This is an optimization exercise on Yosys and OpenROAD, whose aim is small area, not a production implementation. At most, simulation tests tie the RTL to the original design; equivalence was not proved. Some runs may be left out. An edit can pass the tests and still lose a function that they never use. Only the layout flow was run in runs 7 to 13; the RTL was not checked for function there. No activity file was given, so power comes from the tool's default toggle rates.

==> flow/design.v <==
module ALU_ADD (
    input [15:0] a,
    input [15:0] b,
    input ci,
    output [15:0] s,
    output co
);
wire [17:0] t = {1'b0, a, 1'b1} + {1'b0, b, ci};
assign s = t[16:1];
assign co = t[17];
endmodule
module ALU_SHIFT (
    input [15:0] a,
    input [3:0] n,
    input right,
    output [15:0] y           
);
wire [15:0] arev;
genvar g;
generate for (g = 0; g < 16; g = g + 1) begin : rev
    assign arev[g] = a[15-g];
end endgenerate
wire [15:0] x = right ? arev : a;
assign y = x << n;
endmodule
module ALU_RESULT (
    input [15:0] a,
    input [15:0] b,
    input [15:0] sum,
    input [15:0] sh,
    input [15:0] ld,
    input gt,
    input s_sum, s_not, s_shl, s_shr, s_and, s_or, s_gt, s_ld,
    output [15:0] y
);
wire [15:0] shrev;
genvar g;
generate for (g = 0; g < 16; g = g + 1) begin : rev
    assign shrev[g] = sh[15-g];
end endgenerate
assign y = ({16{s_sum}} & sum)
         | ({16{s_not}} & ~a)
         | ({16{s_shl}} & sh)
         | ({16{s_shr}} & shrev)
         | ({16{s_and}} & (a & b))
         | ({16{s_or}} & (a | b))
         | ({16{s_ld}} & ld)
         | {15'd0, s_gt & gt};
endmodule
module REG_FILE_MODULE (
    input clk,
    input [7:0] we,           
    input [15:0] wd,
    output [127:0] q          
);
reg [15:0] r0, r1, r2, r3, r4, r5, r6, r7;
always @(posedge clk) begin
    if (we[0]) r0 <= wd;
    if (we[1]) r1 <= wd;
    if (we[2]) r2 <= wd;
    if (we[3]) r3 <= wd;
    if (we[4]) r4 <= wd;
    if (we[5]) r5 <= wd;
    if (we[6]) r6 <= wd;
    if (we[7]) r7 <= wd;
end
assign q = {r7, r6, r5, r4, r3, r2, r1, r0};
endmodule
module RD_PORT (
    input [127:0] q,
    input [7:0] sel,
    output [15:0] d
);
integer i;
reg [15:0] t;
always @(*) begin
    t = 16'd0;
    for (i = 0; i < 8; i = i + 1) t = t | ({16{sel[i]}} & q[i*16 +: 16]);
end
assign d = t;
endmodule
module top_module (
    input clk,
    input rst,
    output [15:0] imem_addr,
    input  [15:0] imem_data,
    output dmem_we,
    output dmem_re,
    output [15:0] dmem_addr,
    output [15:0] dmem_wdata,
    input  [15:0] dmem_rdata
);
    wire [15:0] ins = imem_data;
    wire [3:0] op = ins[15:12];
    wire [2:0] rs = ins[11:9];
    wire [2:0] rt = ins[8:6];
    wire [2:0] rd = ins[5:3];
    wire [15:0] sx = {{10{ins[5]}}, ins[5:0]};
    reg [15:1] pc;
    assign imem_addr = {pc, 1'b0};
    wire is_lw  = (op == 4'b0000);
    wire is_sw  = (op == 4'b0001);
    wire is_sub = (op == 4'b0011);
    wire is_not = (op == 4'b0100);
    wire is_shl = (op == 4'b0101);
    wire is_shr = (op == 4'b0110);
    wire is_and = (op == 4'b0111);
    wire is_or  = (op == 4'b1000);
    wire is_gt  = (op == 4'b1001);
    wire is_beq = (op == 4'b1011);
    wire is_bne = (op == 4'b1100);
    wire is_j   = (op == 4'b1101);
    wire is_mem = is_lw | is_sw;
    wire is_add = (op == 4'b0010) | (op == 4'b1010) | (op == 4'b1110) | (op == 4'b1111);
    wire wen = ~(is_sw | is_beq | is_bne | is_j);
    wire [127:0] q;
    wire [15:0] a, b, wd;
    wire [2:0] wa = is_lw ? rt : rd;
    wire [7:0] we, ra1, ra2;
    genvar g;
    generate for (g = 0; g < 8; g = g + 1) begin : dec
        assign we[g]  = rst | (wen & (wa == g));
        assign ra1[g] = (rs == g);
        assign ra2[g] = (rt == g);
    end endgenerate
    REG_FILE_MODULE gpr (.clk(clk), .we(we), .wd(wd), .q(q));
    RD_PORT rp1 (.q(q), .sel(ra1), .d(a));
    RD_PORT rp2 (.q(q), .sel(ra2), .d(b));
    wire sub = is_sub | is_gt;
    wire [15:0] sum;
    wire co;
    ALU_ADD add (.a(a), .b((is_mem ? sx : b) ^ {16{sub}}), .ci(sub), .s(sum), .co(co));
    wire eq = (a == b);
    wire gt = co & ~eq;            
    wire [15:0] sh;
    ALU_SHIFT shf (.a(a), .n(b[3:0]), .right(is_shr), .y(sh));
    wire big = |b[15:4];
    wire nr = ~rst;
    ALU_RESULT resm (
        .a(a), .b(b), .sum(sum), .sh(sh), .ld(dmem_rdata), .gt(gt),
        .s_sum(nr & (is_add | is_sub)), .s_not(nr & is_not),
        .s_shl(nr & is_shl & ~big), .s_shr(nr & is_shr & ~big),
        .s_and(nr & is_and), .s_or(nr & is_or), .s_gt(nr & is_gt), .s_ld(nr & is_lw),
        .y(wd)
    );
    assign dmem_we = is_sw;
    assign dmem_re = is_lw;
    assign dmem_addr = sum;
    assign dmem_wdata = b;
    wire taken = (is_beq & eq) | (is_bne & ~eq);
    wire [16:0] pct = {1'b0, pc, 1'b1} + {1'b0, taken ? sx[14:0] : 15'd0, 1'b1};
    wire [15:1] pcn = pct[15:1];
    always @(posedge clk) begin
        if (rst) pc <= 15'd0;
        else if (is_j) pc <= {pcn[15:13], ins[11:0]};
        else pc <= pcn;
    end
endmodule
==> flow/run.sh <==
#!/bin/bash
# synth_recipe.tcl (not shown) runs the flow's synth.tcl, then flattens the netlist and writes it again
# the make line also repeats each setting of config.mk as NAME=value (left out here)
make -C /OpenROAD-flow-scripts/flow DESIGN_CONFIG=/design/flow/config.mk WORK_HOME=/design/flow/orfs CLKGATE_MAP_FILE= SYNTH_SCRIPT=/design/flow/synth_recipe.tcl finish
==> flow/config.mk <==
export PLATFORM = sky130hd
export DESIGN_NAME = top_module
export DESIGN_NICKNAME = top_module
export VERILOG_FILES = /design/flow/design.v
export SDC_FILE = /design/flow/constraint.sdc
export NUM_CORES = 4
export LEC_CHECK = 0
export CAP_MARGIN = 20
export CORE_MARGIN = 2
export CORE_UTILIZATION = 40
export GPL_TIMING_DRIVEN = 0
export PLACE_DENSITY = 0.6
export SLEW_MARGIN = 20
export SYNTH_HIERARCHICAL = 1
==> flow/constraint.sdc <==
create_clock -name core_clock -period 6.5 [get_ports {clk}]
set_input_delay 1.3000 -clock core_clock [delete_from_list [all_inputs] [get_ports {clk}]]
set_output_delay 1.3000 -clock core_clock [all_outputs]
set_load 0.01 [all_outputs]
Figure 1. Top view of the die (run 1).
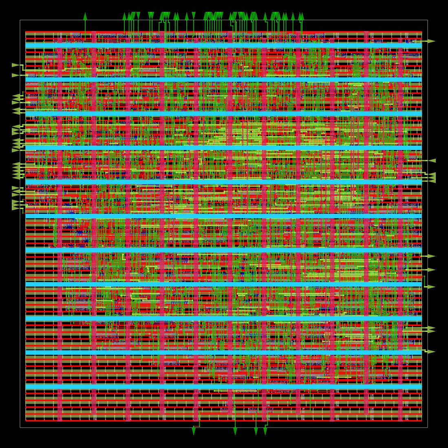
I/O pin total: 84
filler-free cell count of the finished design: 1424
die outline area: 0.02639 mm²
number of core rows: 57
Final Routed Wirelength: 35.51 mm

Figure 2. Placed cells, one color a class (run 1).
(4 px per µm) Fill, decap, tap and diode cells in gray.
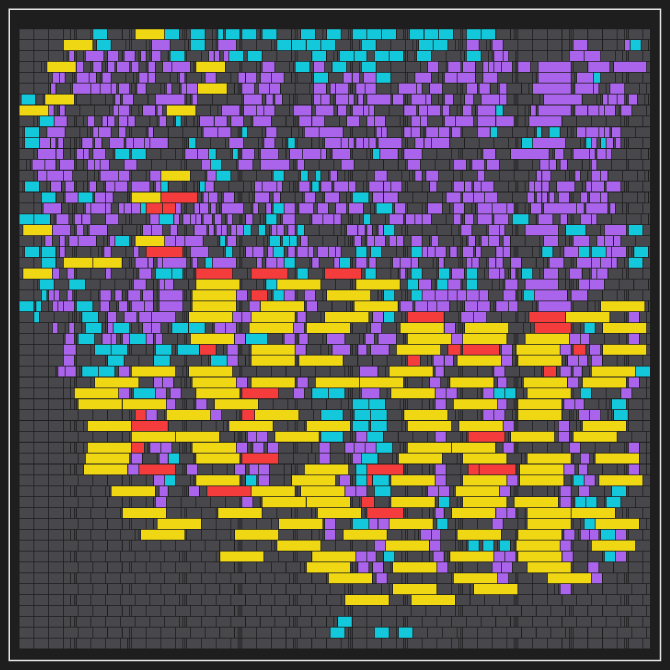
class	color	cells
flip-flops	yellow	143
all other logic	purple	726
other buffers and delay cells	cyan	199
clock drivers and dummy loads	red	32
Finished Cell Area: 0.01227 mm²
Core ar.: 0.02446 mm²
sequential share of cell area: 33.76%

Figure 3. Routing congestion map (run 1).
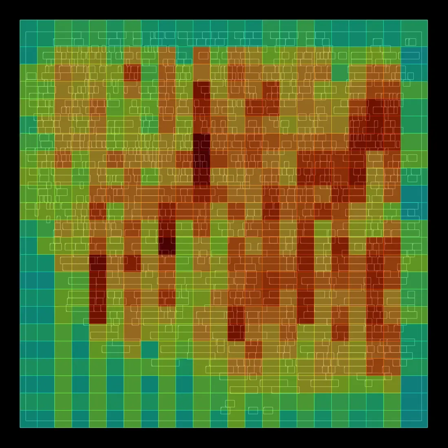
Overall Global Routing Usage: 26.64%
post-layout util: 50.18%
routed wire length per instance: 24.94 µm
global routing usage on met1: 35.55%

==> run summary, run 1 <==
- The flow ran to the end and the layout has no timing, DRC or antenna violations.
- The power attributed to the clock group is 0.968 mW.
- The number of search-and-repair iterations in the first detailed-routing pass is 8.
- The number of buffers inserted to repair setup after CTS is 17.
- The complex-gate fraction of the synthesized area is 24.15%.
- The largest fanout on the critical path is 10.
- The initial antenna violation count came to 0.
- The most common cell in the synthesized netlist is sky130_fd_sc_hd__a22oi_1.
- STA classifies the critical path endpoint as a primary output.
- Once detail routing completed, the nets flagged for antenna violations numbered 0.
- The count of buffers added on input and output ports is 74.
- Net switching is 38.68% of the power.
- The global-route wire length before repair is 52.21 mm.
- Timing analysis after detailed placement gives a worst setup slack of -1.014 ns.
- At the pin with the least slew margin, the transition time is 0.8992 ns.
- Headroom to the max-slew limit came out at 39.59%.
- The count of inserted antenna diode cells is 0.
- The number of global-route vias before repair is 8583.
- Of all flip-flops after synthesis, the portion carrying an async set or reset was 0%.
- The count of pins over their slew limit is 0.
- The library cells used most frequently in the layout, excluding fill and tap cells, are 141 x sky130_fd_sc_hd__a22oi_1, 128 x sky130_fd_sc_hd__edfxtp_1, 70 x sky130_fd_sc_hd__clkdlybuf4s50_1, 55 x sky130_fd_sc_hd__nor2_1, 54 x sky130_fd_sc_hd__a21oi_1.
- The setup slack after layout is 0.1682 ns.
- Setup repair after global routing left no endpoint under its margin.
- The global routing met2 resource utilization is 43.85%.
- After detailed routing, the number of remaining DRC violations is 0.
- The slowest stage of the critical path is the sky130_fd_sc_hd__clkdlybuf4s50_1 cell.
- The post-synthesis net count is 1012.
- The final critical path time including I/O delays and setup is 6.332 ns.
- The count of different cell masters after synthesis is 82.
- After synthesis, flip-flops and latches occupy 41.26% of the total area.
- The critical path startpoint category is an input port.
- The critical path contains buffers and inverters numbering 5 combined.
- For this run, the top clock speed supported by timing is 157.9 MHz.
- The endpoint arrival time on the critical path is 5.03 ns.
- The met2 wirelength from detailed routing is 16.86 mm.
- In this run the critical register-to-register path is launched from gpr.r6[6].
- The final hold violation count is 0.
- The worst register-to-register path ends at pc[15].
- The most critical setup path has its endpoint at dmem_addr[15].
- The initial utilization of the core area, before any placement, comes to 41.06%.
- The cell count after synthesis is 946.
- In this run the most used layer during global routing was met2.
- The total power after layout is 4.425 mW.
- The total number of clock tree sinks is 143.
- The clock latency reported for the late side of the worst-skew pair is 0.43 ns.
- The cell at the root of the clock tree is sky130_fd_sc_hd__clkbuf_16.
- The total internal power is 2.713 mW.
- Yosys attributes the largest share of cell area to sky130_fd_sc_hd__edfxtp_1 38%, sky130_fd_sc_hd__a22oi_1 11%, sky130_fd_sc_hd__ha_1 3.7%.
- The worst register-to-register path has a depth of 16.
- In this design, the stage delay of the slowest critical-path cell is 0.57 ns.
- Compared with the post-synthesis result, the final layout area differs by 22.20%.
- For this run, the number of Yosys warnings is 9.
- The height of the die is 162.5 µm.
- Summed over all instances, the cell type with the most area after synthesis is sky130_fd_sc_hd__edfxtp_1.
- The number of cells on the critical path is 15.
## run 1: cell type report
class | instances | area, µm²
Buffer | 76 | 618.1
Sequential cell | 143 | 4144
Fill cell | 2246 | 12190
Inverter | 18 | 72.57
Tap cell | 324 | 405.4
Multi-Input combinational cell | 708 | 5320
Clock buffer | 18 | 429.2
Clock inverter | 14 | 148.9
Timing Repair Buffer | 123 | 1136
## run 1: Yosys stat by module (local to each module, per instance)
module / cells inside / area, µm²
top_module: 301 / 2138
ALU_ADD: 107 / 814.5
REG_FILE_MODULE: 128 / 3844
ALU_SHIFT: 109 / 984.7
ALU_RESULT: 109 / 704.4
RD_PORT: 96 / 779.5
## run 1: worst register-to-register path, delay by kind of cell (launching register included)
| family | cells | cell delay [ns] |
|---|---|---|
| fa+ha+maj | 1 | 0.40 |
| buf+inv | 1 | 0.19 |
| flops | 1 | 0.39 |
| simple gates | 7 | 1.91 |
| compound gates | 6 | 1.47 |
| xor+xnor | 1 | 0.34 |
## run 1: registers in the layout (all words and copies together), names as in the netlist
signal / flops
gpr.r4: 16
gpr.r5: 16
gpr.r6: 16
gpr.r0: 16
gpr.r3: 16
pc: 15
gpr.r1: 16
gpr.r2: 16
gpr.r7: 16
Figure 4. Clock wires, drivers and flops (run 1).
(4 px per µm)
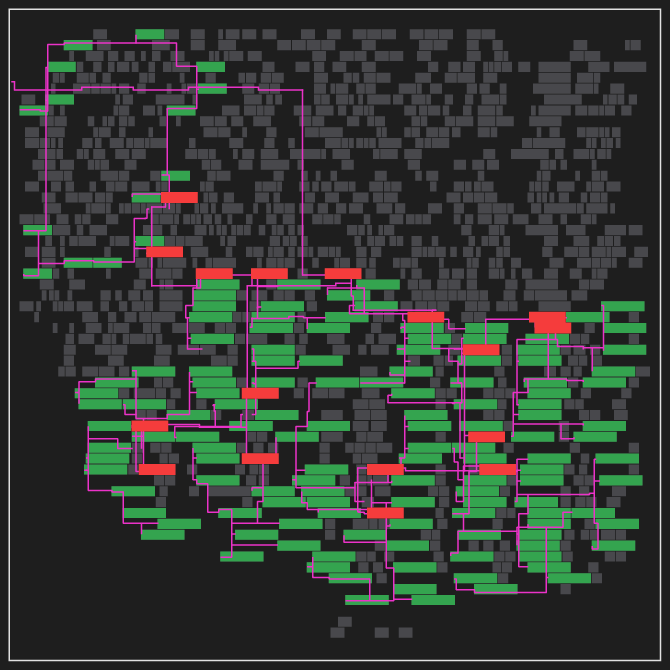

==> inputs of run 2 (changes only) <==
--- a/flow/design.v
+++ b/flow/design.v
@@ -4,9 +4,11 @@
     input ci,
     output [15:0] s,
-    output co
+    output co,
+    output eq
 );
 wire [17:0] t = {1'b0, a, 1'b1} + {1'b0, b, ci};
 assign s = t[16:1];
 assign co = t[17];
+assign eq = &(a ^ b);
 endmodule
 module ALU_SHIFT (
@@ -127,9 +129,8 @@
     RD_PORT rp1 (.q(q), .sel(ra1), .d(a));
     RD_PORT rp2 (.q(q), .sel(ra2), .d(b));
-    wire sub = is_sub | is_gt;
+    wire sub = ~(is_add | is_mem);
     wire [15:0] sum;
-    wire co;
-    ALU_ADD add (.a(a), .b((is_mem ? sx : b) ^ {16{sub}}), .ci(sub), .s(sum), .co(co));
-    wire eq = (a == b);
+    wire co, eq;
+    ALU_ADD add (.a(a), .b((is_mem ? sx : b) ^ {16{sub}}), .ci(sub), .s(sum), .co(co), .eq(eq));
     wire gt = co & ~eq;            
     wire [15:0] sh;
==> flow/flow/run.sh (new file) <==
#!/bin/bash
# The standard layout (standard.sh) with three changes:
#  - synthesis: no full-adder extraction or Kogge-Stone adders, and the final
#    ABC mapping is for area (flow/area.abc) except for the modules in
#    SPEED_MODULES, which keep ORFS's own ABC script. Every step before ABC,
#    and so every register and its cell type, is the standard synthesis's;
#  - every port still gets a buffer, but a sky130_fd_sc_hd__buf_1.
# Output of the make run: flow_make.log (ORFS's own logs under orfs/logs).
set -euo pipefail
HERE=$(pwd)
sed "s#SYNTH_SCRIPT=[^ ]*#SYNTH_SCRIPT=$HERE/flow/synth_area.tcl ADDER_MAP_FILE= SYNTH_OPERATIONS_ARGS=-noshare#" standard.sh > standard_area.sh
export AREA_ABC_SCRIPT=$HERE/flow/area.abc
export SPEED_MODULES=""
export BUFFER_PORTS_ARGS="-buffer_cell sky130_fd_sc_hd__buf_1"
bash standard_area.sh "$@" > flow_make.log 2>&1
==> flow/flow/area.abc (new file) <==
strash
dch
amap
==> flow/flow/synth_area.tcl (new file) <==
# synth_recipe.tcl with the final abc call split: ORFS's script for the
# modules in SPEED_MODULES, then the area script for everything left.
proc synth {args} { yosys synth -nofsm -noshare {*}$args }
proc abc {args} {
  foreach m $::env(SPEED_MODULES) {
    yosys abc {*}$args $m
  }
  set i [lsearch -exact $args -script]
  if { $i >= 0 } { lset args [expr { $i + 1 }] $::env(AREA_ABC_SCRIPT) }
  yosys abc {*}$args
}
source $::env(SCRIPTS_DIR)/synth.tcl
# left out here: clear keep_hierarchy, flatten, clean up, hide names made inside functions, write 1_2_yosys.v
==> flow/standard.sh (new file) <==
#!/bin/bash
# synth_recipe.tcl (not shown) runs the flow's synth.tcl, then flattens the netlist and writes it again
# the make line also repeats each setting of config.mk as NAME=value (left out here)
make -C /OpenROAD-flow-scripts/flow DESIGN_CONFIG=/design/flow/config.mk WORK_HOME=/design/flow/orfs CLKGATE_MAP_FILE= SYNTH_SCRIPT=/design/flow/synth_recipe.tcl "${@:-finish}"
--- a/flow/config.mk
+++ b/flow/config.mk
@@ -9,4 +9,5 @@
 export CORE_MARGIN = 2
 export CORE_UTILIZATION = 40
+export CTS_BUF_LIST = sky130_fd_sc_hd__clkbuf_8
 export GPL_TIMING_DRIVEN = 0
 export PLACE_DENSITY = 0.6
removed: flow/run.sh
Figure 5. Clock wires, drivers and flops (run 2).
(4 px per µm)
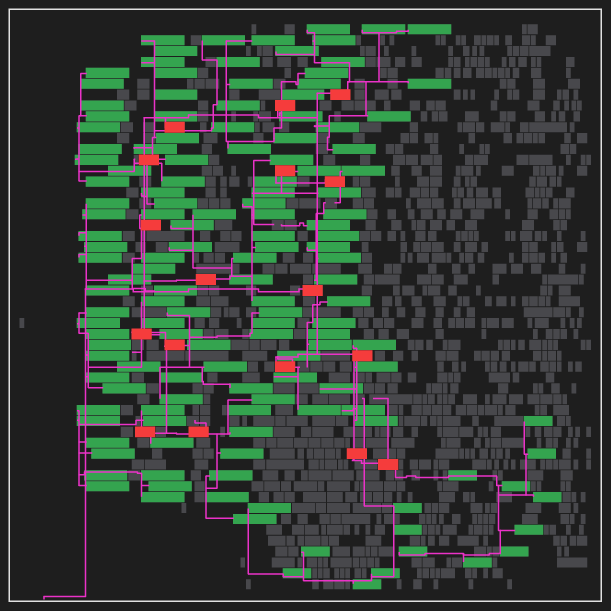
[cells driving clock nets] red | count: 17
[flip-flops] green | count: 143
[clock wires] magenta | length: 1670 µm
routed clock nets	18

==> run 2 against run 1 <==
Still clean on timing, DRC and antenna. Maximum frequency is 0.42% lower. Critical path depth is 6 higher. Clock skew is 0.0060 ns higher. Cell count is 7.0% lower. Hold slack worse by 0.0033 ns. Non-clock buffer count is 21 lower. Critical endpoint unchanged. Largest cell class unchanged.
==> run summary, run 2 <==
- In this run the clock root is driven by a sky130_fd_sc_hd__clkbuf_8.
- Summing all multi-input logic gate instances after layout gives 0.004688 mm².
- Summing the areas of all compound-gate instances in the mapped netlist gives 34.13% of the synthesized area.
- The worst setup path is captured at a primary output.
- In this run the remaining antenna-violating nets after routing total 0.
- sky130_fd_sc_hd__edfxtp_1 takes more of the synthesized area than any other cell.
- The final critical path time including I/O delays and setup is 6.359 ns.
- The final hold violation count was 0.
- In the layout the commonest cells are 128 x sky130_fd_sc_hd__edfxtp_1, 77 x sky130_fd_sc_hd__buf_4, 74 x sky130_fd_sc_hd__buf_1, 73 x sky130_fd_sc_hd__a22oi_1, 71 x sky130_fd_sc_hd__nor2_1.
- The number of inverters outside the clock class in the layout is 48.
- For this run, combinational gates with multiple inputs come to 653.
- Cell internal power was estimated by the tool at 1.882 mW.
- After detailed routing, the average wire length per cell comes to 23.94 µm.
- The number of buffers inserted to repair setup after CTS is 54.
- The remaining design rule violation count is 0.
- The count of inserted antenna diode cells is 0.
- In this run the power spent charging and discharging nets is 1.093 mW.
- Clock latency on the worst-skew pair, taken at its later pin, is 0.46 ns.
- The met2 wirelength from detailed routing is 15.39 mm.
- In the post-synthesis netlist, the cell with the most instances is sky130_fd_sc_hd__edfxtp_1.
- The biggest slice of the area belongs to multi-input gates.
- The area of the die is 0.02179 mm².
- The number of global-route vias before repair is 8191.
- In the finished design the tool counted flip-flops and latches totalling 143.
- The power attributed to the clock group is 0.724 mW.
- The area taken by flip-flops and latches is 0.004144 mm².
- The detailed router used layers up to and including met4.
- The count of different cell masters after synthesis is 38.
- Among all flip-flop cells after synthesis, the most frequent one is sky130_fd_sc_hd__edfxtp_1.
- Global routing consumed, over all layers together, 28.74% of the routing resources.
- The first global-routing pass estimated 47.58 mm of wire.
- The largest single stage delay on the critical path is 0.31 ns.
- The startpoint identified for the worst register-to-register timing path is gpr.r1[14].
- Clock buffers in the final layout number 17.
- The initial antenna violation count is 0.
- The share of the Yosys chip area taken by registers is 50.22%.
- The number of synthesis warnings is 9.
- Static timing analysis puts the maximum clock frequency at 157.3 MHz.
- The total wire length after detailed routing is 31.69 mm.
- The number of search-and-repair iterations in the first detailed-routing pass is 5.
- The endpoint arrival time on the critical path is 5.06 ns.
- The global-route layer with the greatest usage is met2.
- The cell count after synthesis is 840.
- The switching share of total power is 36.74%.
- After layout, the buffer instance count without clock buffers stands at 178.
- Measured against its own limit, the worst slew margin works out to 34.71%.
- STA classifies the critical path startpoint as an input port.
- In the final layout, multi-input gates take up 42.70% of the cell area.
- The critical path buffer and inverter count is 8.
- Measured along the y axis, the die boundary spans 147.6 µm.
- The cell at the slowest stage of the critical path is sky130_fd_sc_hd__nor3_2.
- The worst flop-to-flop path endpoint is pc[15].
- The worst-margin pin slew is 0.9758 ns.
- Global routing consumed, on the met1 layer, 37.36% of the routing resources.
- The fraction of final cell area spent on non-clock buffers in this run is 10.89%.
- The run finished with no timing, DRC or antenna violations.
- CTS saw 143 sinks.
Figure 6. Placed cells, one color a class (run 2).
(4 px per µm) Fill, decap, tap and diode cells in gray.
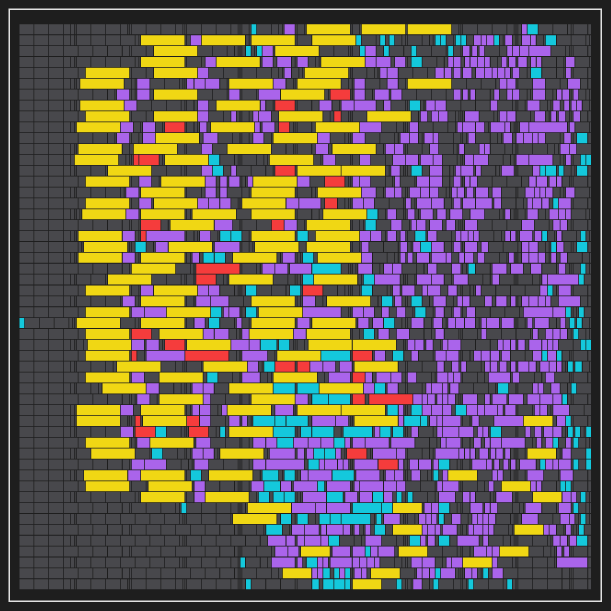
class	color	cells
other buffers and delay cells	cyan	178
flip-flops	yellow	143
clock drivers and dummy loads	red	32
all other logic	purple	701
post-layout util: 54.26%
number of core rows: 52
Core ar.: 0.02023 mm²
sequential share of cell area: 37.74%

-- run 2: cell count changes in the layout (fill, tap and decap cells not counted), moves of 26 or more --
cell / change
sky130_fd_sc_hd__buf_1: +74
sky130_fd_sc_hd__o21ai_0: +34
sky130_fd_sc_hd__a221oi_1: +27
sky130_fd_sc_hd__a22oi_1: -68
sky130_fd_sc_hd__clkinv_1: +39
sky130_fd_sc_hd__a22o_1: +36
sky130_fd_sc_hd__xnor2_1: -29
sky130_fd_sc_hd__buf_6: -26
sky130_fd_sc_hd__o22ai_1: +38
sky130_fd_sc_hd__ha_1: -30
sky130_fd_sc_hd__nand4_1: -27
sky130_fd_sc_hd__clkdlybuf4s50_1: -70
-- run 2: metrics by stage --
step / instance area [µm²] / hold WS, ns / instances / power [mW] / setup slack [ns]
final: 10980 / 0.5989 / 1324 / 2.974 / 0.1413
after global routing: 10980 / 0.6507 / 1324 / 3.109 / -0.03720
after CTS: 10590 / 0.6298 / 1305 / 2.887 / 0.01578
after detailed placement: 9378 / 0.6116 / 1216 / 2.075 / -2.698
after global placement: 8996 / 0.5809 / 1192 / 2.044 / -2.734
after floorplan: 8351 / 0.6182 / 840 / 1.770 / 0.02024
Figure 7. Routing congestion map (run 2).
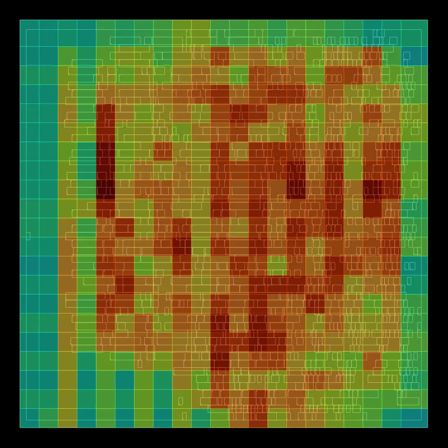

==> inputs of run 3 (changes only) <==
==> flow/flow/area.abc (replaced) <==
strash
dch
amap
topo
upsize -D 4500
dnsize -D 4500
Figure 8. Routing congestion map (run 3).
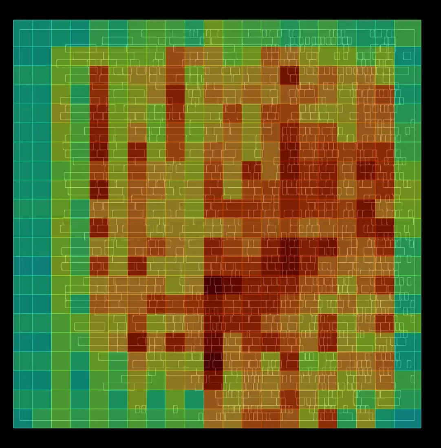
GR Layer Usage met2: 47.28%
Overall Global Routing Usage: 27.96%

Figure 9. Sizing map (run 3).
(4 px per µm)
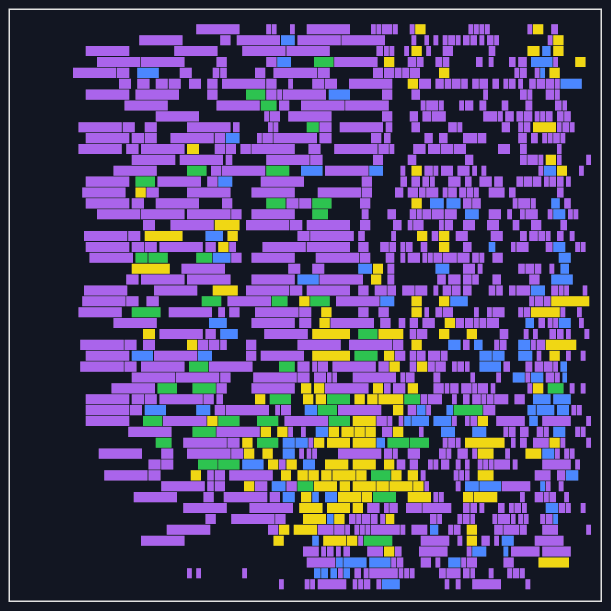
size	color	cells	share
drive 6 and up	green	44	4.2%
drive 1 or less	purple	789	75%
drive 2	blue	98	9.3%
drive 3 to 4	yellow	126	12%

==> run 3 against run 2 <==
Still clean. Hold slack is essentially flat. Total power is 1.1% higher. Sequential share of layout area decreased by 0.11 points. Final area grew 0.30%. Critical path depth up 1. Synthesized cell count unchanged. Combinational power about the same. Sequential power about the same. Synthesized area unchanged. Critical endpoint unchanged. Largest cell class unchanged.
==> run summary, run 3 <==
- For the worst flop-to-flop path, the logic depth is 24.
- The library cells used most frequently in the layout, excluding fill and tap cells, are 128 x sky130_fd_sc_hd__edfxtp_1, 85 x sky130_fd_sc_hd__buf_4, 74 x sky130_fd_sc_hd__buf_1, 73 x sky130_fd_sc_hd__a22oi_1, 72 x sky130_fd_sc_hd__nor2_1.
- In this design, the stage delay of the slowest critical-path cell is 0.31 ns.
- The total power after layout is 3.008 mW.
- The count of nets left with antenna violations once routing finished came out at 0.
- The endpoint arrival time on the critical path is 5.07 ns.
- For this run, the register share of the synthesized area comes to 50.22%.
- In this run, placement finished with an instance count of 1214.
- Counting every net in the synthesized netlist gives 874.
- The most common cell in the synthesized netlist is sky130_fd_sc_hd__edfxtp_1.
- The worst setup path is launched from an input port.
- In this run the worst setup path terminates at dmem_addr[15].
- The run finished with no timing, DRC or antenna violations.
- The global-route wire length before repair is 46.31 mm.
- The cell taking the most area after synthesis is sky130_fd_sc_hd__edfxtp_1.
- Power attributed to the clock group is 0.733 mW.
- The critical path buffer and inverter count is 7.
- Prior to clock tree synthesis, the placed netlist has a worst setup slack of -2.544 ns.
- The final hold violation count is 0.
- Sorting the synthesized cells by area gives the leading types as sky130_fd_sc_hd__edfxtp_1 47%, sky130_fd_sc_hd__a22oi_1 7.2%, sky130_fd_sc_hd__o21ai_0 4.5%.
- The number of buffers inserted by port buffering is 82.
- The starting density of the core is 40.78%.
- The area added between synthesis and finish is 33.45%.
- For this design, the sink count on the clock tree is 143.
- The height of the die is 147.6 µm.
- The worst flop-to-flop path startpoint is gpr.r1[12].
- Along the worst path, the maximum fanout reaches 7.
- Counting distinct cell types in the post-synthesis netlist gives 38.
- Timing would allow up to 157.0 MHz.
- Measured against its own limit, the worst slew margin works out to 34.42%.
- The number of global-route vias before repair came to 8079.
- The number of synthesis warnings is 9.
- The utilization after layout is 54.42%.
[run 3: cell count changes in the layout (fill, tap and decap cells not counted), sizes merged]
cell | previous run | this run
inv | 9 | 15
clkinvlp | 2 | 0
buf | 177 | 180
bufinv | 3 | 0
clkinv | 49 | 48
[run 3: cells by family after synthesis]
logic type	count (synthesis)
AND/OR/NAND/NOR	247
buffers and inverters	49
AO/OA/AOI/OAI	400
other	1
flip-flops	143
[run 3: worst min path at each step]
stage	from	end	slack, ns	cells past startpoint
after global routing	pc[13]	pc[14]	0.64	2
after detailed placement	pc[15]	pc[15]	0.60	3
final	pc[13]	pc[14]	0.60	2
after global placement	pc[15]	pc[15]	0.58	3
after CTS	pc[15]	pc[15]	0.62	3
after floorplan	pc[15]	pc[15]	0.62	2
[run 3: cell type report]
cell class              instances  area [µm²]
clock inverters                15       188.9
clock buffers                  17       234.0
inverters                      48       209.0
flip-flops and latches        143        4144
fillers                      1797        9223
plain buffers                   1       7.507
repair buffers                180        1140
multi-input cells             653        4751
well taps                     270       337.8
Figure 10. Top view of the die (run 3).
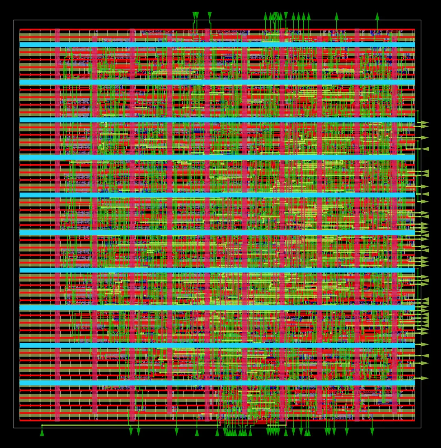

==> inputs of run 4 (changes only) <==
--- a/flow/config.mk
+++ b/flow/config.mk
@@ -13,3 +13,2 @@
 export PLACE_DENSITY = 0.6
 export SLEW_MARGIN = 20
-export SYNTH_HIERARCHICAL = 1
Figure 11. Top view of the die (run 4).
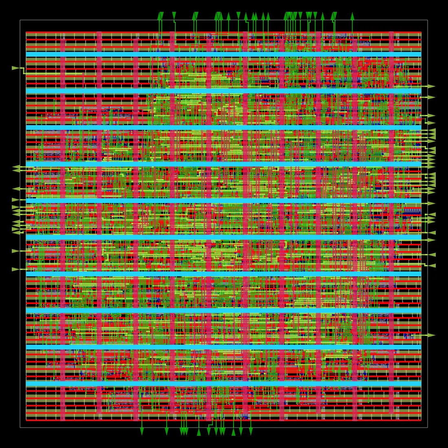
die height: 151.5 µm
Die X-Extent: 151.5 µm
Final Routed Wirelength: 36.93 mm
number of core rows: 53

==> run 4 against run 3 <==
Now fails the layout checks on setup timing. Non-clock buffer count is 31 higher. Cell count rose by 11%. Clock skew grew 0.0021 ns. Sequential cell count did not move. Synthesized cell count is 13% higher. Critical endpoint unchanged. Worst setup slack got worse by 0.32 ns.
==> run summary, run 4 <==
- The run finished, with violations left.
- The checks that failed: setup timing.
- The number of clock buffers in the layout is 17.
- The pre-antenna-repair detailed-routing pass consisted of 6 iterations.
- The cell at the slowest stage of the critical path is sky130_fd_sc_hd__a221oi_4.
- Setup violations remaining at the end of the flow were counted as 5.
- Global routing used 31.45% of the available tracks.
- The number of synthesis warnings is 3.
- Clock latency on the worst-skew pair, taken at its later pin, is 0.47 ns.
- The remaining number of nets flagged by the antenna check after routing is 0.
- Multi-input gates account for 40.33% of the area.
- Across the whole layout, storage elements account for 0.004144 mm².
- After layout, the worst setup slack is -0.1892 ns.
- The tree built by TritonCTS fans out to 143 sinks.
- The design has 143 sequential cells.
- The area of the die is 0.02294 mm².
- The met2 wirelength from detailed routing is 16.89 mm.
- The sequential share of cell area is 34.73%.
- The sequential fraction of the synthesis area is 47.63%.
- By instance count, the leading cell after synthesis is sky130_fd_sc_hd__clkinv_1.
- The number of buffers inserted by port buffering is 82.
- STA classifies the critical path endpoint as a primary output.
- The biggest area contributor in the post-synthesis netlist is sky130_fd_sc_hd__edfxtp_1.
- Buffers outside the clock tree occupy 13.23% of the routed design's cell area.
- The total net switching power is 1.438 mW.
- The most used flip-flop cell after synthesis is sky130_fd_sc_hd__edfxtp_1.
- The final hold violation count is 0.
- The critical path startpoint category is an input port.
- For met2 alone, demand over resource in global routing was 50.93%.
- In the layout the commonest cells are 139 x sky130_fd_sc_hd__clkinv_1, 128 x sky130_fd_sc_hd__edfxtp_1, 108 x sky130_fd_sc_hd__nor2_1, 105 x sky130_fd_sc_hd__buf_4, 83 x sky130_fd_sc_hd__o22ai_1.
- For the pin with the worst max-slew slack, the measured transition is 1.058 ns.
- The finished layout holds 1471 standard cells, fillers aside.
- The largest fanout on the critical path is 6.
- In this run the top signal layer used is met4.
- STA puts the critical path data arrival time at 5.39 ns.
Figure 12. Routing congestion map (run 4).
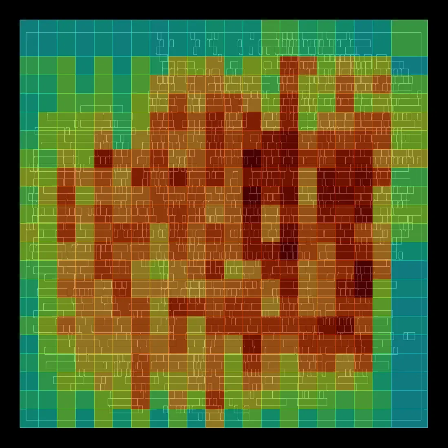
GRT busiest layer: met2
global routing usage on met1: 40.15%
post-layout util: 56.41%

run 4: power by group through the flow:
stage / clock network [mW] / registers (mW) / logic (mW)
2_1_floorplan: 0 / 1.27 / 0.724
3_3_place_gp: 0 / 1.28 / 1.08
3_5_place_dp: 0 / 1.27 / 1.11
4_1_cts: 0.752 / 1.25 / 1.37
5_1_grt: 0.787 / 1.27 / 1.62
6_report: 0.750 / 1.26 / 1.54
run 4: cells by family after synthesis:
| group | count (synthesis) |
|---|---|
| AOI/OAI and AO/OA | 379 |
| other | 1 |
| buffers and inverters | 160 |
| and+or+nand+nor | 267 |
| DFF | 143 |
run 4: worst paths after layout:
check | startpoint | to | slack [ns] | cells past startpoint
setup / recovery | imem_data[10] | dmem_addr[15] | -0.19 | 24
hold reg to reg | pc[13] | pc[14] | 0.64 | 3
hold / removal | pc[13] | pc[14] | 0.64 | 3
setup reg to reg | gpr.r0[14] | pc[15] | 0.89 | 28
run 4: critical path: cells and delay by family:
kind                   cells  cell delay, ns
buffers and inverters      7            0.93
AOI/OAI and AO/OA         11            2.30
and+or+nand+nor            6            0.85
Figure 13. Placed cells, one color a class (run 4).
(4 px per µm) Fill, decap, tap and diode cells in gray.
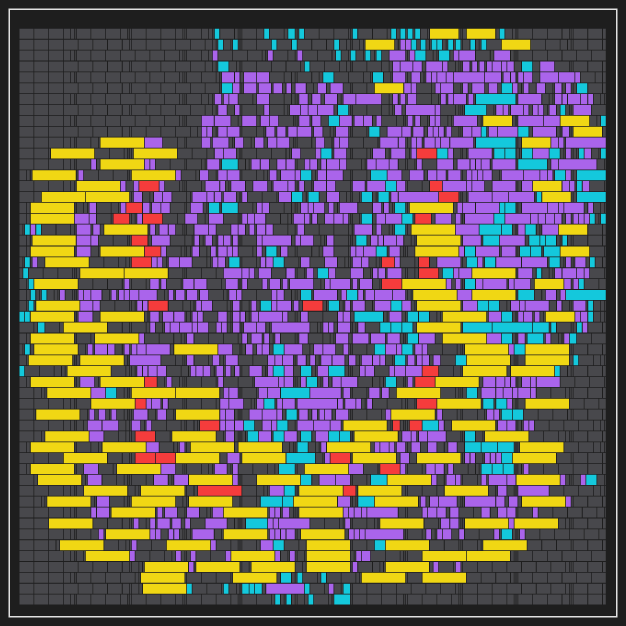

==> inputs of run 5 (changes only) <==
==> flow/flow/area.abc (replaced) <==
strash
dch
amap
--- a/flow/config.mk
+++ b/flow/config.mk
@@ -8,7 +8,8 @@
 export CAP_MARGIN = 20
 export CORE_MARGIN = 2
-export CORE_UTILIZATION = 40
+export CORE_UTILIZATION = 55
 export CTS_BUF_LIST = sky130_fd_sc_hd__clkbuf_8
 export GPL_TIMING_DRIVEN = 0
-export PLACE_DENSITY = 0.6
+export PLACE_DENSITY = 0.7
 export SLEW_MARGIN = 20
+export SYNTH_HIERARCHICAL = 1
Figure 14. Placed cells, one color a class (run 5).
(4 px per µm) Fill, decap, tap and diode cells in gray.
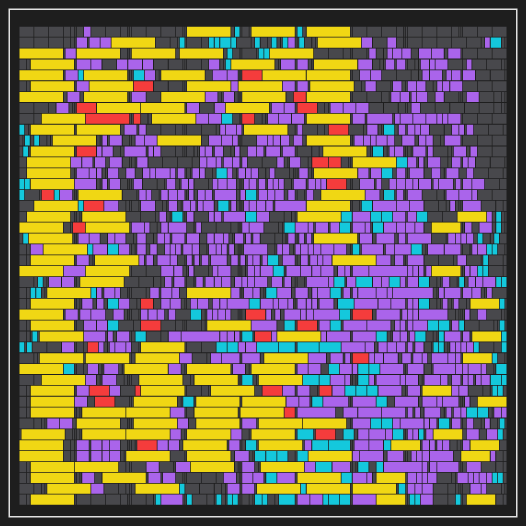
class	color	cells
all other logic	purple	701
clock drivers and dummy loads	red	32
flip-flops	yellow	143
other buffers and delay cells	cyan	171
Finished Cell Area: 0.01076 mm²
Core ar.: 0.01459 mm²
sequential share of cell area: 38.52%
number of core rows: 44
post-layout util: 73.75%

Figure 15. Top view of the die (run 5).
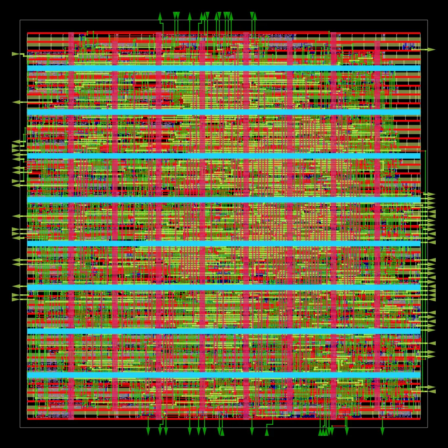
filler-free cell count of the finished design: 1231
die outline area: 0.01600 mm²

==> run 5 against run 4 <==
The layout still fails its checks (setup timing). Worst setup slack better by 0.11 ns. Via count about the same. Hold slack worse by 0.017 ns. Synthesized cell count down 12%. Clock power down 6.3%. Non-clock buffer count down 41. Total power down 14%. Count of clock-buffer cells in the layout unchanged. Critical path depth down 3. Global-route usage up 11 points. Sequential power about the same. Critical endpoint unchanged.
==> run summary, run 5 <==
- The power attributed to the clock group is 0.703 mW.
- The placement-stage worst setup slack is -2.543 ns.
- Summing the areas of all compound-gate instances in the mapped netlist gives 34.13% of the synthesized area.
- Of all the cell area in the finished design, the clock network holds 3.559%.
- The number of global-route vias before repair was 8419.
- 0 antenna diodes ended up in the layout.
- After detailed routing, the average wire length per cell comes to 29.31 µm.
- The endpoint arrival time on the critical path is 5.27 ns.
- The delay of the slowest cell on the worst path is 0.37 ns.
- The group drawing the most power is registers.
- The worst slew slack as a fraction of its limit is 26.87%.
- STA classifies the critical path endpoint as a primary output.
- Synthesis produced 840 cells.
- Registers take 0.004144 mm².
- The worst-margin pin slew is 1.093 ns.
- The number of inverters outside the clock class in the layout is 48.
- The number of buffers inserted to repair setup after CTS is 35.
- The highest metal layer carrying signal wires in the routed design is met4.
- The layout checks failed on setup timing.
- In the finished design the tool counted flip-flops and latches totalling 143.
- The layer flagged by global routing as most heavily used is met2.
- Summing all multi-input logic gate instances after layout gives 0.004741 mm².
- The flow ran to the end, but the layout failed its checks.
- Setup violations remaining at the end of the flow were counted as 2.
- Leaving out fill and tap cells, the most frequent cells in the layout are 128 x sky130_fd_sc_hd__edfxtp_1, 76 x sky130_fd_sc_hd__buf_4, 75 x sky130_fd_sc_hd__buf_1, 72 x sky130_fd_sc_hd__nor2_1, 72 x sky130_fd_sc_hd__a22oi_1.
- The setup slack after layout is -0.07423 ns.
- The layout has 17 clock buffers.
- The global-route wire length before repair is 50.80 mm.
- The count of pins over their slew limit was 0.
- The achievable clock frequency is 152.1 MHz.
- The switching share of total power is 40.12%.
==> run 5: cell families after synthesis <==
kind of cell | after synthesis
DFF | 143
AOI/OAI and AO/OA | 400
buffers and inverters | 49
other | 1
and+or+nand+nor | 247
==> run 5: per-module statistics from Yosys (local to each module, per instance) <==
module           flops+latches  area (µm²)  copies in the design  cells inside
REG_FILE_MODULE            128        3844                     1           128
RD_PORT                      0       600.6                     2            80
top_module                  15        1495                     1           242
ALU_SHIFT                    0       578.1                     1            94
ALU_ADD                      0       508.0                     1           108
ALU_RESULT                   0       625.6                     1           108
==> run 5: stage by stage <==
step,cell area [µm²],setup TNS [ns],instances,total power [mW]
2_1_floorplan,8351,0,840,1.770
3_3_place_gp,8889,-168.73,1106,2.057
3_5_place_dp,9296,-151.45,1131,2.103
4_1_cts,10250,-0.08327,1202,2.861
5_1_grt,10760,-0.5327,1231,3.136
6_report,10760,-0.07927,1231,3.045
==> run 5: worst paths after layout <==
kind	startpoint	end	slack [ns]	cells past startpoint
worst min register to register	pc[15]	pc[15]	0.63	3
worst max register to register	gpr.r1[14]	pc[15]	1.20	25
worst min-delay path	pc[15]	pc[15]	0.63	3
worst max-delay path	imem_data[8]	dmem_addr[15]	-0.07	21
Figure 16. Routing congestion map (run 5).
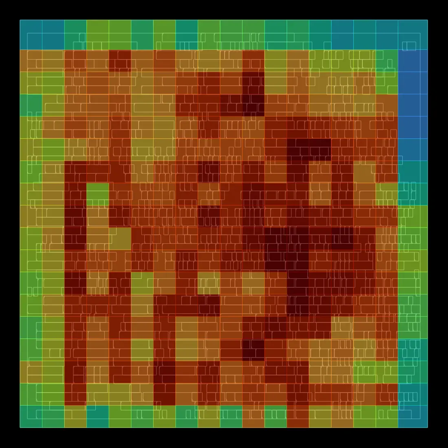

==> inputs of run 6 (changes only) <==
--- a/flow/config.mk
+++ b/flow/config.mk
@@ -8,8 +8,9 @@
 export CAP_MARGIN = 20
 export CORE_MARGIN = 2
-export CORE_UTILIZATION = 55
-export CTS_BUF_LIST = sky130_fd_sc_hd__clkbuf_8
+export CORE_UTILIZATION = 40
+export CTS_BUF_LIST = sky130_fd_sc_hd__clkbuf_4 sky130_fd_sc_hd__clkbuf_8
+export CTS_CLUSTER_SIZE = 8
 export GPL_TIMING_DRIVEN = 0
-export PLACE_DENSITY = 0.7
+export PLACE_DENSITY = 0.6
 export SLEW_MARGIN = 20
 export SYNTH_HIERARCHICAL = 1
Figure 17. Routing congestion map (run 6).
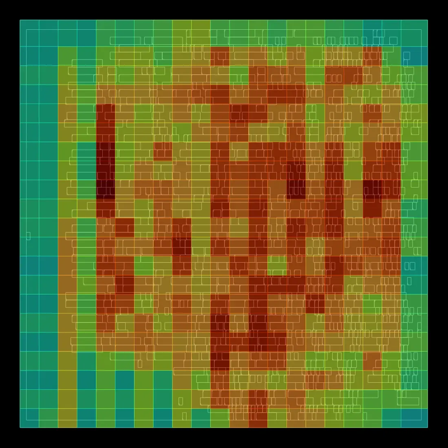
GR Layer Usage met2: 48.53%
global routing usage on met1: 37.40%
global-route track usage on met3: 4.136%
routed wire length per instance: 24.02 µm
post-layout util: 54.30%

Figure 18. Clock wires, drivers and flops (run 6).
(4 px per µm)
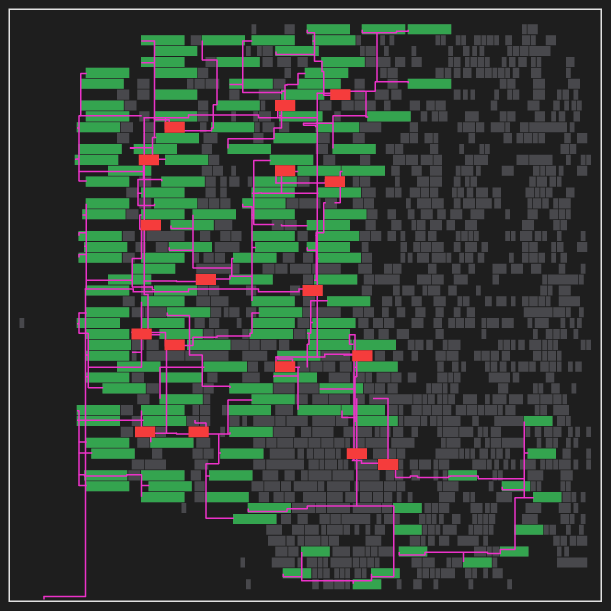
[clock wires] magenta | length: 1700 µm
[flip-flops] green | count: 143
[cells driving clock nets] red | count: 17
routed clock nets	18

==> run 6 against run 5 <==
The run now finishes clean. Via count down 8.6%. Non-clock buffer count grew 7. Synthesized cell count unchanged. Global-route usage is 14 points lower. Combinational power is 7% lower. Hold slack got worse by 0.027 ns. Critical path depth is 2 higher. Maximum frequency rose by 3.4%. Largest power group unchanged.
==> run summary, run 6 <==
- The flow ran to the end and the layout has no timing, DRC or antenna violations.
- The startpoint identified for the worst hold timing path is pc[13].
- Tap insertion was completed with 270 tapcells.
- The worst slew slack as a fraction of its limit is 32.68%.
- The biggest slice of the area belongs to multi-input gates.
- Based on the critical path, the design can be clocked at up to 157.3 MHz.
- The critical path contains buffers and inverters numbering 7 combined.
- Of the total power, the share spent switching nets is 36.69%.
- Of all nets on the critical path, the largest fanout is 11.
- The setup slack of the worst register-to-register path is 1.33 ns.
- Yosys printed 9 warnings.
- Summed over all nets, the switching power comes to 1.097 mW.
- The count of inserted antenna diode cells is 0.
- The most common cell in the synthesized netlist is sky130_fd_sc_hd__edfxtp_1.
- The cell count after synthesis came out at 840.
- The worst-case reg-to-reg path depth is 26.
- Across the whole layout, multi-input logic makes up 42.67% of the cell area.
- 653 cells are multi-input combinational gates.
- The floorplan has 52 rows.
- In this design, the largest share of critical-path delay is due to compound AO/OA/AOI/OAI gates.
- The number of buffers inserted by port buffering is 82.
- The detail route stage leaves a number of antenna-violating nets equal to 0.
- In the post-synthesis netlist, the biggest area contributors are sky130_fd_sc_hd__edfxtp_1 47%, sky130_fd_sc_hd__a22oi_1 7.2%, sky130_fd_sc_hd__o21ai_0 4.5%.
- The count of pins over their slew limit is 0.
- From bottom edge to top edge, the die measures 147.6 µm.
- The worst setup path is captured at a primary output.
- The critical path ends at dmem_addr[14].
- The number of sequential storage elements is 143.
- The non-clock buffer share of cell area is 10.89%.
- The first detailed-routing pass ran for 5 iterations.
- The global-route wire length before repair is 47.60 mm.
- The critical path startpoint category is an input port.
- The hold path endpoint is pc[14].
- The total area of multi-input combinational cells is 0.004688 mm².
- Synthesis produced a netlist with a net count of 874.
- The cell at the root of the clock tree is sky130_fd_sc_hd__clkbuf_8.
- The die boundary width is 147.6 µm.
- For this run, design rule violations remaining after detail routing come to 0.
- The I/O pin count is 84.
- Counting distinct cell types in the post-synthesis netlist gives 38.
- The sequential share of cell area is 37.72%.
- The final hold violation count is 0.
- The cell at the slowest stage of the critical path is sky130_fd_sc_hd__a221oi_4.
- The final setup violation count is 0.
- The area taken by flip-flops and latches is 0.004144 mm².
- The delay of the slowest cell on the worst path is 0.40 ns.
- The number of global-route vias before repair is 8192.
- The area of the die is 0.02179 mm².
- The number of non-clock buffers is 178.
- The critical path crosses 23 cells after its start point.
- The area added between synthesis and finish is 33.15%.
- At the worst endpoint, the arrival time is 5.06 ns.
- The area of the core region is 0.02023 mm².
- The power attributed to the clock group is 0.739 mW.
- The non-clock inverters instantiated in the layout total 48.
run 6: per-stage QoR:
stage / cell area (µm²) / instances / total power, mW / worst slack (ns) / setup TNS, ns
global route: 10990 / 1324 / 3.121 / -0.03720 / -0.06835
finish: 10990 / 1324 / 2.990 / 0.1414 / 0
CTS: 10590 / 1305 / 2.899 / 0.01578 / 0
floorplan: 8351 / 840 / 1.770 / 0.02024 / 0
detailed placement: 9378 / 1216 / 2.075 / -2.698 / -171.34
global placement: 8996 / 1192 / 2.044 / -2.734 / -182.03
run 6: metal layers:
metal / vias up / wire (µm) / GRT usage, %
met5: - / 0 / 0
met3: 76 / 3090 / 4.136
met1: 4225 / 12210 / 37.40
met4: 0 / 1078 / 11.49
li1: 3924 / - / -
met2: 521 / 15420 / 48.53
run 6: modules after synthesis (local to each module, per instance):
| module | copies in the design | flip-flops and latches | cell area [µm²] | cells |
|---|---|---|---|---|
| RD_PORT | 2 | 0 | 600.6 | 80 |
| ALU_SHIFT | 1 | 0 | 578.1 | 94 |
| ALU_ADD | 1 | 0 | 508.0 | 108 |
| ALU_RESULT | 1 | 0 | 625.6 | 108 |
| REG_FILE_MODULE | 1 | 128 | 3844 | 128 |
| top_module | 1 | 15 | 1495 | 242 |
Figure 19. Metal 2 (run 6).
(3 px per µm)
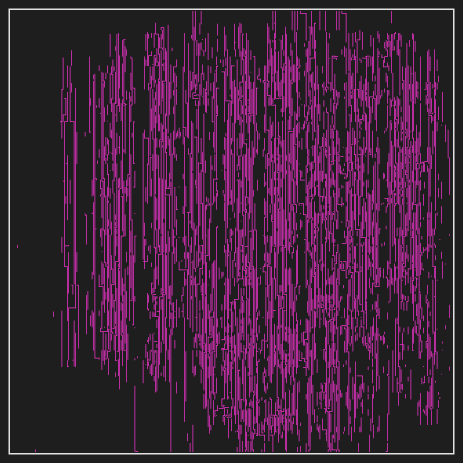

==> inputs of run 7 (changes only) <==
--- a/flow/design.v
+++ b/flow/design.v
@@ -53,4 +53,5 @@
     input clk,
     input [7:0] we,           
+    input [7:0] hold,         
     input [15:0] wd,
     output [127:0] q          
@@ -58,12 +59,12 @@
 reg [15:0] r0, r1, r2, r3, r4, r5, r6, r7;
 always @(posedge clk) begin
-    if (we[0]) r0 <= wd;
-    if (we[1]) r1 <= wd;
-    if (we[2]) r2 <= wd;
-    if (we[3]) r3 <= wd;
-    if (we[4]) r4 <= wd;
-    if (we[5]) r5 <= wd;
-    if (we[6]) r6 <= wd;
-    if (we[7]) r7 <= wd;
+    r0 <= ({16{we[0]}} & wd) | ({16{hold[0]}} & r0);
+    r1 <= ({16{we[1]}} & wd) | ({16{hold[1]}} & r1);
+    r2 <= ({16{we[2]}} & wd) | ({16{hold[2]}} & r2);
+    r3 <= ({16{we[3]}} & wd) | ({16{hold[3]}} & r3);
+    r4 <= ({16{we[4]}} & wd) | ({16{hold[4]}} & r4);
+    r5 <= ({16{we[5]}} & wd) | ({16{hold[5]}} & r5);
+    r6 <= ({16{we[6]}} & wd) | ({16{hold[6]}} & r6);
+    r7 <= ({16{we[7]}} & wd) | ({16{hold[7]}} & r7);
 end
 assign q = {r7, r6, r5, r4, r3, r2, r1, r0};
@@ -119,12 +120,13 @@
     wire [15:0] a, b, wd;
     wire [2:0] wa = is_lw ? rt : rd;
-    wire [7:0] we, ra1, ra2;
+    wire [7:0] we, hold, ra1, ra2;
     genvar g;
     generate for (g = 0; g < 8; g = g + 1) begin : dec
         assign we[g]  = rst | (wen & (wa == g));
+        assign hold[g] = ~rst & ~(wen & (wa == g));
         assign ra1[g] = (rs == g);
         assign ra2[g] = (rt == g);
     end endgenerate
-    REG_FILE_MODULE gpr (.clk(clk), .we(we), .wd(wd), .q(q));
+    REG_FILE_MODULE gpr (.clk(clk), .we(we), .hold(hold), .wd(wd), .q(q));
     RD_PORT rp1 (.q(q), .sel(ra1), .d(a));
     RD_PORT rp2 (.q(q), .sel(ra2), .d(b));
--- a/flow/config.mk
+++ b/flow/config.mk
@@ -9,6 +9,5 @@
 export CORE_MARGIN = 2
 export CORE_UTILIZATION = 40
-export CTS_BUF_LIST = sky130_fd_sc_hd__clkbuf_4 sky130_fd_sc_hd__clkbuf_8
-export CTS_CLUSTER_SIZE = 8
+export CTS_BUF_LIST = sky130_fd_sc_hd__clkbuf_8
 export GPL_TIMING_DRIVEN = 0
 export PLACE_DENSITY = 0.6
Figure 20. Metal 2 (run 7).
(3 px per µm)
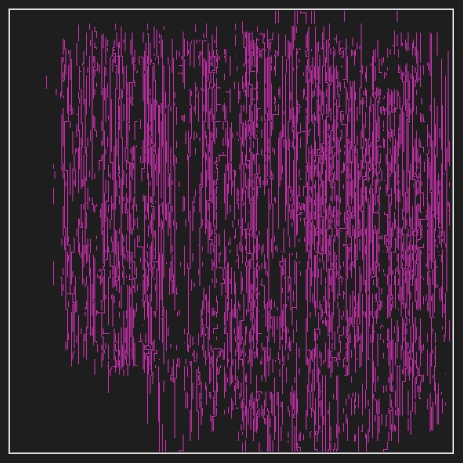
share of all routed wire	45%
main direction	vertical

==> run 7 against run 6 <==
Now fails the layout checks on setup timing. Non-clock buffer count up 5. Worst setup slack worse by 0.19 ns. Die area down 0.16%. Synthesized area down 0.17%. First-iteration DRC count up 17%. Final area up 0.97%. Critical path depth down 2. Hold slack worse by 0.11 ns. Synthesized cell count up 35%. Via count up 15%. Critical endpoint is now dmem_addr[15].
==> run summary, run 7 <==
- After filler insertion, the fill cell instance count of the layout stands at 1979.
- The hold path endpoint is gpr.r0[14].
- The die covers 0.02176 mm².
- The area added between synthesis and finish is 34.66%.
- The critical path startpoint category is an input port.
- The met1 wire length is 14.57 mm.
- Of all cell types, the one taking the most synthesized area is sky130_fd_sc_hd__dfxtp_1.
- The critical path ends at dmem_addr[15].
- The worst-margin pin slew is 1.040 ns.
- The critical path buffer and inverter count is 7.
- Among cell families on the critical path, the largest total delay comes from compound AO/OA/AOI/OAI gates.
- Cells fill 54.82% of the core in the end.
- The global-route layer with the greatest usage is met2.
- The initial antenna violation count is 0.
- The first TritonRoute pass finished after 5 iterations.
- The I/O pin count is 84.
- The die boundary width is 147.5 µm.
- The checks that failed were setup timing.
- Routed signal wires occupy layers up through met4.
- The final cell count without fillers is 1623.
- The worst slew slack as a fraction of its limit is 30.65%.
- The remaining number of nets flagged by the antenna check after routing is 0.
- The area taken by flip-flops and latches is 0.002863 mm².
- In this run the post-CTS setup repair buffer count came out at 43.
- The run finished, with violations left.
- The starting density of the core is 40.71%.
- The area of the core region is 0.02023 mm².
- The count of pins over their slew limit is 0.
- The setup slack after layout is -0.04411 ns.
- The floorplan has 52 rows.
- The total wire length after detailed routing is 33.03 mm.
- For this run, design rule violations remaining after detail routing come to 0.
- The worst slack on hold paths is 0.4876 ns.
- In the global route stage, overall resource usage came out at 29.50%.
- The endpoint arrival time on the critical path is 5.24 ns.
- The global routing met2 resource utilization is 47.37%.
- The delay of the slowest cell on the worst path is 0.47 ns.
- The nature of the critical path endpoint is a primary output.
- In the layout the commonest cells are 190 x sky130_fd_sc_hd__nand2_1, 180 x sky130_fd_sc_hd__o21ai_0, 143 x sky130_fd_sc_hd__dfxtp_1, 95 x sky130_fd_sc_hd__buf_4, 79 x sky130_fd_sc_hd__nor2_1.
- The number of antenna diodes in the final layout is 0.
- Based on the critical path, the design can be clocked at up to 152.8 MHz.
- The most common cell in the synthesized netlist is sky130_fd_sc_hd__o21ai_0.
- Synthesis produced a netlist whose cell count is 1134.
- Total power for the finished layout comes to 3.280 mW.
- The post-route cell area is 0.01109 mm².
- Port buffering added 82 buffers.
- The first global-routing pass estimated 50.91 mm of wire.
- The setup slack of the worst register-to-register path is 1.26 ns.
- The placed standard-cell area is 0.009173 mm².
- The cell at the root of the clock tree is sky130_fd_sc_hd__clkbuf_8.
- Dividing the detail-routed wire length by the instance count gives 20.35 µm.
- The final setup violation count is 3.
- The clock latency reported for the late side of the worst-skew pair is 0.46 ns.
- The number of synthesis warnings is 9.
- The slowest stage of the critical path is the sky130_fd_sc_hd__a22oi_1 cell.
- For this run, the leading register cell type out of synthesis is sky130_fd_sc_hd__dfxtp_1.
- The multi-input combinational cells in the finished layout cover a total of 0.005997 mm².
Figure 21. Clock wires, drivers and flops (run 7).
(4 px per µm)
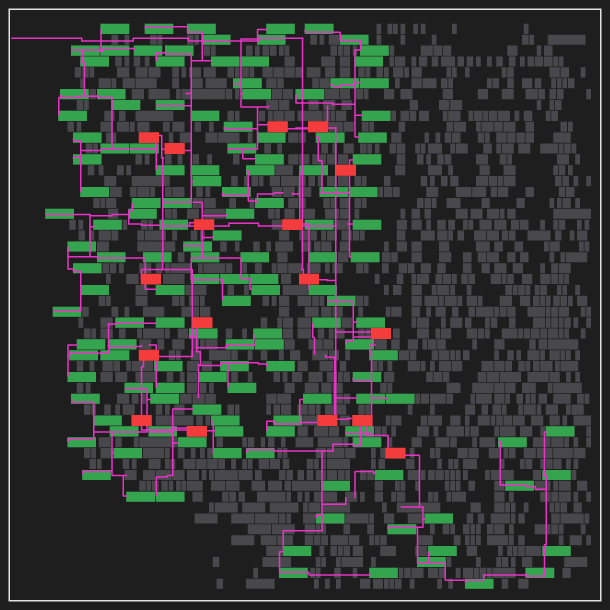
[flip-flops] green | count: 143
[clock wires] magenta | length: 1780 µm
[cells driving clock nets] red | count: 17
routed clock nets	18

[run 7: kinds of logic (layout without fill, tap and decap cells)]
| family | Yosys count | in the layout | share of synthesized area, % |
|---|---|---|---|
| and+or+nand+nor | 382 | 387 | 19.50 |
| AOI/OAI and AO/OA | 529 | 529 | 42.06 |
| buffers and inverters | 79 | 293 | 3.645 |
| other | 1 | 1 | 0.04552 |
| DFF | 143 | 143 | 34.75 |
[run 7: final cells by class]
| class | count | area share [%] |
|---|---|---|
| sequential | 143 | 25.81 |
| timing repair buffer | 182 | 10.46 |
| tap | 270 | 3.045 |
| multi-input combinational | 917 | 54.06 |
| clock inverter | 15 | 1.568 |
| buffer | 1 | 0.06767 |
| clock buffer | 17 | 2.109 |
| inverter | 78 | 2.887 |
[run 7: modules after synthesis (local to each module, per instance)]
module           flip-flops and latches  copies in the design  cells  area, µm²
RD_PORT                               0                     2     80      600.6
top_module                           15                     1    256       1551
ALU_RESULT                            0                     1    108      625.6
REG_FILE_MODULE                     128                     1    408       3774
ALU_ADD                               0                     1    108      508.0
ALU_SHIFT                             0                     1     94      578.1
[run 7: power breakdown]
group          internal (mW)  switching [mW]
logic                  0.481           0.881
registers               1.04           0.140
clock network          0.353           0.386
total                   1.87            1.41
Figure 22. Sizing map (run 7).
(4 px per µm)
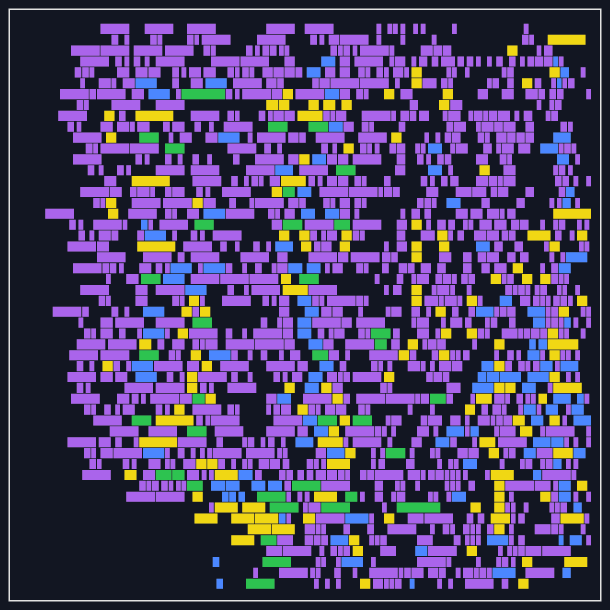

==> inputs of run 8 (changes only) <==
==> flow/flow/area.abc (replaced) <==
strash
dch
amap
topo
upsize -D 4500
dnsize -D 4500
Figure 23. Sizing map (run 8).
(4 px per µm)
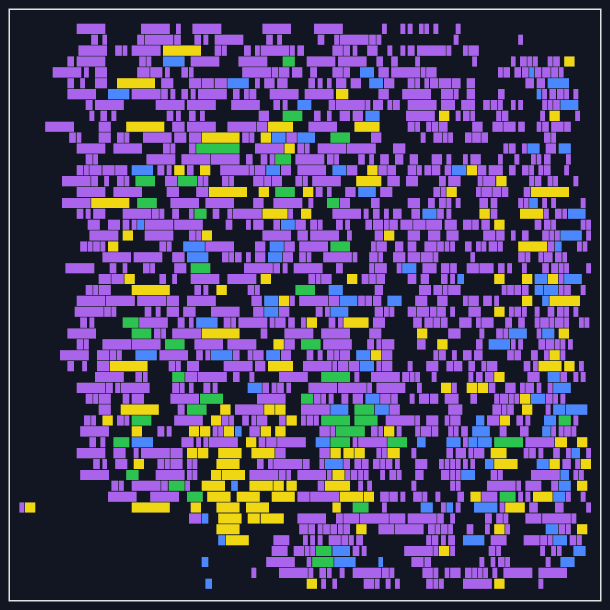
size	color	cells	share
drive 6 and up	green	40	3.0%
drive 3 to 4	yellow	131	9.8%
drive 1 or less	purple	1073	80%
drive 2	blue	97	7.2%

==> run 8 against run 7 <==
The run now finishes clean. Hold slack gained 0.00054 ns. Global-route usage grew 0.50 points. Routed wire length grew 3.3%. Critical path depth is the same. Clock power shrank 3.0%. Count of clock-buffer cells in the layout is the same. Final area shrank 0.33%. Cell count shrank 0.74%.
==> run summary, run 8 <==
- Fill cells in the final layout number 1988.
- The power in sequential cells is 1.19 mW.
- The delay of the slowest cell on the worst path is 0.39 ns.
- Among all flip-flop cells after synthesis, the most frequent one is sky130_fd_sc_hd__dfxtp_1.
- The startpoint of the lowest-slack hold path is gpr.r5[14].
- The instance count along the most critical hold path is 2.
- For the final routed database, the setup TNS stands at 0 ns.
- After floorplanning, the core was divided into 52 placement rows.
- The total wire length after detailed routing is 34.12 mm.
- In the post-route analysis, the smallest setup slack over all paths is 0.1163 ns.
- At the later pin of the worst-skew pair, clock insertion delay measures 0.46 ns.
- Measured in cells, the most critical reg-to-reg path has a length of 28.
- The cell at the root of the clock tree is sky130_fd_sc_hd__clkbuf_8.
- The total net switching power is 1.408 mW.
- In this run the vertical extent of the chip is 147.5 µm.
- The area of the die is 0.02176 mm².
- The achievable clock frequency is 156.6 MHz.
- The count of inserted antenna diode cells is 0.
- The core region is 0.02023 mm².
- The initial antenna violation count is 0.
- For this run, global-route usage on met3 was measured as 5.062%.
- After synthesis, the cell types taking the most area are sky130_fd_sc_hd__dfxtp_1 35%, sky130_fd_sc_hd__o21ai_0 12%, sky130_fd_sc_hd__nand2_1 8.8%.
- The detailed router used layers up to and including met4.
- The final critical path time including I/O delays and setup is 6.384 ns.
- The routed design uses 15.84 mm of met2 wire.
- The met1 wire length is 14.54 mm.
- The power of the combinational group is 1.33 mW.
- Combinational logic is responsible for 41.1% of the overall power.
- The count of pins over their slew limit was 0.
- The worst flop-to-flop path startpoint is gpr.r1[13].
- OpenSTA, run right after detailed placement, puts the worst setup slack at -2.494 ns.
- The area added between synthesis and finish is 34.22%.
- Global routing used 30.00% of the available tracks across all layers.
- The die boundary width is 147.5 µm.
- The number of search-and-repair iterations in the first detailed-routing pass is 7.
- The run finished with no timing, DRC or antenna violations.
- In this run the worst setup path begins at imem_data[10].
- In the layout the commonest cells are 190 x sky130_fd_sc_hd__nand2_1, 178 x sky130_fd_sc_hd__o21ai_0, 143 x sky130_fd_sc_hd__dfxtp_1, 82 x sky130_fd_sc_hd__buf_4, 80 x sky130_fd_sc_hd__nor2_1.
- The final setup violation count is 0.
- Measured against its own limit, the worst slew margin works out to 33.19%.
- The clock share of power is 22.2%.
- Counting distinct cell types in the post-synthesis netlist gives 36.
- Once layout is done, the placed cells without fillers occupy 0.01106 mm².
- For this run, asynchronously set or reset flops after synthesis account for 0%.
- STA classifies the critical path endpoint as a primary output.
- The sequential fraction of the synthesis area is 34.75%.
- The number of cells on the critical path is 21.
- Summing all flip-flop and latch instances after layout gives 0.002863 mm².
- In this run the most used layer during global routing was met2.
- The total area of multi-input combinational cells is 0.006076 mm².
- Clock tree synthesis found a total of 143 sinks.
- In this run the count of I/O pins placed on the die edge is 84.
- In this run the register-to-register setup slack is 1.27 ns.
- The most common cell in the synthesized netlist is sky130_fd_sc_hd__o21ai_0.
- The remaining design rule violation count is 0.
- The critical path startpoint category is an input port.
Figure 24. Routing congestion map (run 8).
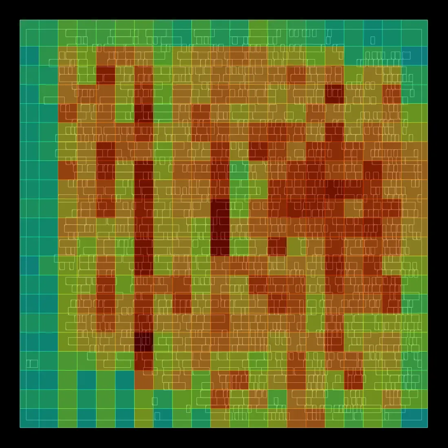
GR Layer Usage met2: 49.37%
routed wire length per instance: 21.18 µm
post-layout util: 54.64%

[run 8: cell counts after synthesis]
No cell type changed its count.
[run 8: worst min-delay path: cells and delay by family (launching register included)]
kind | cells | cell delay [ns]
flip-flops | 1 | 0.33
AND/OR/NAND/NOR | 1 | 0.05
AO/OA/AOI/OAI | 1 | 0.06
[run 8: cells by family (layout without fill, tap and decap cells)]
group,count (synthesis),in the layout,share of synthesized area [%]
buf+inv,79,281,3.645
simple gates,382,387,19.50
other cells,1,1,0.04552
flops,143,143,34.75
compound gates,529,529,42.06
[run 8: through the flow]
stage / power [mW] / std cells / hold WS (ns)
6_report: 3.229 / 1611 / 0.4881
4_1_cts: 3.068 / 1581 / 0.4852
5_1_grt: 3.405 / 1611 / 0.5150
3_5_place_dp: 2.248 / 1500 / 0.4697
3_3_place_gp: 2.224 / 1486 / 0.4575
2_1_floorplan: 1.875 / 1134 / 0.4474
[run 8: final cells by class]
cell class,instances,area share [%]
Buffer,1,0.06790
Clock buffer,17,2.116
Clock inverter,15,1.528
Inverter,78,2.931
Multi-Input combinational cell,917,54.95
Sequential cell,143,25.89
Tap cell,270,3.055
Timing Repair Buffer,170,9.460
Figure 25. Metal 2 (run 8).
(3 px per µm)
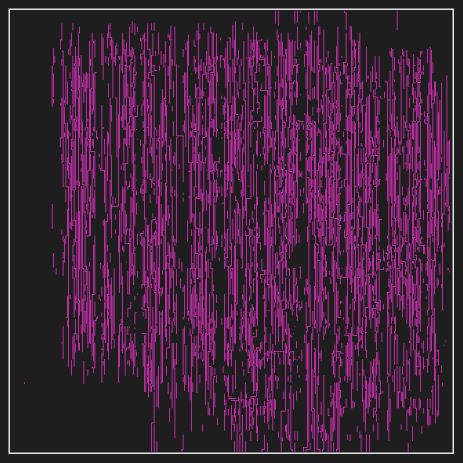

==> inputs of run 9 (changes only) <==
--- a/flow/design.v
+++ b/flow/design.v
@@ -53,5 +53,4 @@
     input clk,
     input [7:0] we,           
-    input [7:0] hold,         
     input [15:0] wd,
     output [127:0] q          
@@ -59,12 +58,12 @@
 reg [15:0] r0, r1, r2, r3, r4, r5, r6, r7;
 always @(posedge clk) begin
-    r0 <= ({16{we[0]}} & wd) | ({16{hold[0]}} & r0);
-    r1 <= ({16{we[1]}} & wd) | ({16{hold[1]}} & r1);
-    r2 <= ({16{we[2]}} & wd) | ({16{hold[2]}} & r2);
-    r3 <= ({16{we[3]}} & wd) | ({16{hold[3]}} & r3);
-    r4 <= ({16{we[4]}} & wd) | ({16{hold[4]}} & r4);
-    r5 <= ({16{we[5]}} & wd) | ({16{hold[5]}} & r5);
-    r6 <= ({16{we[6]}} & wd) | ({16{hold[6]}} & r6);
-    r7 <= ({16{we[7]}} & wd) | ({16{hold[7]}} & r7);
+    if (we[0]) r0 <= wd;
+    if (we[1]) r1 <= wd;
+    if (we[2]) r2 <= wd;
+    if (we[3]) r3 <= wd;
+    if (we[4]) r4 <= wd;
+    if (we[5]) r5 <= wd;
+    if (we[6]) r6 <= wd;
+    if (we[7]) r7 <= wd;
 end
 assign q = {r7, r6, r5, r4, r3, r2, r1, r0};
@@ -120,13 +119,12 @@
     wire [15:0] a, b, wd;
     wire [2:0] wa = is_lw ? rt : rd;
-    wire [7:0] we, hold, ra1, ra2;
+    wire [7:0] we, ra1, ra2;
     genvar g;
     generate for (g = 0; g < 8; g = g + 1) begin : dec
         assign we[g]  = rst | (wen & (wa == g));
-        assign hold[g] = ~rst & ~(wen & (wa == g));
         assign ra1[g] = (rs == g);
         assign ra2[g] = (rt == g);
     end endgenerate
-    REG_FILE_MODULE gpr (.clk(clk), .we(we), .hold(hold), .wd(wd), .q(q));
+    REG_FILE_MODULE gpr (.clk(clk), .we(we), .wd(wd), .q(q));
     RD_PORT rp1 (.q(q), .sel(ra1), .d(a));
     RD_PORT rp2 (.q(q), .sel(ra2), .d(b));
@@ -152,10 +150,26 @@
     assign dmem_wdata = b;
     wire taken = (is_beq & eq) | (is_bne & ~eq);
-    wire [16:0] pct = {1'b0, pc, 1'b1} + {1'b0, taken ? sx[14:0] : 15'd0, 1'b1};
-    wire [15:1] pcn = pct[15:1];
+    wire [15:1] pc_seq, pc_br;
+    PC_NEXT pcn (.pc(pc), .imm(ins[5:0]), .seq(pc_seq), .br(pc_br));
     always @(posedge clk) begin
         if (rst) pc <= 15'd0;
-        else if (is_j) pc <= {pcn[15:13], ins[11:0]};
-        else pc <= pcn;
+        else if (is_j) pc <= {pc_seq[15:13], ins[11:0]};
+        else if (taken) pc <= pc_br;
+        else pc <= pc_seq;
     end
 endmodule
+module PC_NEXT (
+    input [15:1] pc,
+    input [5:0] imm,
+    output [15:1] seq,
+    output [15:1] br
+);
+wire [8:0] hi = pc[15:7];
+wire [8:0] hi_inc = hi + 9'd1;
+wire [8:0] hi_dec = hi - 9'd1;
+wire [6:0] lo_seq = {1'b0, pc[6:1]} + 7'd1;
+wire [7:0] lo_brt = {1'b0, pc[6:1], 1'b1} + {1'b0, imm, 1'b1};
+wire [6:0] lo_br = lo_brt[7:1];
+assign seq = {lo_seq[6] ? hi_inc : hi, lo_seq[5:0]};
+assign br = {(lo_br[6] & ~imm[5]) ? hi_inc : ((~lo_br[6] & imm[5]) ? hi_dec : hi), lo_br[5:0]};
+endmodule
==> flow/flow/area.abc (replaced) <==
strash
dch
amap
Figure 26. Metal 2 (run 9).
(3 px per µm)
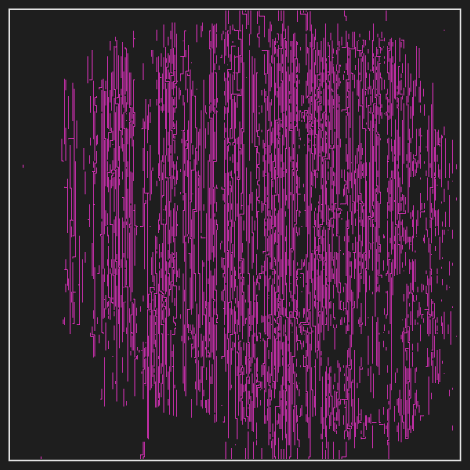
wire length on this layer	15600 µm
longest straight run	63.2 µm

Figure 27. Top view of the die (run 9).
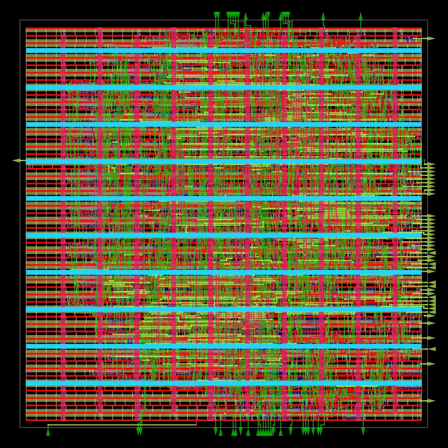
Finished Cell Area: 0.01115 mm²
die height: 150.0 µm
die outline area: 0.02249 mm²
Final Routed Wirelength: 33.10 mm

==> run 9 against run 8 <==
Total power down 6.4%. Sequential cell count stayed put. Non-clock buffer count grew 7. Cell count fell by 14%. Critical path type unchanged. Highest routed layer unchanged.
==> run summary, run 9 <==
- The flow ran to the end and the layout has no timing, DRC or antenna violations.
- During synthesis, Yosys emitted a total of 9 warnings.
- The final setup violation count is 0.
- The fraction of final cell area spent on clock buffers and inverters in this run is 3.523%.
- Sequential cells make up 37.15% of the cell area.
- The nature of the critical path endpoint is a primary output.
- The internal power of the cells totals 1.867 mW.
- Among all flip-flop cells after synthesis, the most frequent one is sky130_fd_sc_hd__edfxtp_1.
- The cell count after synthesis is 898.
- The most common cell in the synthesized netlist is sky130_fd_sc_hd__edfxtp_1.
- 0 antenna diodes ended up in the layout.
- The number of global-route vias before repair was 8268.
- The cell at the root of the clock tree is sky130_fd_sc_hd__clkbuf_8.
- The die is 150.0 µm wide.
- The number of buffers inserted by port buffering is 82.
- The fraction of synthesis flops using an asynchronous set or reset pin is 0%.
- The count of nets left with antenna violations once routing finished came out at 0.
- Synthesis instantiated 38 different standard cells from the library.
- The global-route wire length before repair is 48.11 mm.
- In this run the count of I/O pins placed on the die edge is 84.
- Prior to clock tree synthesis, the placed netlist has a worst setup slack of -1.673 ns.
- The fraction of final cell area spent on non-clock buffers in this run is 11.12%.
- The critical path startpoint category is an input port.
- The worst path in the final design needs a cycle of 6.374 ns, including I/O delays and setup.
- Of the total power, registers draw 40.4%.
- The global routing usage summed across all routing layers is 29.02%.
- The total number of clock tree sinks is 143.
- After layout, the buffer instance count without clock buffers stands at 178.
- The final cell count without fillers is 1387.
- The largest fanout on the critical path is 7.
- The number of search-and-repair iterations in the first detailed-routing pass is 7.
- The power of the combinational group is 1.10 mW.
- At the pin with the least slew margin, the transition time is 1.109 ns.
- Summing internal, switching and leakage power gives 3.024 mW.
- The final-layout setup total negative slack is 0 ns.
- The filler cells instantiated in the layout total 1882.
- The routed wire length per instance is 23.86 µm.
- The total area of multi-input combinational cells is 0.004787 mm².
- The worst pin sits at a relative slew slack of 25.83%.
- The delay of the slowest cell on the worst path is 0.32 ns.
==> run 9: logic make-up (layout without fill, tap and decap cells) <==
kind of cell           count (synthesis)  in the layout  synth area share (%)
AND/OR/NAND/NOR                      268            273                 13.83
buffers and inverters                 60            269                 2.687
flip-flops                           143            143                 48.63
AO/OA/AOI/OAI                        426            426                 34.80
other                                  1              1               0.04401
==> run 9: what timing repair did <==
| item | in CTS | in global routing |
|---|---|---|
| pin swaps | 21 | 10 |
| setup endpoints to repair | 93 | 7 |
| buffers inserted | 61 | 11 |
| gates resized for setup | 59 | 44 |
| cloned | 3 | 2 |
| hold buffers | 0 | 0 |
==> run 9: per-layer routing <==
layer  vias to the layer above  track usage, %  share of wire (%)
met5                         -               0                  0
met1                      4307           35.69                 38
met3                       126           5.701                9.5
met4                         0           15.19                5.3
met2                       485           48.29                 47
li1                       4148               -                  -
==> run 9: path summary, 6_finish.rpt <==
check / startpoint / end / slack [ns] / cells after the start
setup / recovery: imem_data[6] / dmem_addr[13] / 0.13 / 22
hold / removal: pc[1] / pc[1] / 0.69 / 3
setup reg to reg: gpr.r1[1] / gpr.r6[15] / 1.62 / 23
hold reg to reg: pc[1] / pc[1] / 0.69 / 3
Figure 28. Placed cells, one color a class (run 9).
(4 px per µm) Fill, decap, tap and diode cells in gray.
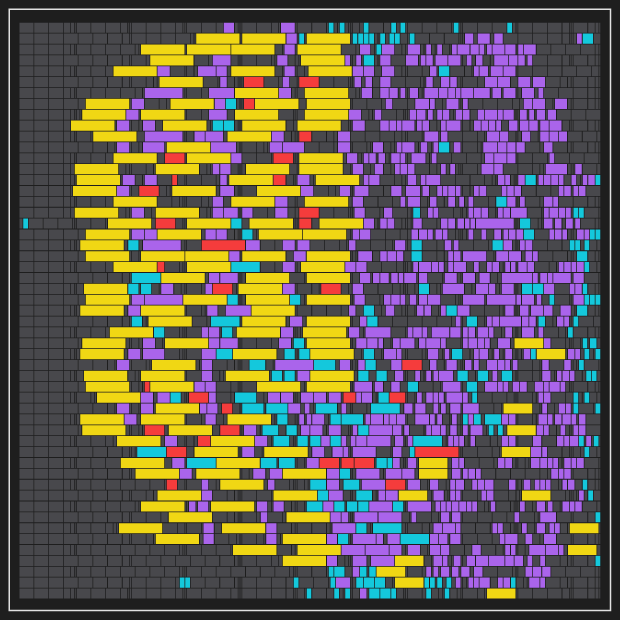

==> run 10: a larger rewrite; changed files in full <==
removed: flow/flow/run.sh
removed: flow/flow/area.abc
removed: flow/flow/synth_area.tcl
removed: flow/standard.sh
==> flow/design.v <==
module REG_FILE_MODULE (
    input clk,
    input [7:0] we,           
    input [15:0] wd,
    input [7:0] ra1,          
    input [7:0] ra2,          
    output [15:0] rd1,
    output [15:0] rd2
);
reg [15:0] r0, r1, r2, r3, r4, r5, r6, r7;
always @(posedge clk) begin
    if (we[0]) r0 <= wd;
    if (we[1]) r1 <= wd;
    if (we[2]) r2 <= wd;
    if (we[3]) r3 <= wd;
    if (we[4]) r4 <= wd;
    if (we[5]) r5 <= wd;
    if (we[6]) r6 <= wd;
    if (we[7]) r7 <= wd;
end
assign rd1 = ({16{ra1[0]}} & r0) | ({16{ra1[1]}} & r1) | ({16{ra1[2]}} & r2) | ({16{ra1[3]}} & r3)
           | ({16{ra1[4]}} & r4) | ({16{ra1[5]}} & r5) | ({16{ra1[6]}} & r6) | ({16{ra1[7]}} & r7);
assign rd2 = ({16{ra2[0]}} & r0) | ({16{ra2[1]}} & r1) | ({16{ra2[2]}} & r2) | ({16{ra2[3]}} & r3)
           | ({16{ra2[4]}} & r4) | ({16{ra2[5]}} & r5) | ({16{ra2[6]}} & r6) | ({16{ra2[7]}} & r7);
endmodule
module top_module (
    input clk,
    input rst,
    output [15:0] imem_addr,
    input  [15:0] imem_data,
    output dmem_we,
    output dmem_re,
    output [15:0] dmem_addr,
    output [15:0] dmem_wdata,
    input  [15:0] dmem_rdata
);
    wire [15:0] ins = imem_data;
    wire [3:0] op = ins[15:12];
    wire [2:0] rs = ins[11:9];
    wire [2:0] rt = ins[8:6];
    wire [2:0] rd = ins[5:3];
    wire [15:0] sx = {{10{ins[5]}}, ins[5:0]};
    reg [15:1] pc;
    assign imem_addr = {pc, 1'b0};
    wire is_lw  = (op == 4'b0000);
    wire is_sw  = (op == 4'b0001);
    wire is_sub = (op == 4'b0011);
    wire is_not = (op == 4'b0100);
    wire is_shl = (op == 4'b0101);
    wire is_shr = (op == 4'b0110);
    wire is_and = (op == 4'b0111);
    wire is_or  = (op == 4'b1000);
    wire is_gt  = (op == 4'b1001);
    wire is_beq = (op == 4'b1011);
    wire is_bne = (op == 4'b1100);
    wire is_j   = (op == 4'b1101);
    wire is_mem = is_lw | is_sw;
    wire is_add = (op == 4'b0010) | (op == 4'b1010) | (op == 4'b1110) | (op == 4'b1111);
    wire wen = ~(is_sw | is_beq | is_bne | is_j);
    wire [15:0] a, b;
    wire [15:0] wd;
    wire [2:0] wa = is_lw ? rt : rd;
    wire [7:0] we, ra1, ra2;
    genvar g;
    generate for (g = 0; g < 8; g = g + 1) begin : dec
        assign we[g]  = rst | (wen & (wa == g));
        assign ra1[g] = (rs == g);
        assign ra2[g] = (rt == g);
    end endgenerate
    REG_FILE_MODULE gpr (
        .clk(clk), .we(we), .wd(wd), .ra1(ra1), .ra2(ra2), .rd1(a), .rd2(b)
    );
    wire sub = is_sub | is_gt;
    wire [15:0] bop = is_mem ? sx : b;
    wire [16:0] sum = {1'b0, a} + {1'b0, bop ^ {16{sub}}} + {16'd0, sub};
    wire eq = (a == b);
    wire gt = sum[16] & ~eq;       
    wire [15:0] arev, shin, shl, shrr;
    generate for (g = 0; g < 16; g = g + 1) begin : rev
        assign arev[g] = a[15-g];
        assign shrr[g] = shl[15-g];
    end endgenerate
    assign shin = is_shr ? arev : a;
    assign shl = shin << b[3:0];
    wire big = |b[15:4];
    wire [15:0] res =
          ({16{is_add | is_mem | is_sub}} & sum[15:0])
        | ({16{is_not}} & ~a)
        | ({16{is_shl & ~big}} & shl)
        | ({16{is_shr & ~big}} & shrr)
        | ({16{is_and}} & (a & b))
        | ({16{is_or}} & (a | b))
        | {15'd0, is_gt & gt};
    assign wd = rst ? 16'd0 : (is_lw ? dmem_rdata : res);
    assign dmem_we = is_sw;
    assign dmem_re = is_lw;
    assign dmem_addr = sum[15:0];
    assign dmem_wdata = b;
    wire taken = (is_beq & eq) | (is_bne & ~eq);
    wire [15:1] pcn = pc + (taken ? sx[14:0] : 15'd0) + 15'd1;
    always @(posedge clk) begin
        if (rst) pc <= 15'd0;
        else if (is_j) pc <= {pcn[15:13], ins[11:0]};
        else pc <= pcn;
    end
endmodule
==> flow/run.sh <==
#!/bin/bash
# synth_recipe.tcl (not shown) runs the flow's synth.tcl, then flattens the netlist and writes it again
# the make line also repeats each setting of config.mk as NAME=value (left out here)
make -C /OpenROAD-flow-scripts/flow DESIGN_CONFIG=/design/flow/config.mk WORK_HOME=/design/flow/orfs CLKGATE_MAP_FILE= SYNTH_SCRIPT=/design/flow/synth_recipe.tcl finish
==> flow/config.mk <==
export PLATFORM = sky130hd
export DESIGN_NAME = top_module
export DESIGN_NICKNAME = top_module
export VERILOG_FILES = /design/flow/design.v
export SDC_FILE = /design/flow/constraint.sdc
export NUM_CORES = 4
export LEC_CHECK = 0
export CAP_MARGIN = 20
export CORE_MARGIN = 2
export CORE_UTILIZATION = 40
export PLACE_DENSITY = 0.6
export SLEW_MARGIN = 20
Figure 29. Placed cells, one color a class (run 10).
(3 px per µm) Fill, decap, tap and diode cells in gray.
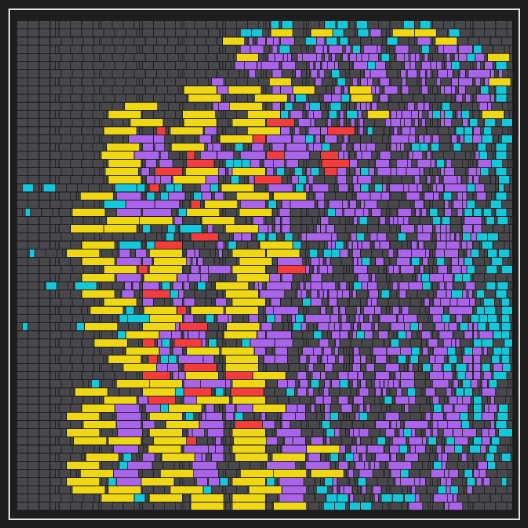
class	color	cells
other buffers and delay cells	cyan	287
flip-flops	yellow	143
all other logic	purple	823
clock drivers and dummy loads	red	32
Core ar.: 0.02695 mm²
post-layout util: 52.67%
sequential share of cell area: 29.19%

Figure 30. Clock wires, drivers and flops (run 10).
(4 px per µm)
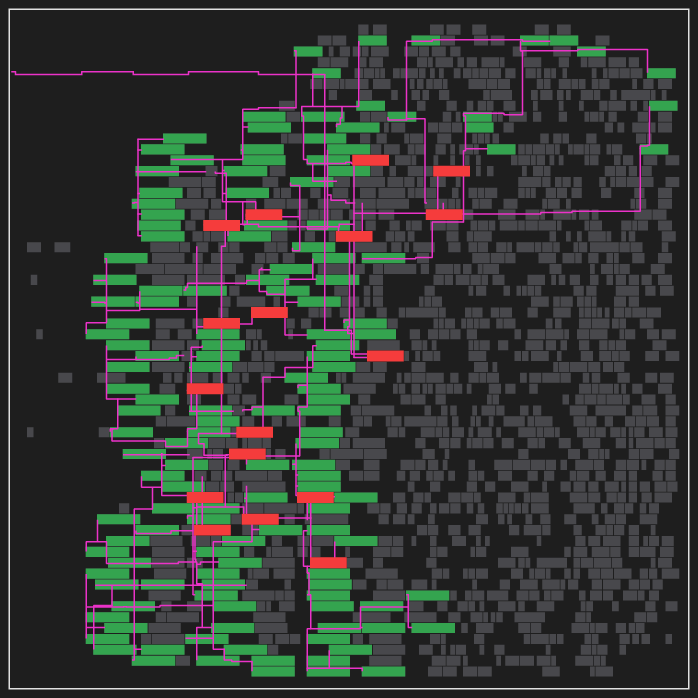
[clock wires] magenta | length: 2130 µm
[cells driving clock nets] red | count: 17
[flip-flops] green | count: 143
routed clock nets	18

==> run 10 against run 9 <==
Critical path depth increased by 3. Worst setup slack worse by 0.015 ns. Via count is 7.1% higher. Clock skew down 0.0020 ns. Count of clock-buffer cells in the layout stayed put. Sequential power increased by 9%. Largest power group is now combinational cells. First-iteration DRC count up 6.6%. Sequential cell count stayed put. Register-to-register slack worse by 0.29 ns. Critical path type is now input port to flop.
==> run summary, run 10 <==
- The top cell types in the final layout, fill and taps aside, are 199 x sky130_fd_sc_hd__buf_4, 128 x sky130_fd_sc_hd__edfxtp_1, 82 x sky130_fd_sc_hd__a21oi_1, 67 x sky130_fd_sc_hd__clkdlybuf4s50_1, 65 x sky130_fd_sc_hd__nand2_1.
- The endpoint identified for the worst register-to-register timing path is pc[14].
- The worst slew slack as a fraction of its limit is 28.34%.
- For the worst setup path, the data arrival time is 6.70 ns.
- In this run the worst setup path begins at imem_data[6].
- The floorplan step defined a die boundary enclosing 0.02872 mm².
- The cell class contributing the biggest share of worst-path delay is compound AO/OA/AOI/OAI gates.
- Wires add up to 37.22 mm.
- Once the clock tree was built, the setup fixing pass inserted 10 buffers.
- The placed standard-cell area is 0.01334 mm².
- After synthesis, flip-flops and latches occupy 37.83% of the total area.
- The routed wire length per instance is 22.89 µm.
- The clock latency reported for the late side of the worst-skew pair is 0.43 ns.
- The critical path contains buffers and inverters numbering 6 combined.
- The flow inserted 341 tap cells.
- In this run the vertical extent of the chip is 169.5 µm.
- The final cell count without fillers is 1626.
- The achievable clock frequency is 156.5 MHz.
- For the final routed database, the setup TNS stands at 0 ns.
- Before CTS, the worst setup slack after placement is -0.5820 ns.
- The post-synthesis net count is 1125.
- The path with the worst hold slack has its endpoint at pc[1].
- The most used flip-flop cell after synthesis is sky130_fd_sc_hd__edfxtp_1.
- The setup slack of the worst register-to-register path is 1.33 ns.
- The cell count after placement is 1581.
- The number of sequential storage elements is 143.
- The most common cell in the synthesized netlist is sky130_fd_sc_hd__edfxtp_1.
- The total power after layout is 4.621 mW.
- The nature of the critical path endpoint is a flop.
- The run finished with no timing, DRC or antenna violations.
- The count of nets left with antenna violations once routing finished came out at 0.
- The number of non-clock buffers is 287.
- The number of different library cells used by synthesis comes to 102.
- The worst flop-to-flop path startpoint is gpr.r4[7].
- Fill cells in the final layout number 2382.
- The setup slack after layout is 0.1106 ns.
- The cell count after synthesis is 1028.
- The die boundary width is 169.5 µm.
- At the pin with the least slew margin, the transition time is 1.048 ns.
- The initialized floorplan defines 60 standard-cell rows.
- After clock tree synthesis, the flow added hold-fix buffers numbering 0.
==> run 10: cell types whose count changed in the layout (fill, tap and decap cells not counted), moves of 44 or more <==
cell	delta
sky130_fd_sc_hd__buf_4	+130
sky130_fd_sc_hd__buf_1	-74
sky130_fd_sc_hd__a22oi_1	-70
sky130_fd_sc_hd__clkdlybuf4s50_1	+67
sky130_fd_sc_hd__ha_1	+60
sky130_fd_sc_hd__inv_1	+57
sky130_fd_sc_hd__clkinv_1	-49
sky130_fd_sc_hd__o22ai_1	-44
==> run 10: per-layer routing <==
layer	track usage (%)	share of wire, %
met1	34.77	42
met2	43.12	47
met3	3.102	7.2
met4	10.89	4.0
met5	0	0
==> run 10: kinds of logic after synthesis <==
| kind of cell | share of synthesized area, % |
|---|---|
| AOI/OAI and AO/OA | 19.04 |
| xor gates and xnor gates | 2.959 |
| adders and majority gates | 7.334 |
| buffers and inverters | 5.700 |
| DFF | 37.83 |
| muxes | 14.37 |
| other | 0.03424 |
| and+or+nand+nor | 12.73 |
==> run 10: where the power goes <==
part / leakage [nW] / switching (mW) / internal (mW)
clock network: 0.301 / 0.450 / 0.588
logic: 4.07 / 1.17 / 1.09
registers: 1.45 / 0.0856 / 1.24
Figure 31. Sizing map (run 10).
(3 px per µm)
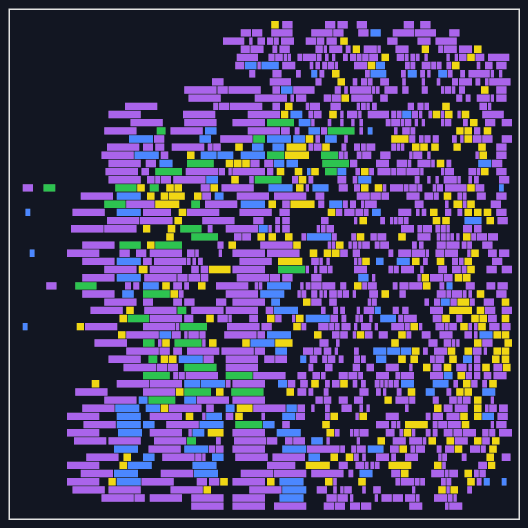

==> inputs of run 11 (changes only) <==
--- a/flow/config.mk
+++ b/flow/config.mk
@@ -9,4 +9,5 @@
 export CORE_MARGIN = 2
 export CORE_UTILIZATION = 40
+export GPL_TIMING_DRIVEN = 0
 export PLACE_DENSITY = 0.6
 export SLEW_MARGIN = 20
Figure 32. Sizing map (run 11).
(3 px per µm)
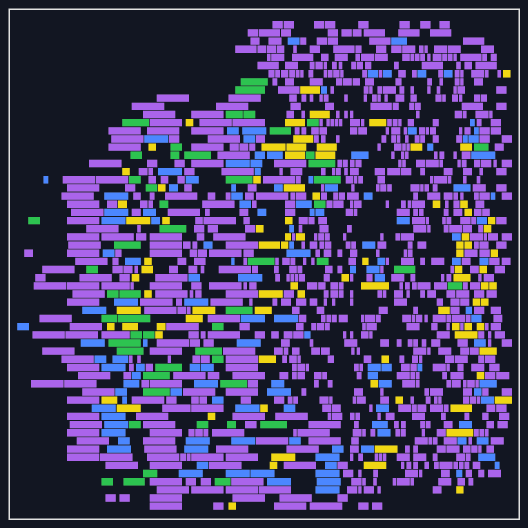
size	color	cells	share
drive 3 to 4	yellow	88	7.5%
drive 2	blue	134	11%
drive 6 and up	green	52	4.4%
drive 1 or less	purple	897	77%
post-synthesis to final-layout area growth: 24.29%
final setup slack of the worst path: 0.1392 ns
Plain + repair buffers: 173
Finished Cell Area: 0.01361 mm²

Figure 33. Routing congestion map (run 11).
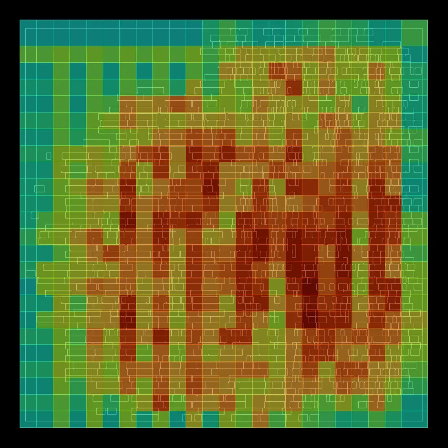
post-layout util: 50.51%
GR Layer Usage met2: 45.52%
Overall Global Routing Usage: 27.52%

==> run 11 against run 10 <==
Cell count decreased by 7.0%. Clock skew increased by 0.0032 ns. Total power decreased by 2.1%. Core utilization decreased by 2.2 points. Sequential power about the same. Synthesized cell count unchanged. Via count decreased by 2.2%. Synthesized area unchanged. Hold slack improved by 0.0033 ns. Count of clock-buffer cells in the layout unchanged. Critical path depth decreased by 4.
==> run summary, run 11 <==
- The flow ran to the end and the layout has no timing, DRC or antenna violations.
- The met3 track utilization from global routing is 5.807%.
- Summed over all instances, the cell type with the most area after synthesis is sky130_fd_sc_hd__edfxtp_1.
- The routed length on met3 is 3.363 mm.
- The setup slack of the worst register-to-register path is 0.86 ns.
- Excluding fillers, the count of instances in the completed layout stands at 1512.
- The analysis attributes to net switching a power of 1.733 mW.
- Ranked by total cell area, the synthesized netlist is headed by sky130_fd_sc_hd__edfxtp_1 35%, sky130_fd_sc_hd__mux4_2 7.4%, sky130_fd_sc_hd__ha_1 7.0%.
- In this run the worst setup path terminates at pc[15].
- The starting density of the core is 40.64%.
- The cell count after placement is 1451.
- The cell at the root of the clock tree is sky130_fd_sc_hd__clkbuf_16.
- After Yosys synthesis, XOR and XNOR cells account for 2.959% of the synthesized area.
- The global-route wire length before repair is 57.93 mm.
- The number of synthesis warnings is 2.
- The later pin in the worst-skew pair is clocked with a latency of 0.44 ns.
- The largest fanout on the critical path is 10.
- The combinational family with the most area after synthesis is compound AO/OA/AOI/OAI gates.
- The fraction of synthesis flops using an asynchronous set or reset pin is 0%.
- The number of buffers inserted to repair setup after CTS is 22.
- The number of resized instances in the post-cts repair step is 103.
- The repair_antennas step left the layout with diodes totalling 0.
- The clock net in this run drives a total of 143 sinks.
- The highest metal layer with signal wires is met4.
- The clock network burns 22.8% of the power.
- The arithmetic-cell share of the synthesized area counting full adders, half adders and majority gates is 7.334%.
- Static timing analysis puts the maximum clock frequency at 157.2 MHz.
- After detailed routing, the total wire length is 39.52 mm.
- The number of buffers inserted for hold repair after clock tree synthesis is 0.
- The initial antenna violation count was 0.
- Data arrives at the worst endpoint at 6.65 ns.
- Buffers placed on the I/O ports in this run total 80.
- The endpoint identified for the worst register-to-register timing path is gpr.r0[12].
- The post-synthesis net count is 1125.
- The remaining number of nets flagged by the antenna check after routing is 0.
- The count of different cell masters after synthesis is 102.
- The most used flip-flop cell after synthesis is sky130_fd_sc_hd__edfxtp_1.
- Prior to clock tree synthesis, the placed netlist has a worst setup slack of -2.067 ns.
- The count of pins over their slew limit came to 0.
- The hold path endpoint is pc[1].
- The cell count after synthesis is 1028.
- The final hold violation count is 0.
- Combinational logic is responsible for 47.9% of the overall power.
- The area fraction in and, or, nand and nor cells after synthesis is 12.73%.
- The height of the die is 169.5 µm.
- In the final timing run, aggregate negative setup slack is 0 ns.
- Along the worst hold path, the cell count comes to 3.
- The placement row count is 60.
- The worst hold path begins at pc[1].
==> run 11: cell counts after synthesis <==
No cell type changed its count.
==> run 11: worst max-delay path: cells and delay by family <==
family                   cells  cell delay [ns]
AO/OA/AOI/OAI                9             2.52
AND/OR/NAND/NOR              5             0.89
buffers and inverters        3             0.80
adder cells (fa/ha/maj)      3             0.98
XOR/XNOR                     1             0.14
==> run 11: power groups by stage <==
stage / Sequential [mW] / Clock [mW] / Combinational [mW]
2_1_floorplan: 1.31 / 0 / 1.10
3_3_place_gp: 1.34 / 0 / 1.80
3_5_place_dp: 1.34 / 0 / 1.82
4_1_cts: 1.32 / 1.04 / 2.05
5_1_grt: 1.34 / 1.08 / 2.30
6_report: 1.32 / 1.03 / 2.17
==> run 11: layout make-up <==
| class | instances | area, µm² |
|---|---|---|
| Tap cell | 341 | 426.7 |
| Sequential cell | 143 | 4144 |
| Clock buffer | 17 | 425.4 |
| Inverter | 61 | 244.0 |
| Buffer | 60 | 486.7 |
| Timing Repair Buffer | 113 | 1081 |
| Clock inverter | 15 | 192.7 |
| Multi-Input combinational cell | 762 | 6613 |
| Fill cell | 2417 | 13340 |
Figure 34. Placed cells, one color a class (run 11).
(3 px per µm) Fill, decap, tap and diode cells in gray.
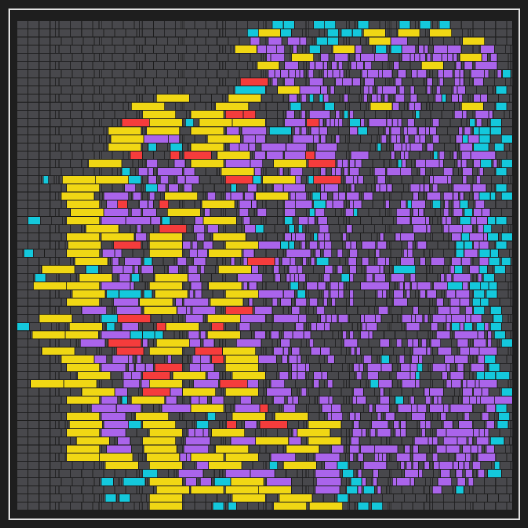

==> inputs of run 12 (changes only) <==
--- a/flow/config.mk
+++ b/flow/config.mk
@@ -6,8 +6,8 @@
 export NUM_CORES = 4
 export LEC_CHECK = 0
-export CAP_MARGIN = 20
+export CAP_MARGIN = 0
 export CORE_MARGIN = 2
-export CORE_UTILIZATION = 40
+export CORE_UTILIZATION = 60
 export GPL_TIMING_DRIVEN = 0
-export PLACE_DENSITY = 0.6
-export SLEW_MARGIN = 20
+export PLACE_DENSITY = 0.75
+export SLEW_MARGIN = 0
Figure 35. Placed cells, one color a class (run 12).
(4 px per µm) Fill, decap, tap and diode cells in gray.
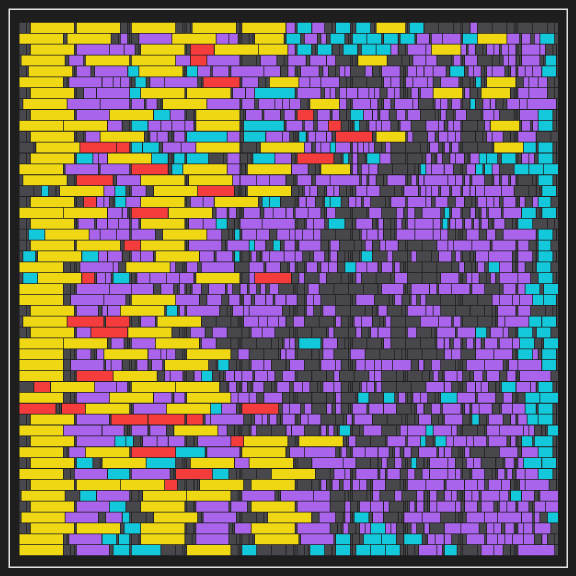
class	color	cells
all other logic	purple	823
flip-flops	yellow	143
clock drivers and dummy loads	red	32
other buffers and delay cells	cyan	167
number of core rows: 49
post-layout util: 74.36%

Figure 36. Clock wires, drivers and flops (run 12).
(4 px per µm)
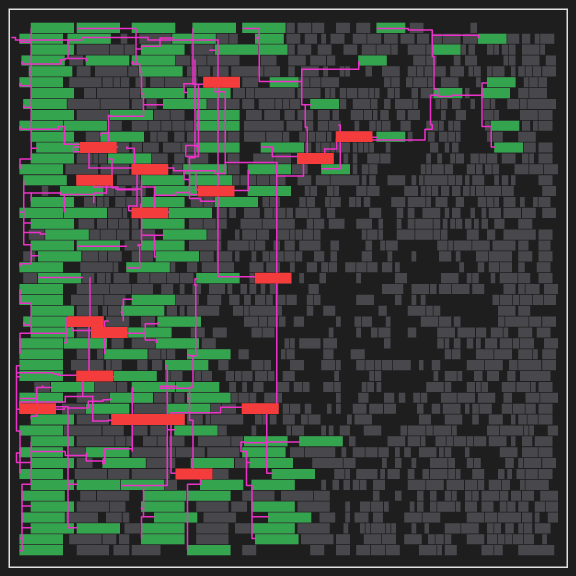
[clock wires] magenta | length: 1710 µm
[cells driving clock nets] red | count: 17
[flip-flops] green | count: 143
routed clock nets	18

==> run 12 against run 11 <==
Hold slack gained 0.0040 ns. Via count rose by 3.9%. Still clean on timing, DRC and antenna. Routed wire length down 2.3%. Register-to-register slack gained 0.09 ns. Maximum frequency shrank 0.57%. Critical path depth down 4. First-iteration DRC count rose by 21%. Count of clock-buffer cells in the layout unchanged. Critical endpoint is now dmem_addr[14]. Clock power hardly changed. Combinational power decreased by 8%.
==> run summary, run 12 <==
- The flow ran to the end and the layout has no timing, DRC or antenna violations.
- The clock latency reported for the late side of the worst-skew pair is 0.43 ns.
- Per report_power, the combinational group accounts for 46.1% of the total.
- The count of inserted antenna diode cells is 0.
- The cell at the root of the clock tree is sky130_fd_sc_hd__clkbuf_16.
- The cell count after synthesis is 1028.
- In the final routing, the length of wire on met1 measures 14.10 mm.
- The number of search-and-repair iterations in the first detailed-routing pass is 9.
- The area taken by flip-flops and latches is 0.004144 mm².
- In this run the worst setup path begins at imem_data[10].
- The I/O pin count is 84.
- The worst flop-to-flop path startpoint is gpr.r2[0].
- The library cells used most frequently in the layout, excluding fill and tap cells, are 128 x sky130_fd_sc_hd__edfxtp_1, 79 x sky130_fd_sc_hd__a21oi_1, 66 x sky130_fd_sc_hd__clkdlybuf4s50_1, 63 x sky130_fd_sc_hd__nand2_1, 60 x sky130_fd_sc_hd__ha_1.
- The filler cells instantiated in the layout total 1249.
- Together, buffers and inverters on the worst path number 6.
- The sequential share of cell area is 31.02%.
- Setup repair after global routing could not meet its margin everywhere.
- The power share of the sequential group is 30.7%.
- The routed length on met3 is 4.479 mm.
- The non-clock buffer share of cell area is 11.76%.
- Yosys mapped the design onto 102 distinct sky130hd cell types.
- The worst-case reg-to-reg path depth is 19.
- The complex-gate fraction of the synthesized area is 19.04%.
- The most common cell in the synthesized netlist is sky130_fd_sc_hd__edfxtp_1.
- After layout, the worst setup slack is 0.1028 ns.
- The layout has 167 buffers outside the clock class.
- The number of buffers inserted by port buffering is 80.
- The most used flip-flop cell after synthesis is sky130_fd_sc_hd__edfxtp_1.
- Ranked by total area, the top cell class in this layout is multi-input gates.
- The number of resized instances in the post-cts repair step is 90.
- Subtracting the final worst setup slack from the clock period gives 6.397 ns.
- Before CTS, the worst setup slack after placement is -1.910 ns.
- The area of the die is 0.01935 mm².
- For this run, design rule violations remaining after detail routing come to 0.
- The area fraction in and, or, nand and nor cells after synthesis is 12.73%.
- In this run the remaining antenna-violating nets after routing total 0.
- The relative area of clock buffers and inverters in the final design is 4.590%.
- The power attributed to the clock group is 1.01 mW.
- The routed wire length per instance is 27.70 µm.
- The combinational family with the most area after synthesis is compound AO/OA/AOI/OAI gates.
- The number of nets handed over by synthesis was 1125.
- The number of synthesis warnings is 2.
- The cell taking the most area after synthesis is sky130_fd_sc_hd__edfxtp_1.
- The delay of the slowest cell on the worst path is 0.49 ns.
- Counting flops with an async set or reset pin after synthesis yields a share of 0%.
- The number of buffers inserted to repair setup after CTS is 10.
- The capture point of the critical path is dmem_addr[14].
- Buffers inserted to repair hold after CTS numbered 0.
- After layout, the clock buffer instance count stands at 17.
- The final layout contains routed wiring with a total length of 38.62 mm.
- The share of synthesized area spent on multiplexers is 14.37%.
- The critical path runs through a total of 17 cells.
- The fraction of area in multi-input gates is 48.63%.
- After Yosys synthesis, full adders, half adders and majority gates account for 7.334% of the synthesized area.
- The setup slack of the worst register-to-register path is 0.95 ns.
-- run 12: cell count changes in the layout (fill, tap and decap cells not counted), sizes merged, moves of 2 or more --
cell           change
clkdlybuf4s50      -2
inv                +2
buf                -6
dlygate4sd2        +2
dlymetal6s2s       +2
-- run 12: stage by stage --
step	cell area (µm²)	std cells	setup TNS, ns	total power, mW	hold WS, ns
after floorplan	10950	1028	0	2.413	0.5964
after global placement	12040	1337	-105.15	3.092	0.5686
after detailed placement	12220	1345	-117.41	3.141	0.5794
after CTS	13170	1386	0	4.222	0.5908
after global routing	13360	1394	-0.1905	4.491	0.6275
final	13360	1394	0	4.344	0.5888
-- run 12: worst min path at each step --
stage	start	endpoint	depth (start not counted)
floorplan	pc[1]	pc[1]	3
global placement	pc[1]	pc[1]	3
detailed placement	pc[1]	pc[1]	3
CTS	pc[1]	pc[1]	3
global route	pc[1]	pc[1]	3
finish	pc[1]	pc[1]	3
-- run 12: metal layers --
metal	vias to the layer above	track usage (%)
met5	-	0
met4	0	20.10
met3	161	8.909
met2	756	63.73
met1	4723	49.94
li1	4234	-
Figure 37. Metal 2 (run 12).
(3 px per µm)
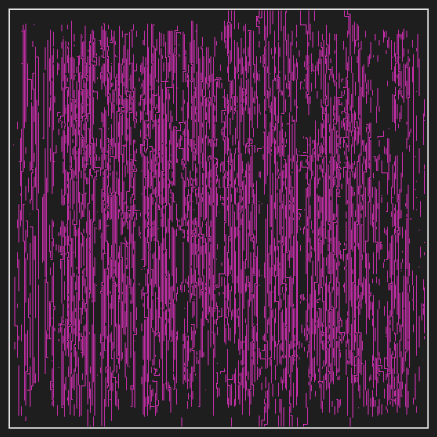

==> inputs of run 13 (changes only) <==
==> flow/flow/run.sh (new file) <==
#!/bin/bash
# Standard ORFS layout, except that the final ABC mapping in synthesis uses an
# area-oriented script (flow/area.abc). Everything before ABC (and so every
# register and its cell type) is the standard synthesis.
set -euo pipefail
HERE=$(pwd)
sed "s#SYNTH_SCRIPT=[^ ]*#SYNTH_SCRIPT=$HERE/flow/synth_area.tcl ADDER_MAP_FILE= SYNTH_OPERATIONS_ARGS=-noshare#" standard.sh > standard_area.sh
export AREA_ABC_SCRIPT=$HERE/flow/area.abc
bash standard_area.sh "$@" > flow_make.log 2>&1
==> flow/flow/area.abc (new file) <==
strash
dch
amap
==> flow/flow/synth_area.tcl (new file) <==
# synth_recipe.tcl with the final abc call redirected to an area script.
proc synth {args} { yosys synth -nofsm -noshare {*}$args }
proc abc {args} {
  set i [lsearch -exact $args -script]
  if { $i >= 0 } { lset args [expr { $i + 1 }] $::env(AREA_ABC_SCRIPT) }
  yosys abc {*}$args
}
source $::env(SCRIPTS_DIR)/synth.tcl
# left out here: clear keep_hierarchy, flatten, clean up, hide names made inside functions, write 1_2_yosys.v
==> flow/standard.sh (new file) <==
#!/bin/bash
# synth_recipe.tcl (not shown) runs the flow's synth.tcl, then flattens the netlist and writes it again
# the make line also repeats each setting of config.mk as NAME=value (left out here)
make -C /OpenROAD-flow-scripts/flow DESIGN_CONFIG=/design/flow/config.mk WORK_HOME=/design/flow/orfs CLKGATE_MAP_FILE= SYNTH_SCRIPT=/design/flow/synth_recipe.tcl "${@:-finish}"
--- a/flow/config.mk
+++ b/flow/config.mk
@@ -6,8 +6,8 @@
 export NUM_CORES = 4
 export LEC_CHECK = 0
-export CAP_MARGIN = 0
+export CAP_MARGIN = 20
 export CORE_MARGIN = 2
-export CORE_UTILIZATION = 60
+export CORE_UTILIZATION = 40
 export GPL_TIMING_DRIVEN = 0
-export PLACE_DENSITY = 0.75
-export SLEW_MARGIN = 0
+export PLACE_DENSITY = 0.6
+export SLEW_MARGIN = 20
removed: flow/run.sh
Figure 38. Metal 2 (run 13).
(3 px per µm)
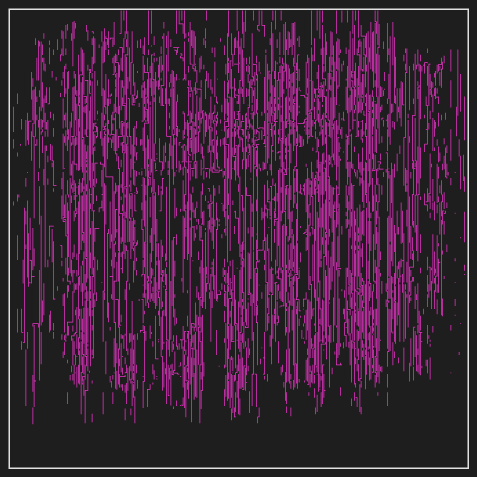
share of all routed wire	44%
wire length on this layer	16000 µm
Vias: 9814
Final Routed Wirelength: 36.14 mm
GR Layer Usage met2: 45.17%

==> run 13 against run 12 <==
Now fails the layout checks on setup timing. Synthesized area shrank 19%. Worst setup slack worse by 0.23 ns. Clock skew increased by 0.0032 ns. Largest power group unchanged. Hold slack better by 0.046 ns. Non-clock buffer count rose by 29. Critical path type unchanged. Core utilization fell by 15 points. First-iteration DRC count fell by 11%.
==> run summary, run 13 <==
- The flow ran to the end, but the layout failed its checks.
- A clean result was blocked by setup timing.
- In this run the most used layer during global routing was met2.
- The most used flip-flop cell after synthesis is sky130_fd_sc_hd__edfxtp_1.
- The worst setup path is captured at a primary output.
- The finished cells cover 0.01282 mm².
- Setup violations remaining at the end of the flow were counted as 2.
- The initial antenna violation count came to 0.
- In the synthesized netlist, mux cells make up 0% of the area.
- The met3 track utilization from global routing is 7.309%.
- The first global-routing pass estimated 53.67 mm of wire.
- The number of global-route vias before repair is 9010.
- Across all hold checks on the routed design, the worst slack comes to 0.6345 ns.
- STA classifies the critical path startpoint as an input port.
- The floorplan has 54 rows.
- In this run, post-CTS repair resized a total of 141 instances.
- The largest single stage delay on the critical path is 0.49 ns.
- The routed length on met3 is 4.122 mm.
- In this run the vertical extent of the chip is 152.5 µm.
- The detailed router put a total of 14.70 mm of wire on met1.
- The cell taking the most area after synthesis is sky130_fd_sc_hd__edfxtp_1.
- The final-layout setup total negative slack is -0.1522 ns.
- The utilization after layout is 58.91%.
- The setup slack of the worst register-to-register path is 1.12 ns.
- The cell count after synthesis came out at 1050.
- Among all stages on the critical path, the largest delay is contributed by sky130_fd_sc_hd__nor4_4.
- The combinational family with the most area after synthesis is compound AO/OA/AOI/OAI gates.
- The total power after layout is 3.557 mW.
- The starting density of the core is 40.54%.
- Leaving out filler cells and counting taps, the final layout contains 1560.
- 0 antenna diodes ended up in the layout.
- The number of synthesis warnings is 2.
- Summing the sequential cell areas from Yosys gives 46.99% of the chip area.
- STA puts the critical path data arrival time at 5.33 ns.
- Compared with the post-synthesis result, the final layout area differs by 45.31%.
- Summed over all nets, wire length on met2 after detailed routing comes to 16.04 mm.
- The pre-antenna-repair detailed-routing pass consisted of 7 iterations.
- The count of pins over their slew limit came to 0.
- The clock drives 143 sinks.
- The number of setup buffers added after CTS is 88.
- The die is 152.5 µm wide.
- The fraction of synthesis flops using an asynchronous set or reset pin is 0%.
- The post-synthesis net count is 1084.
- Across all setup checks in the final design, the least slack found is -0.1312 ns.
- The floorplan step defined a die boundary enclosing 0.02325 mm².
- The placement-stage worst setup slack is -2.873 ns.
- The number of buffers inserted for hold repair after clock tree synthesis is 0.
- The arithmetic-cell share of the synthesized area counting full adders, half adders and majority gates is 0%.
- Setup repair after global routing could not meet its margin everywhere.
Figure 39. Clock wires, drivers and flops (run 13).
(4 px per µm)
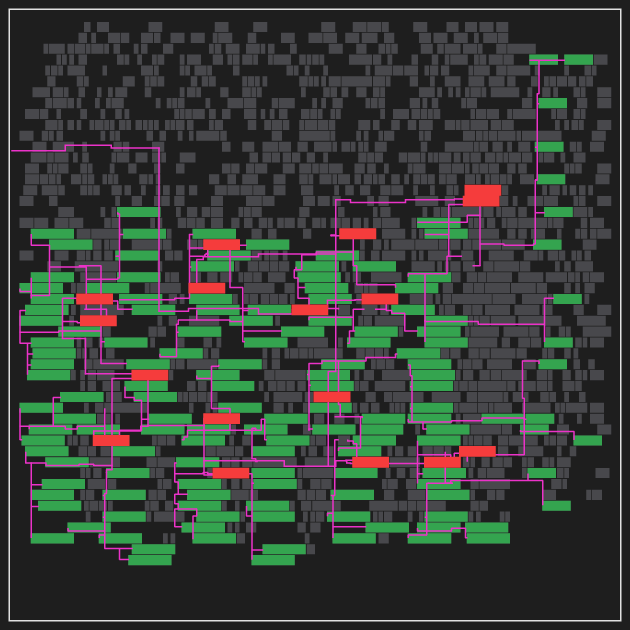
[clock wires] magenta | length: 1820 µm
[cells driving clock nets] red | count: 17
[flip-flops] green | count: 143
routed clock nets	18
power of the clock network: 1.06 mW
Worst Skew: 0.01390 ns
clock power share: 29.8%
Clk Latency, worst-skew pair: 0.43 ns

run 13: cell types whose count changed after synthesis, sizes merged, moves of 39 or more:
cell and delta:
ha -61, buf -41, o22ai +170, nor2 +96, inv -59, mux4 -39
clkinv +190
run 13: layout make-up:
type | count | area, µm²
fillers | 1907 | 8940
multi-input cells | 716 | 5025
flip-flops and latches | 143 | 4144
repair buffers | 195 | 1846
inverters | 192 | 808.3
clock buffers | 18 | 429.2
well taps | 280 | 350.3
clock inverters | 14 | 201.4
plain buffers | 1 | 7.507
repair inverters | 1 | 5.005
run 13: report_power, final:
group / internal (mW) / switching, mW
Clock: 0.650 / 0.408
Combinational: 0.520 / 0.802
Sequential: 1.14 / 0.0337
run 13: worst paths after layout:
check | startpoint | to | cells past startpoint
worst max register to register | gpr.r7[1] | pc[14] | 26
worst min register to register | pc[13] | pc[14] | 2
worst min-delay path | pc[13] | pc[14] | 2
worst max-delay path | imem_data[6] | dmem_addr[15] | 27
run 13: critical path: cells and delay by family:
family                 cells  cell delay [ns]
buffers and inverters      4             0.50
and+or+nand+nor            9             1.36
AOI/OAI and AO/OA         14             2.16

## Gallery

Top view of the die.
image #1
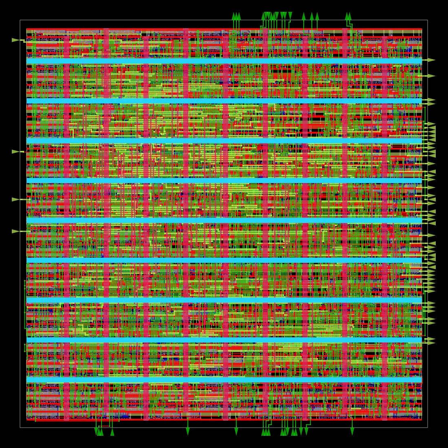
image #2
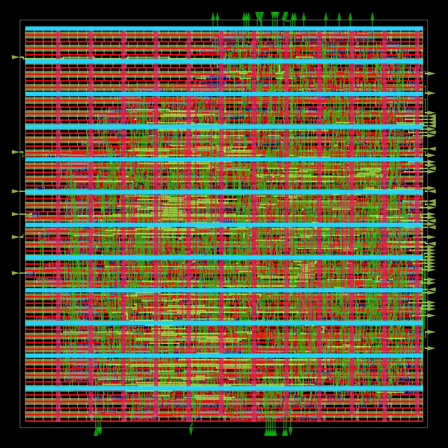
image #3
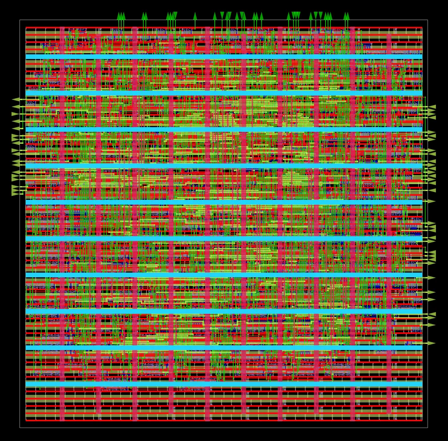
image #4
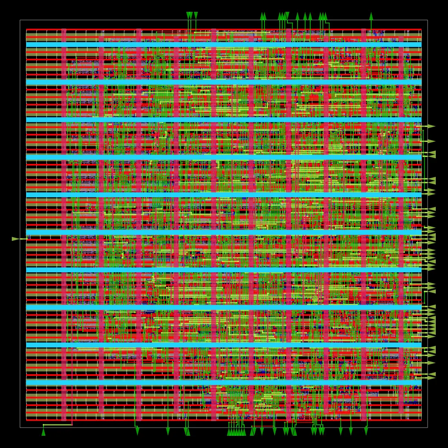
image #5
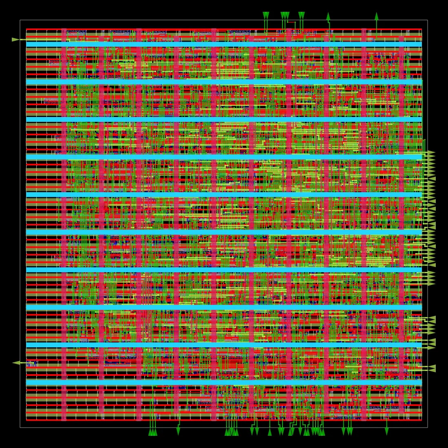
Run 2 is image #4.
Run 12 is image #1.
Run 13 is image #3.
Run 8 is image #5.
Run 11 is image #2.
The one with the largest die is image #2.
The one with the highest utilization is image #1.


==> layout pictures side by side <==
Sizing map.
(4 px per µm)
Plate I
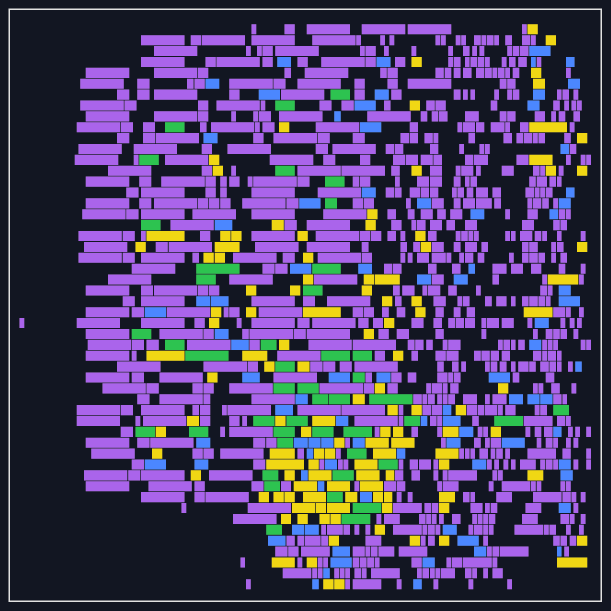
Plate II
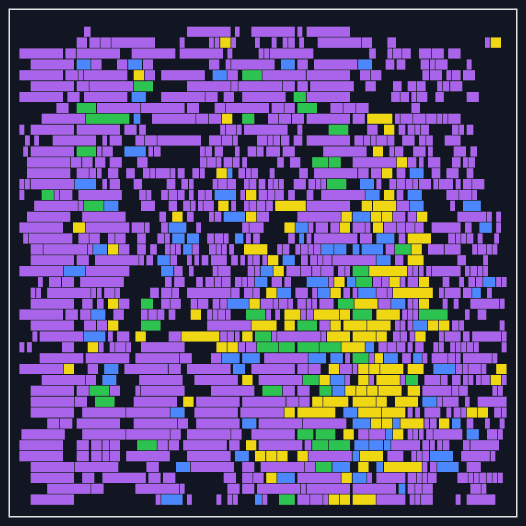
Plate III
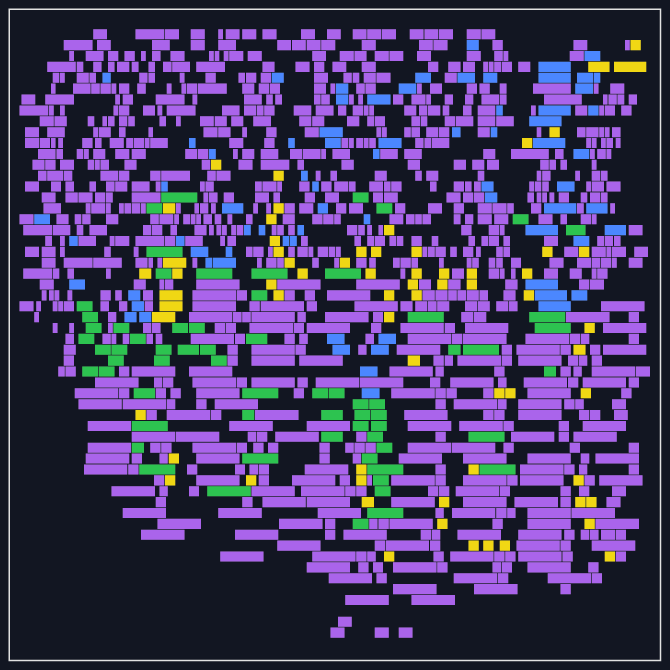
Plate IV
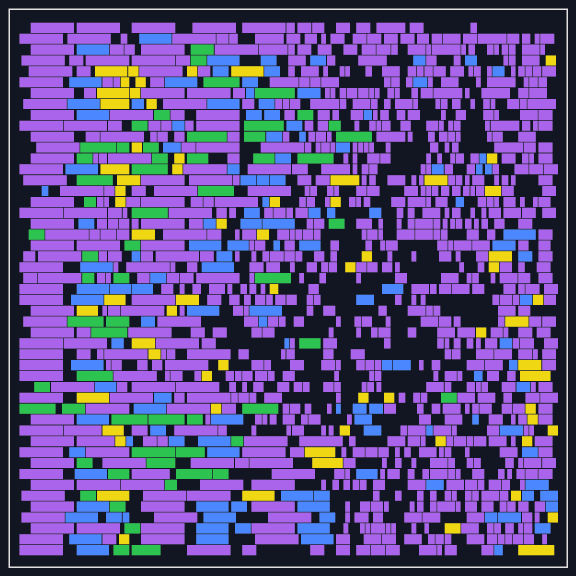
Plate V
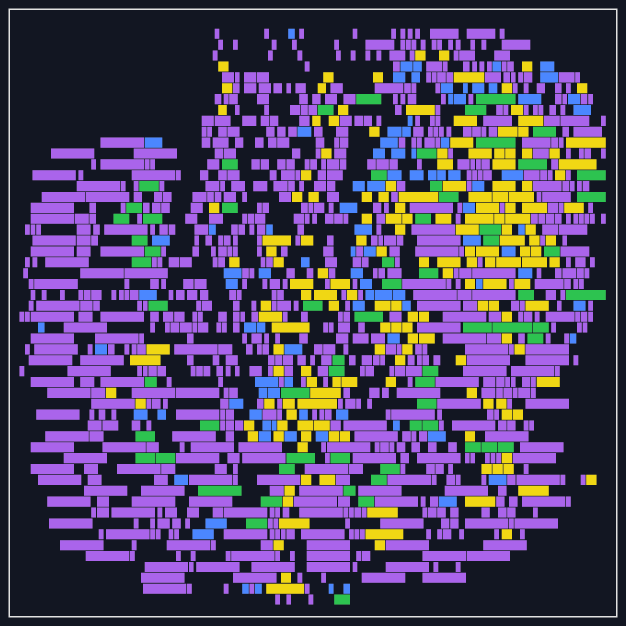
Plate VI
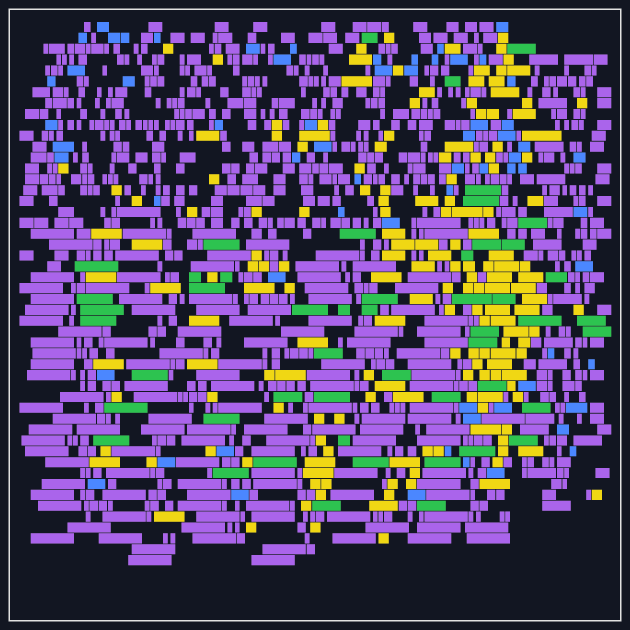
Of these, smallest die: Plate II
| from | picture |
|---|---|
| run 1 | Plate III |
| run 2 | Plate I |
| run 12 | Plate IV |
| run 5 | Plate II |
| run 13 | Plate VI |
| run 4 | Plate V |

Key to Plate II:
size	color	cells	share
drive 1 or less	purple	797	76%
drive 2	blue	90	8.6%
drive 3 to 4	yellow	117	11%
drive 6 and up	green	43	4.1%

-- separate check: timing with driven ports --
In the flow no input, the clock included, has a driving cell. The finished layouts below were timed again as built, in two steps.
Step 1 assumes that a clkbuf_16 drives the clock port and a buf_2 every other input.
Step 2, shift: input delay + t, output delay - t, t = (earliest + latest rising clock arrival at the registers) / 2. This alone moves slack from input paths to output paths.
Slacks: ideal ports / drivers / drivers and shift; pairs: ideal ports / drivers.
run	t (ns)	setup slack, ns	worst setup path after step 2	latest minus earliest clock arrival (ns)	cell pins on the clock port's net
run 1	0.473	0.168 / 0.136 / 0.093	input to register	0.016 / 0.015	1
run 2	0.490	0.141 / 0.119 / -0.191	input to register	0.022 / 0.022	1
run 3	0.502	0.130 / 0.106 / -0.309	input to register	0.019 / 0.019	1
run 4	0.501	-0.189 / -0.226 / -0.549	input to register	0.021 / 0.022	1
run 5	0.509	-0.074 / -0.101 / -0.294	input to register	0.020 / 0.020	1
run 6	0.493	0.141 / 0.114 / -0.194	input to register	0.020 / 0.020	1
run 7	0.495	-0.044 / -0.075 / -0.307	input to register	0.020 / 0.020	1
run 8	0.497	0.116 / 0.093 / -0.168	input to register	0.023 / 0.022	1
run 9	0.498	0.126 / 0.103 / 0.103	input to output	0.016 / 0.016	1
run 10	0.472	0.111 / 0.105 / -0.336	input to register	0.013 / 0.014	1
run 11	0.477	0.139 / 0.143 / -0.316	input to register	0.017 / 0.017	1
run 12	0.476	0.103 / 0.079 / -0.319	input to register	0.011 / 0.010	1
run 13	0.469	-0.131 / -0.197 / -0.234	input to register	0.013 / 0.014	1
Met with ideal ports but missed after step 2: setup timing in 7 of these runs. The setup slack of run 11, which loses most, moves by +0.004 ns with the drivers and by -0.455 ns with both steps.
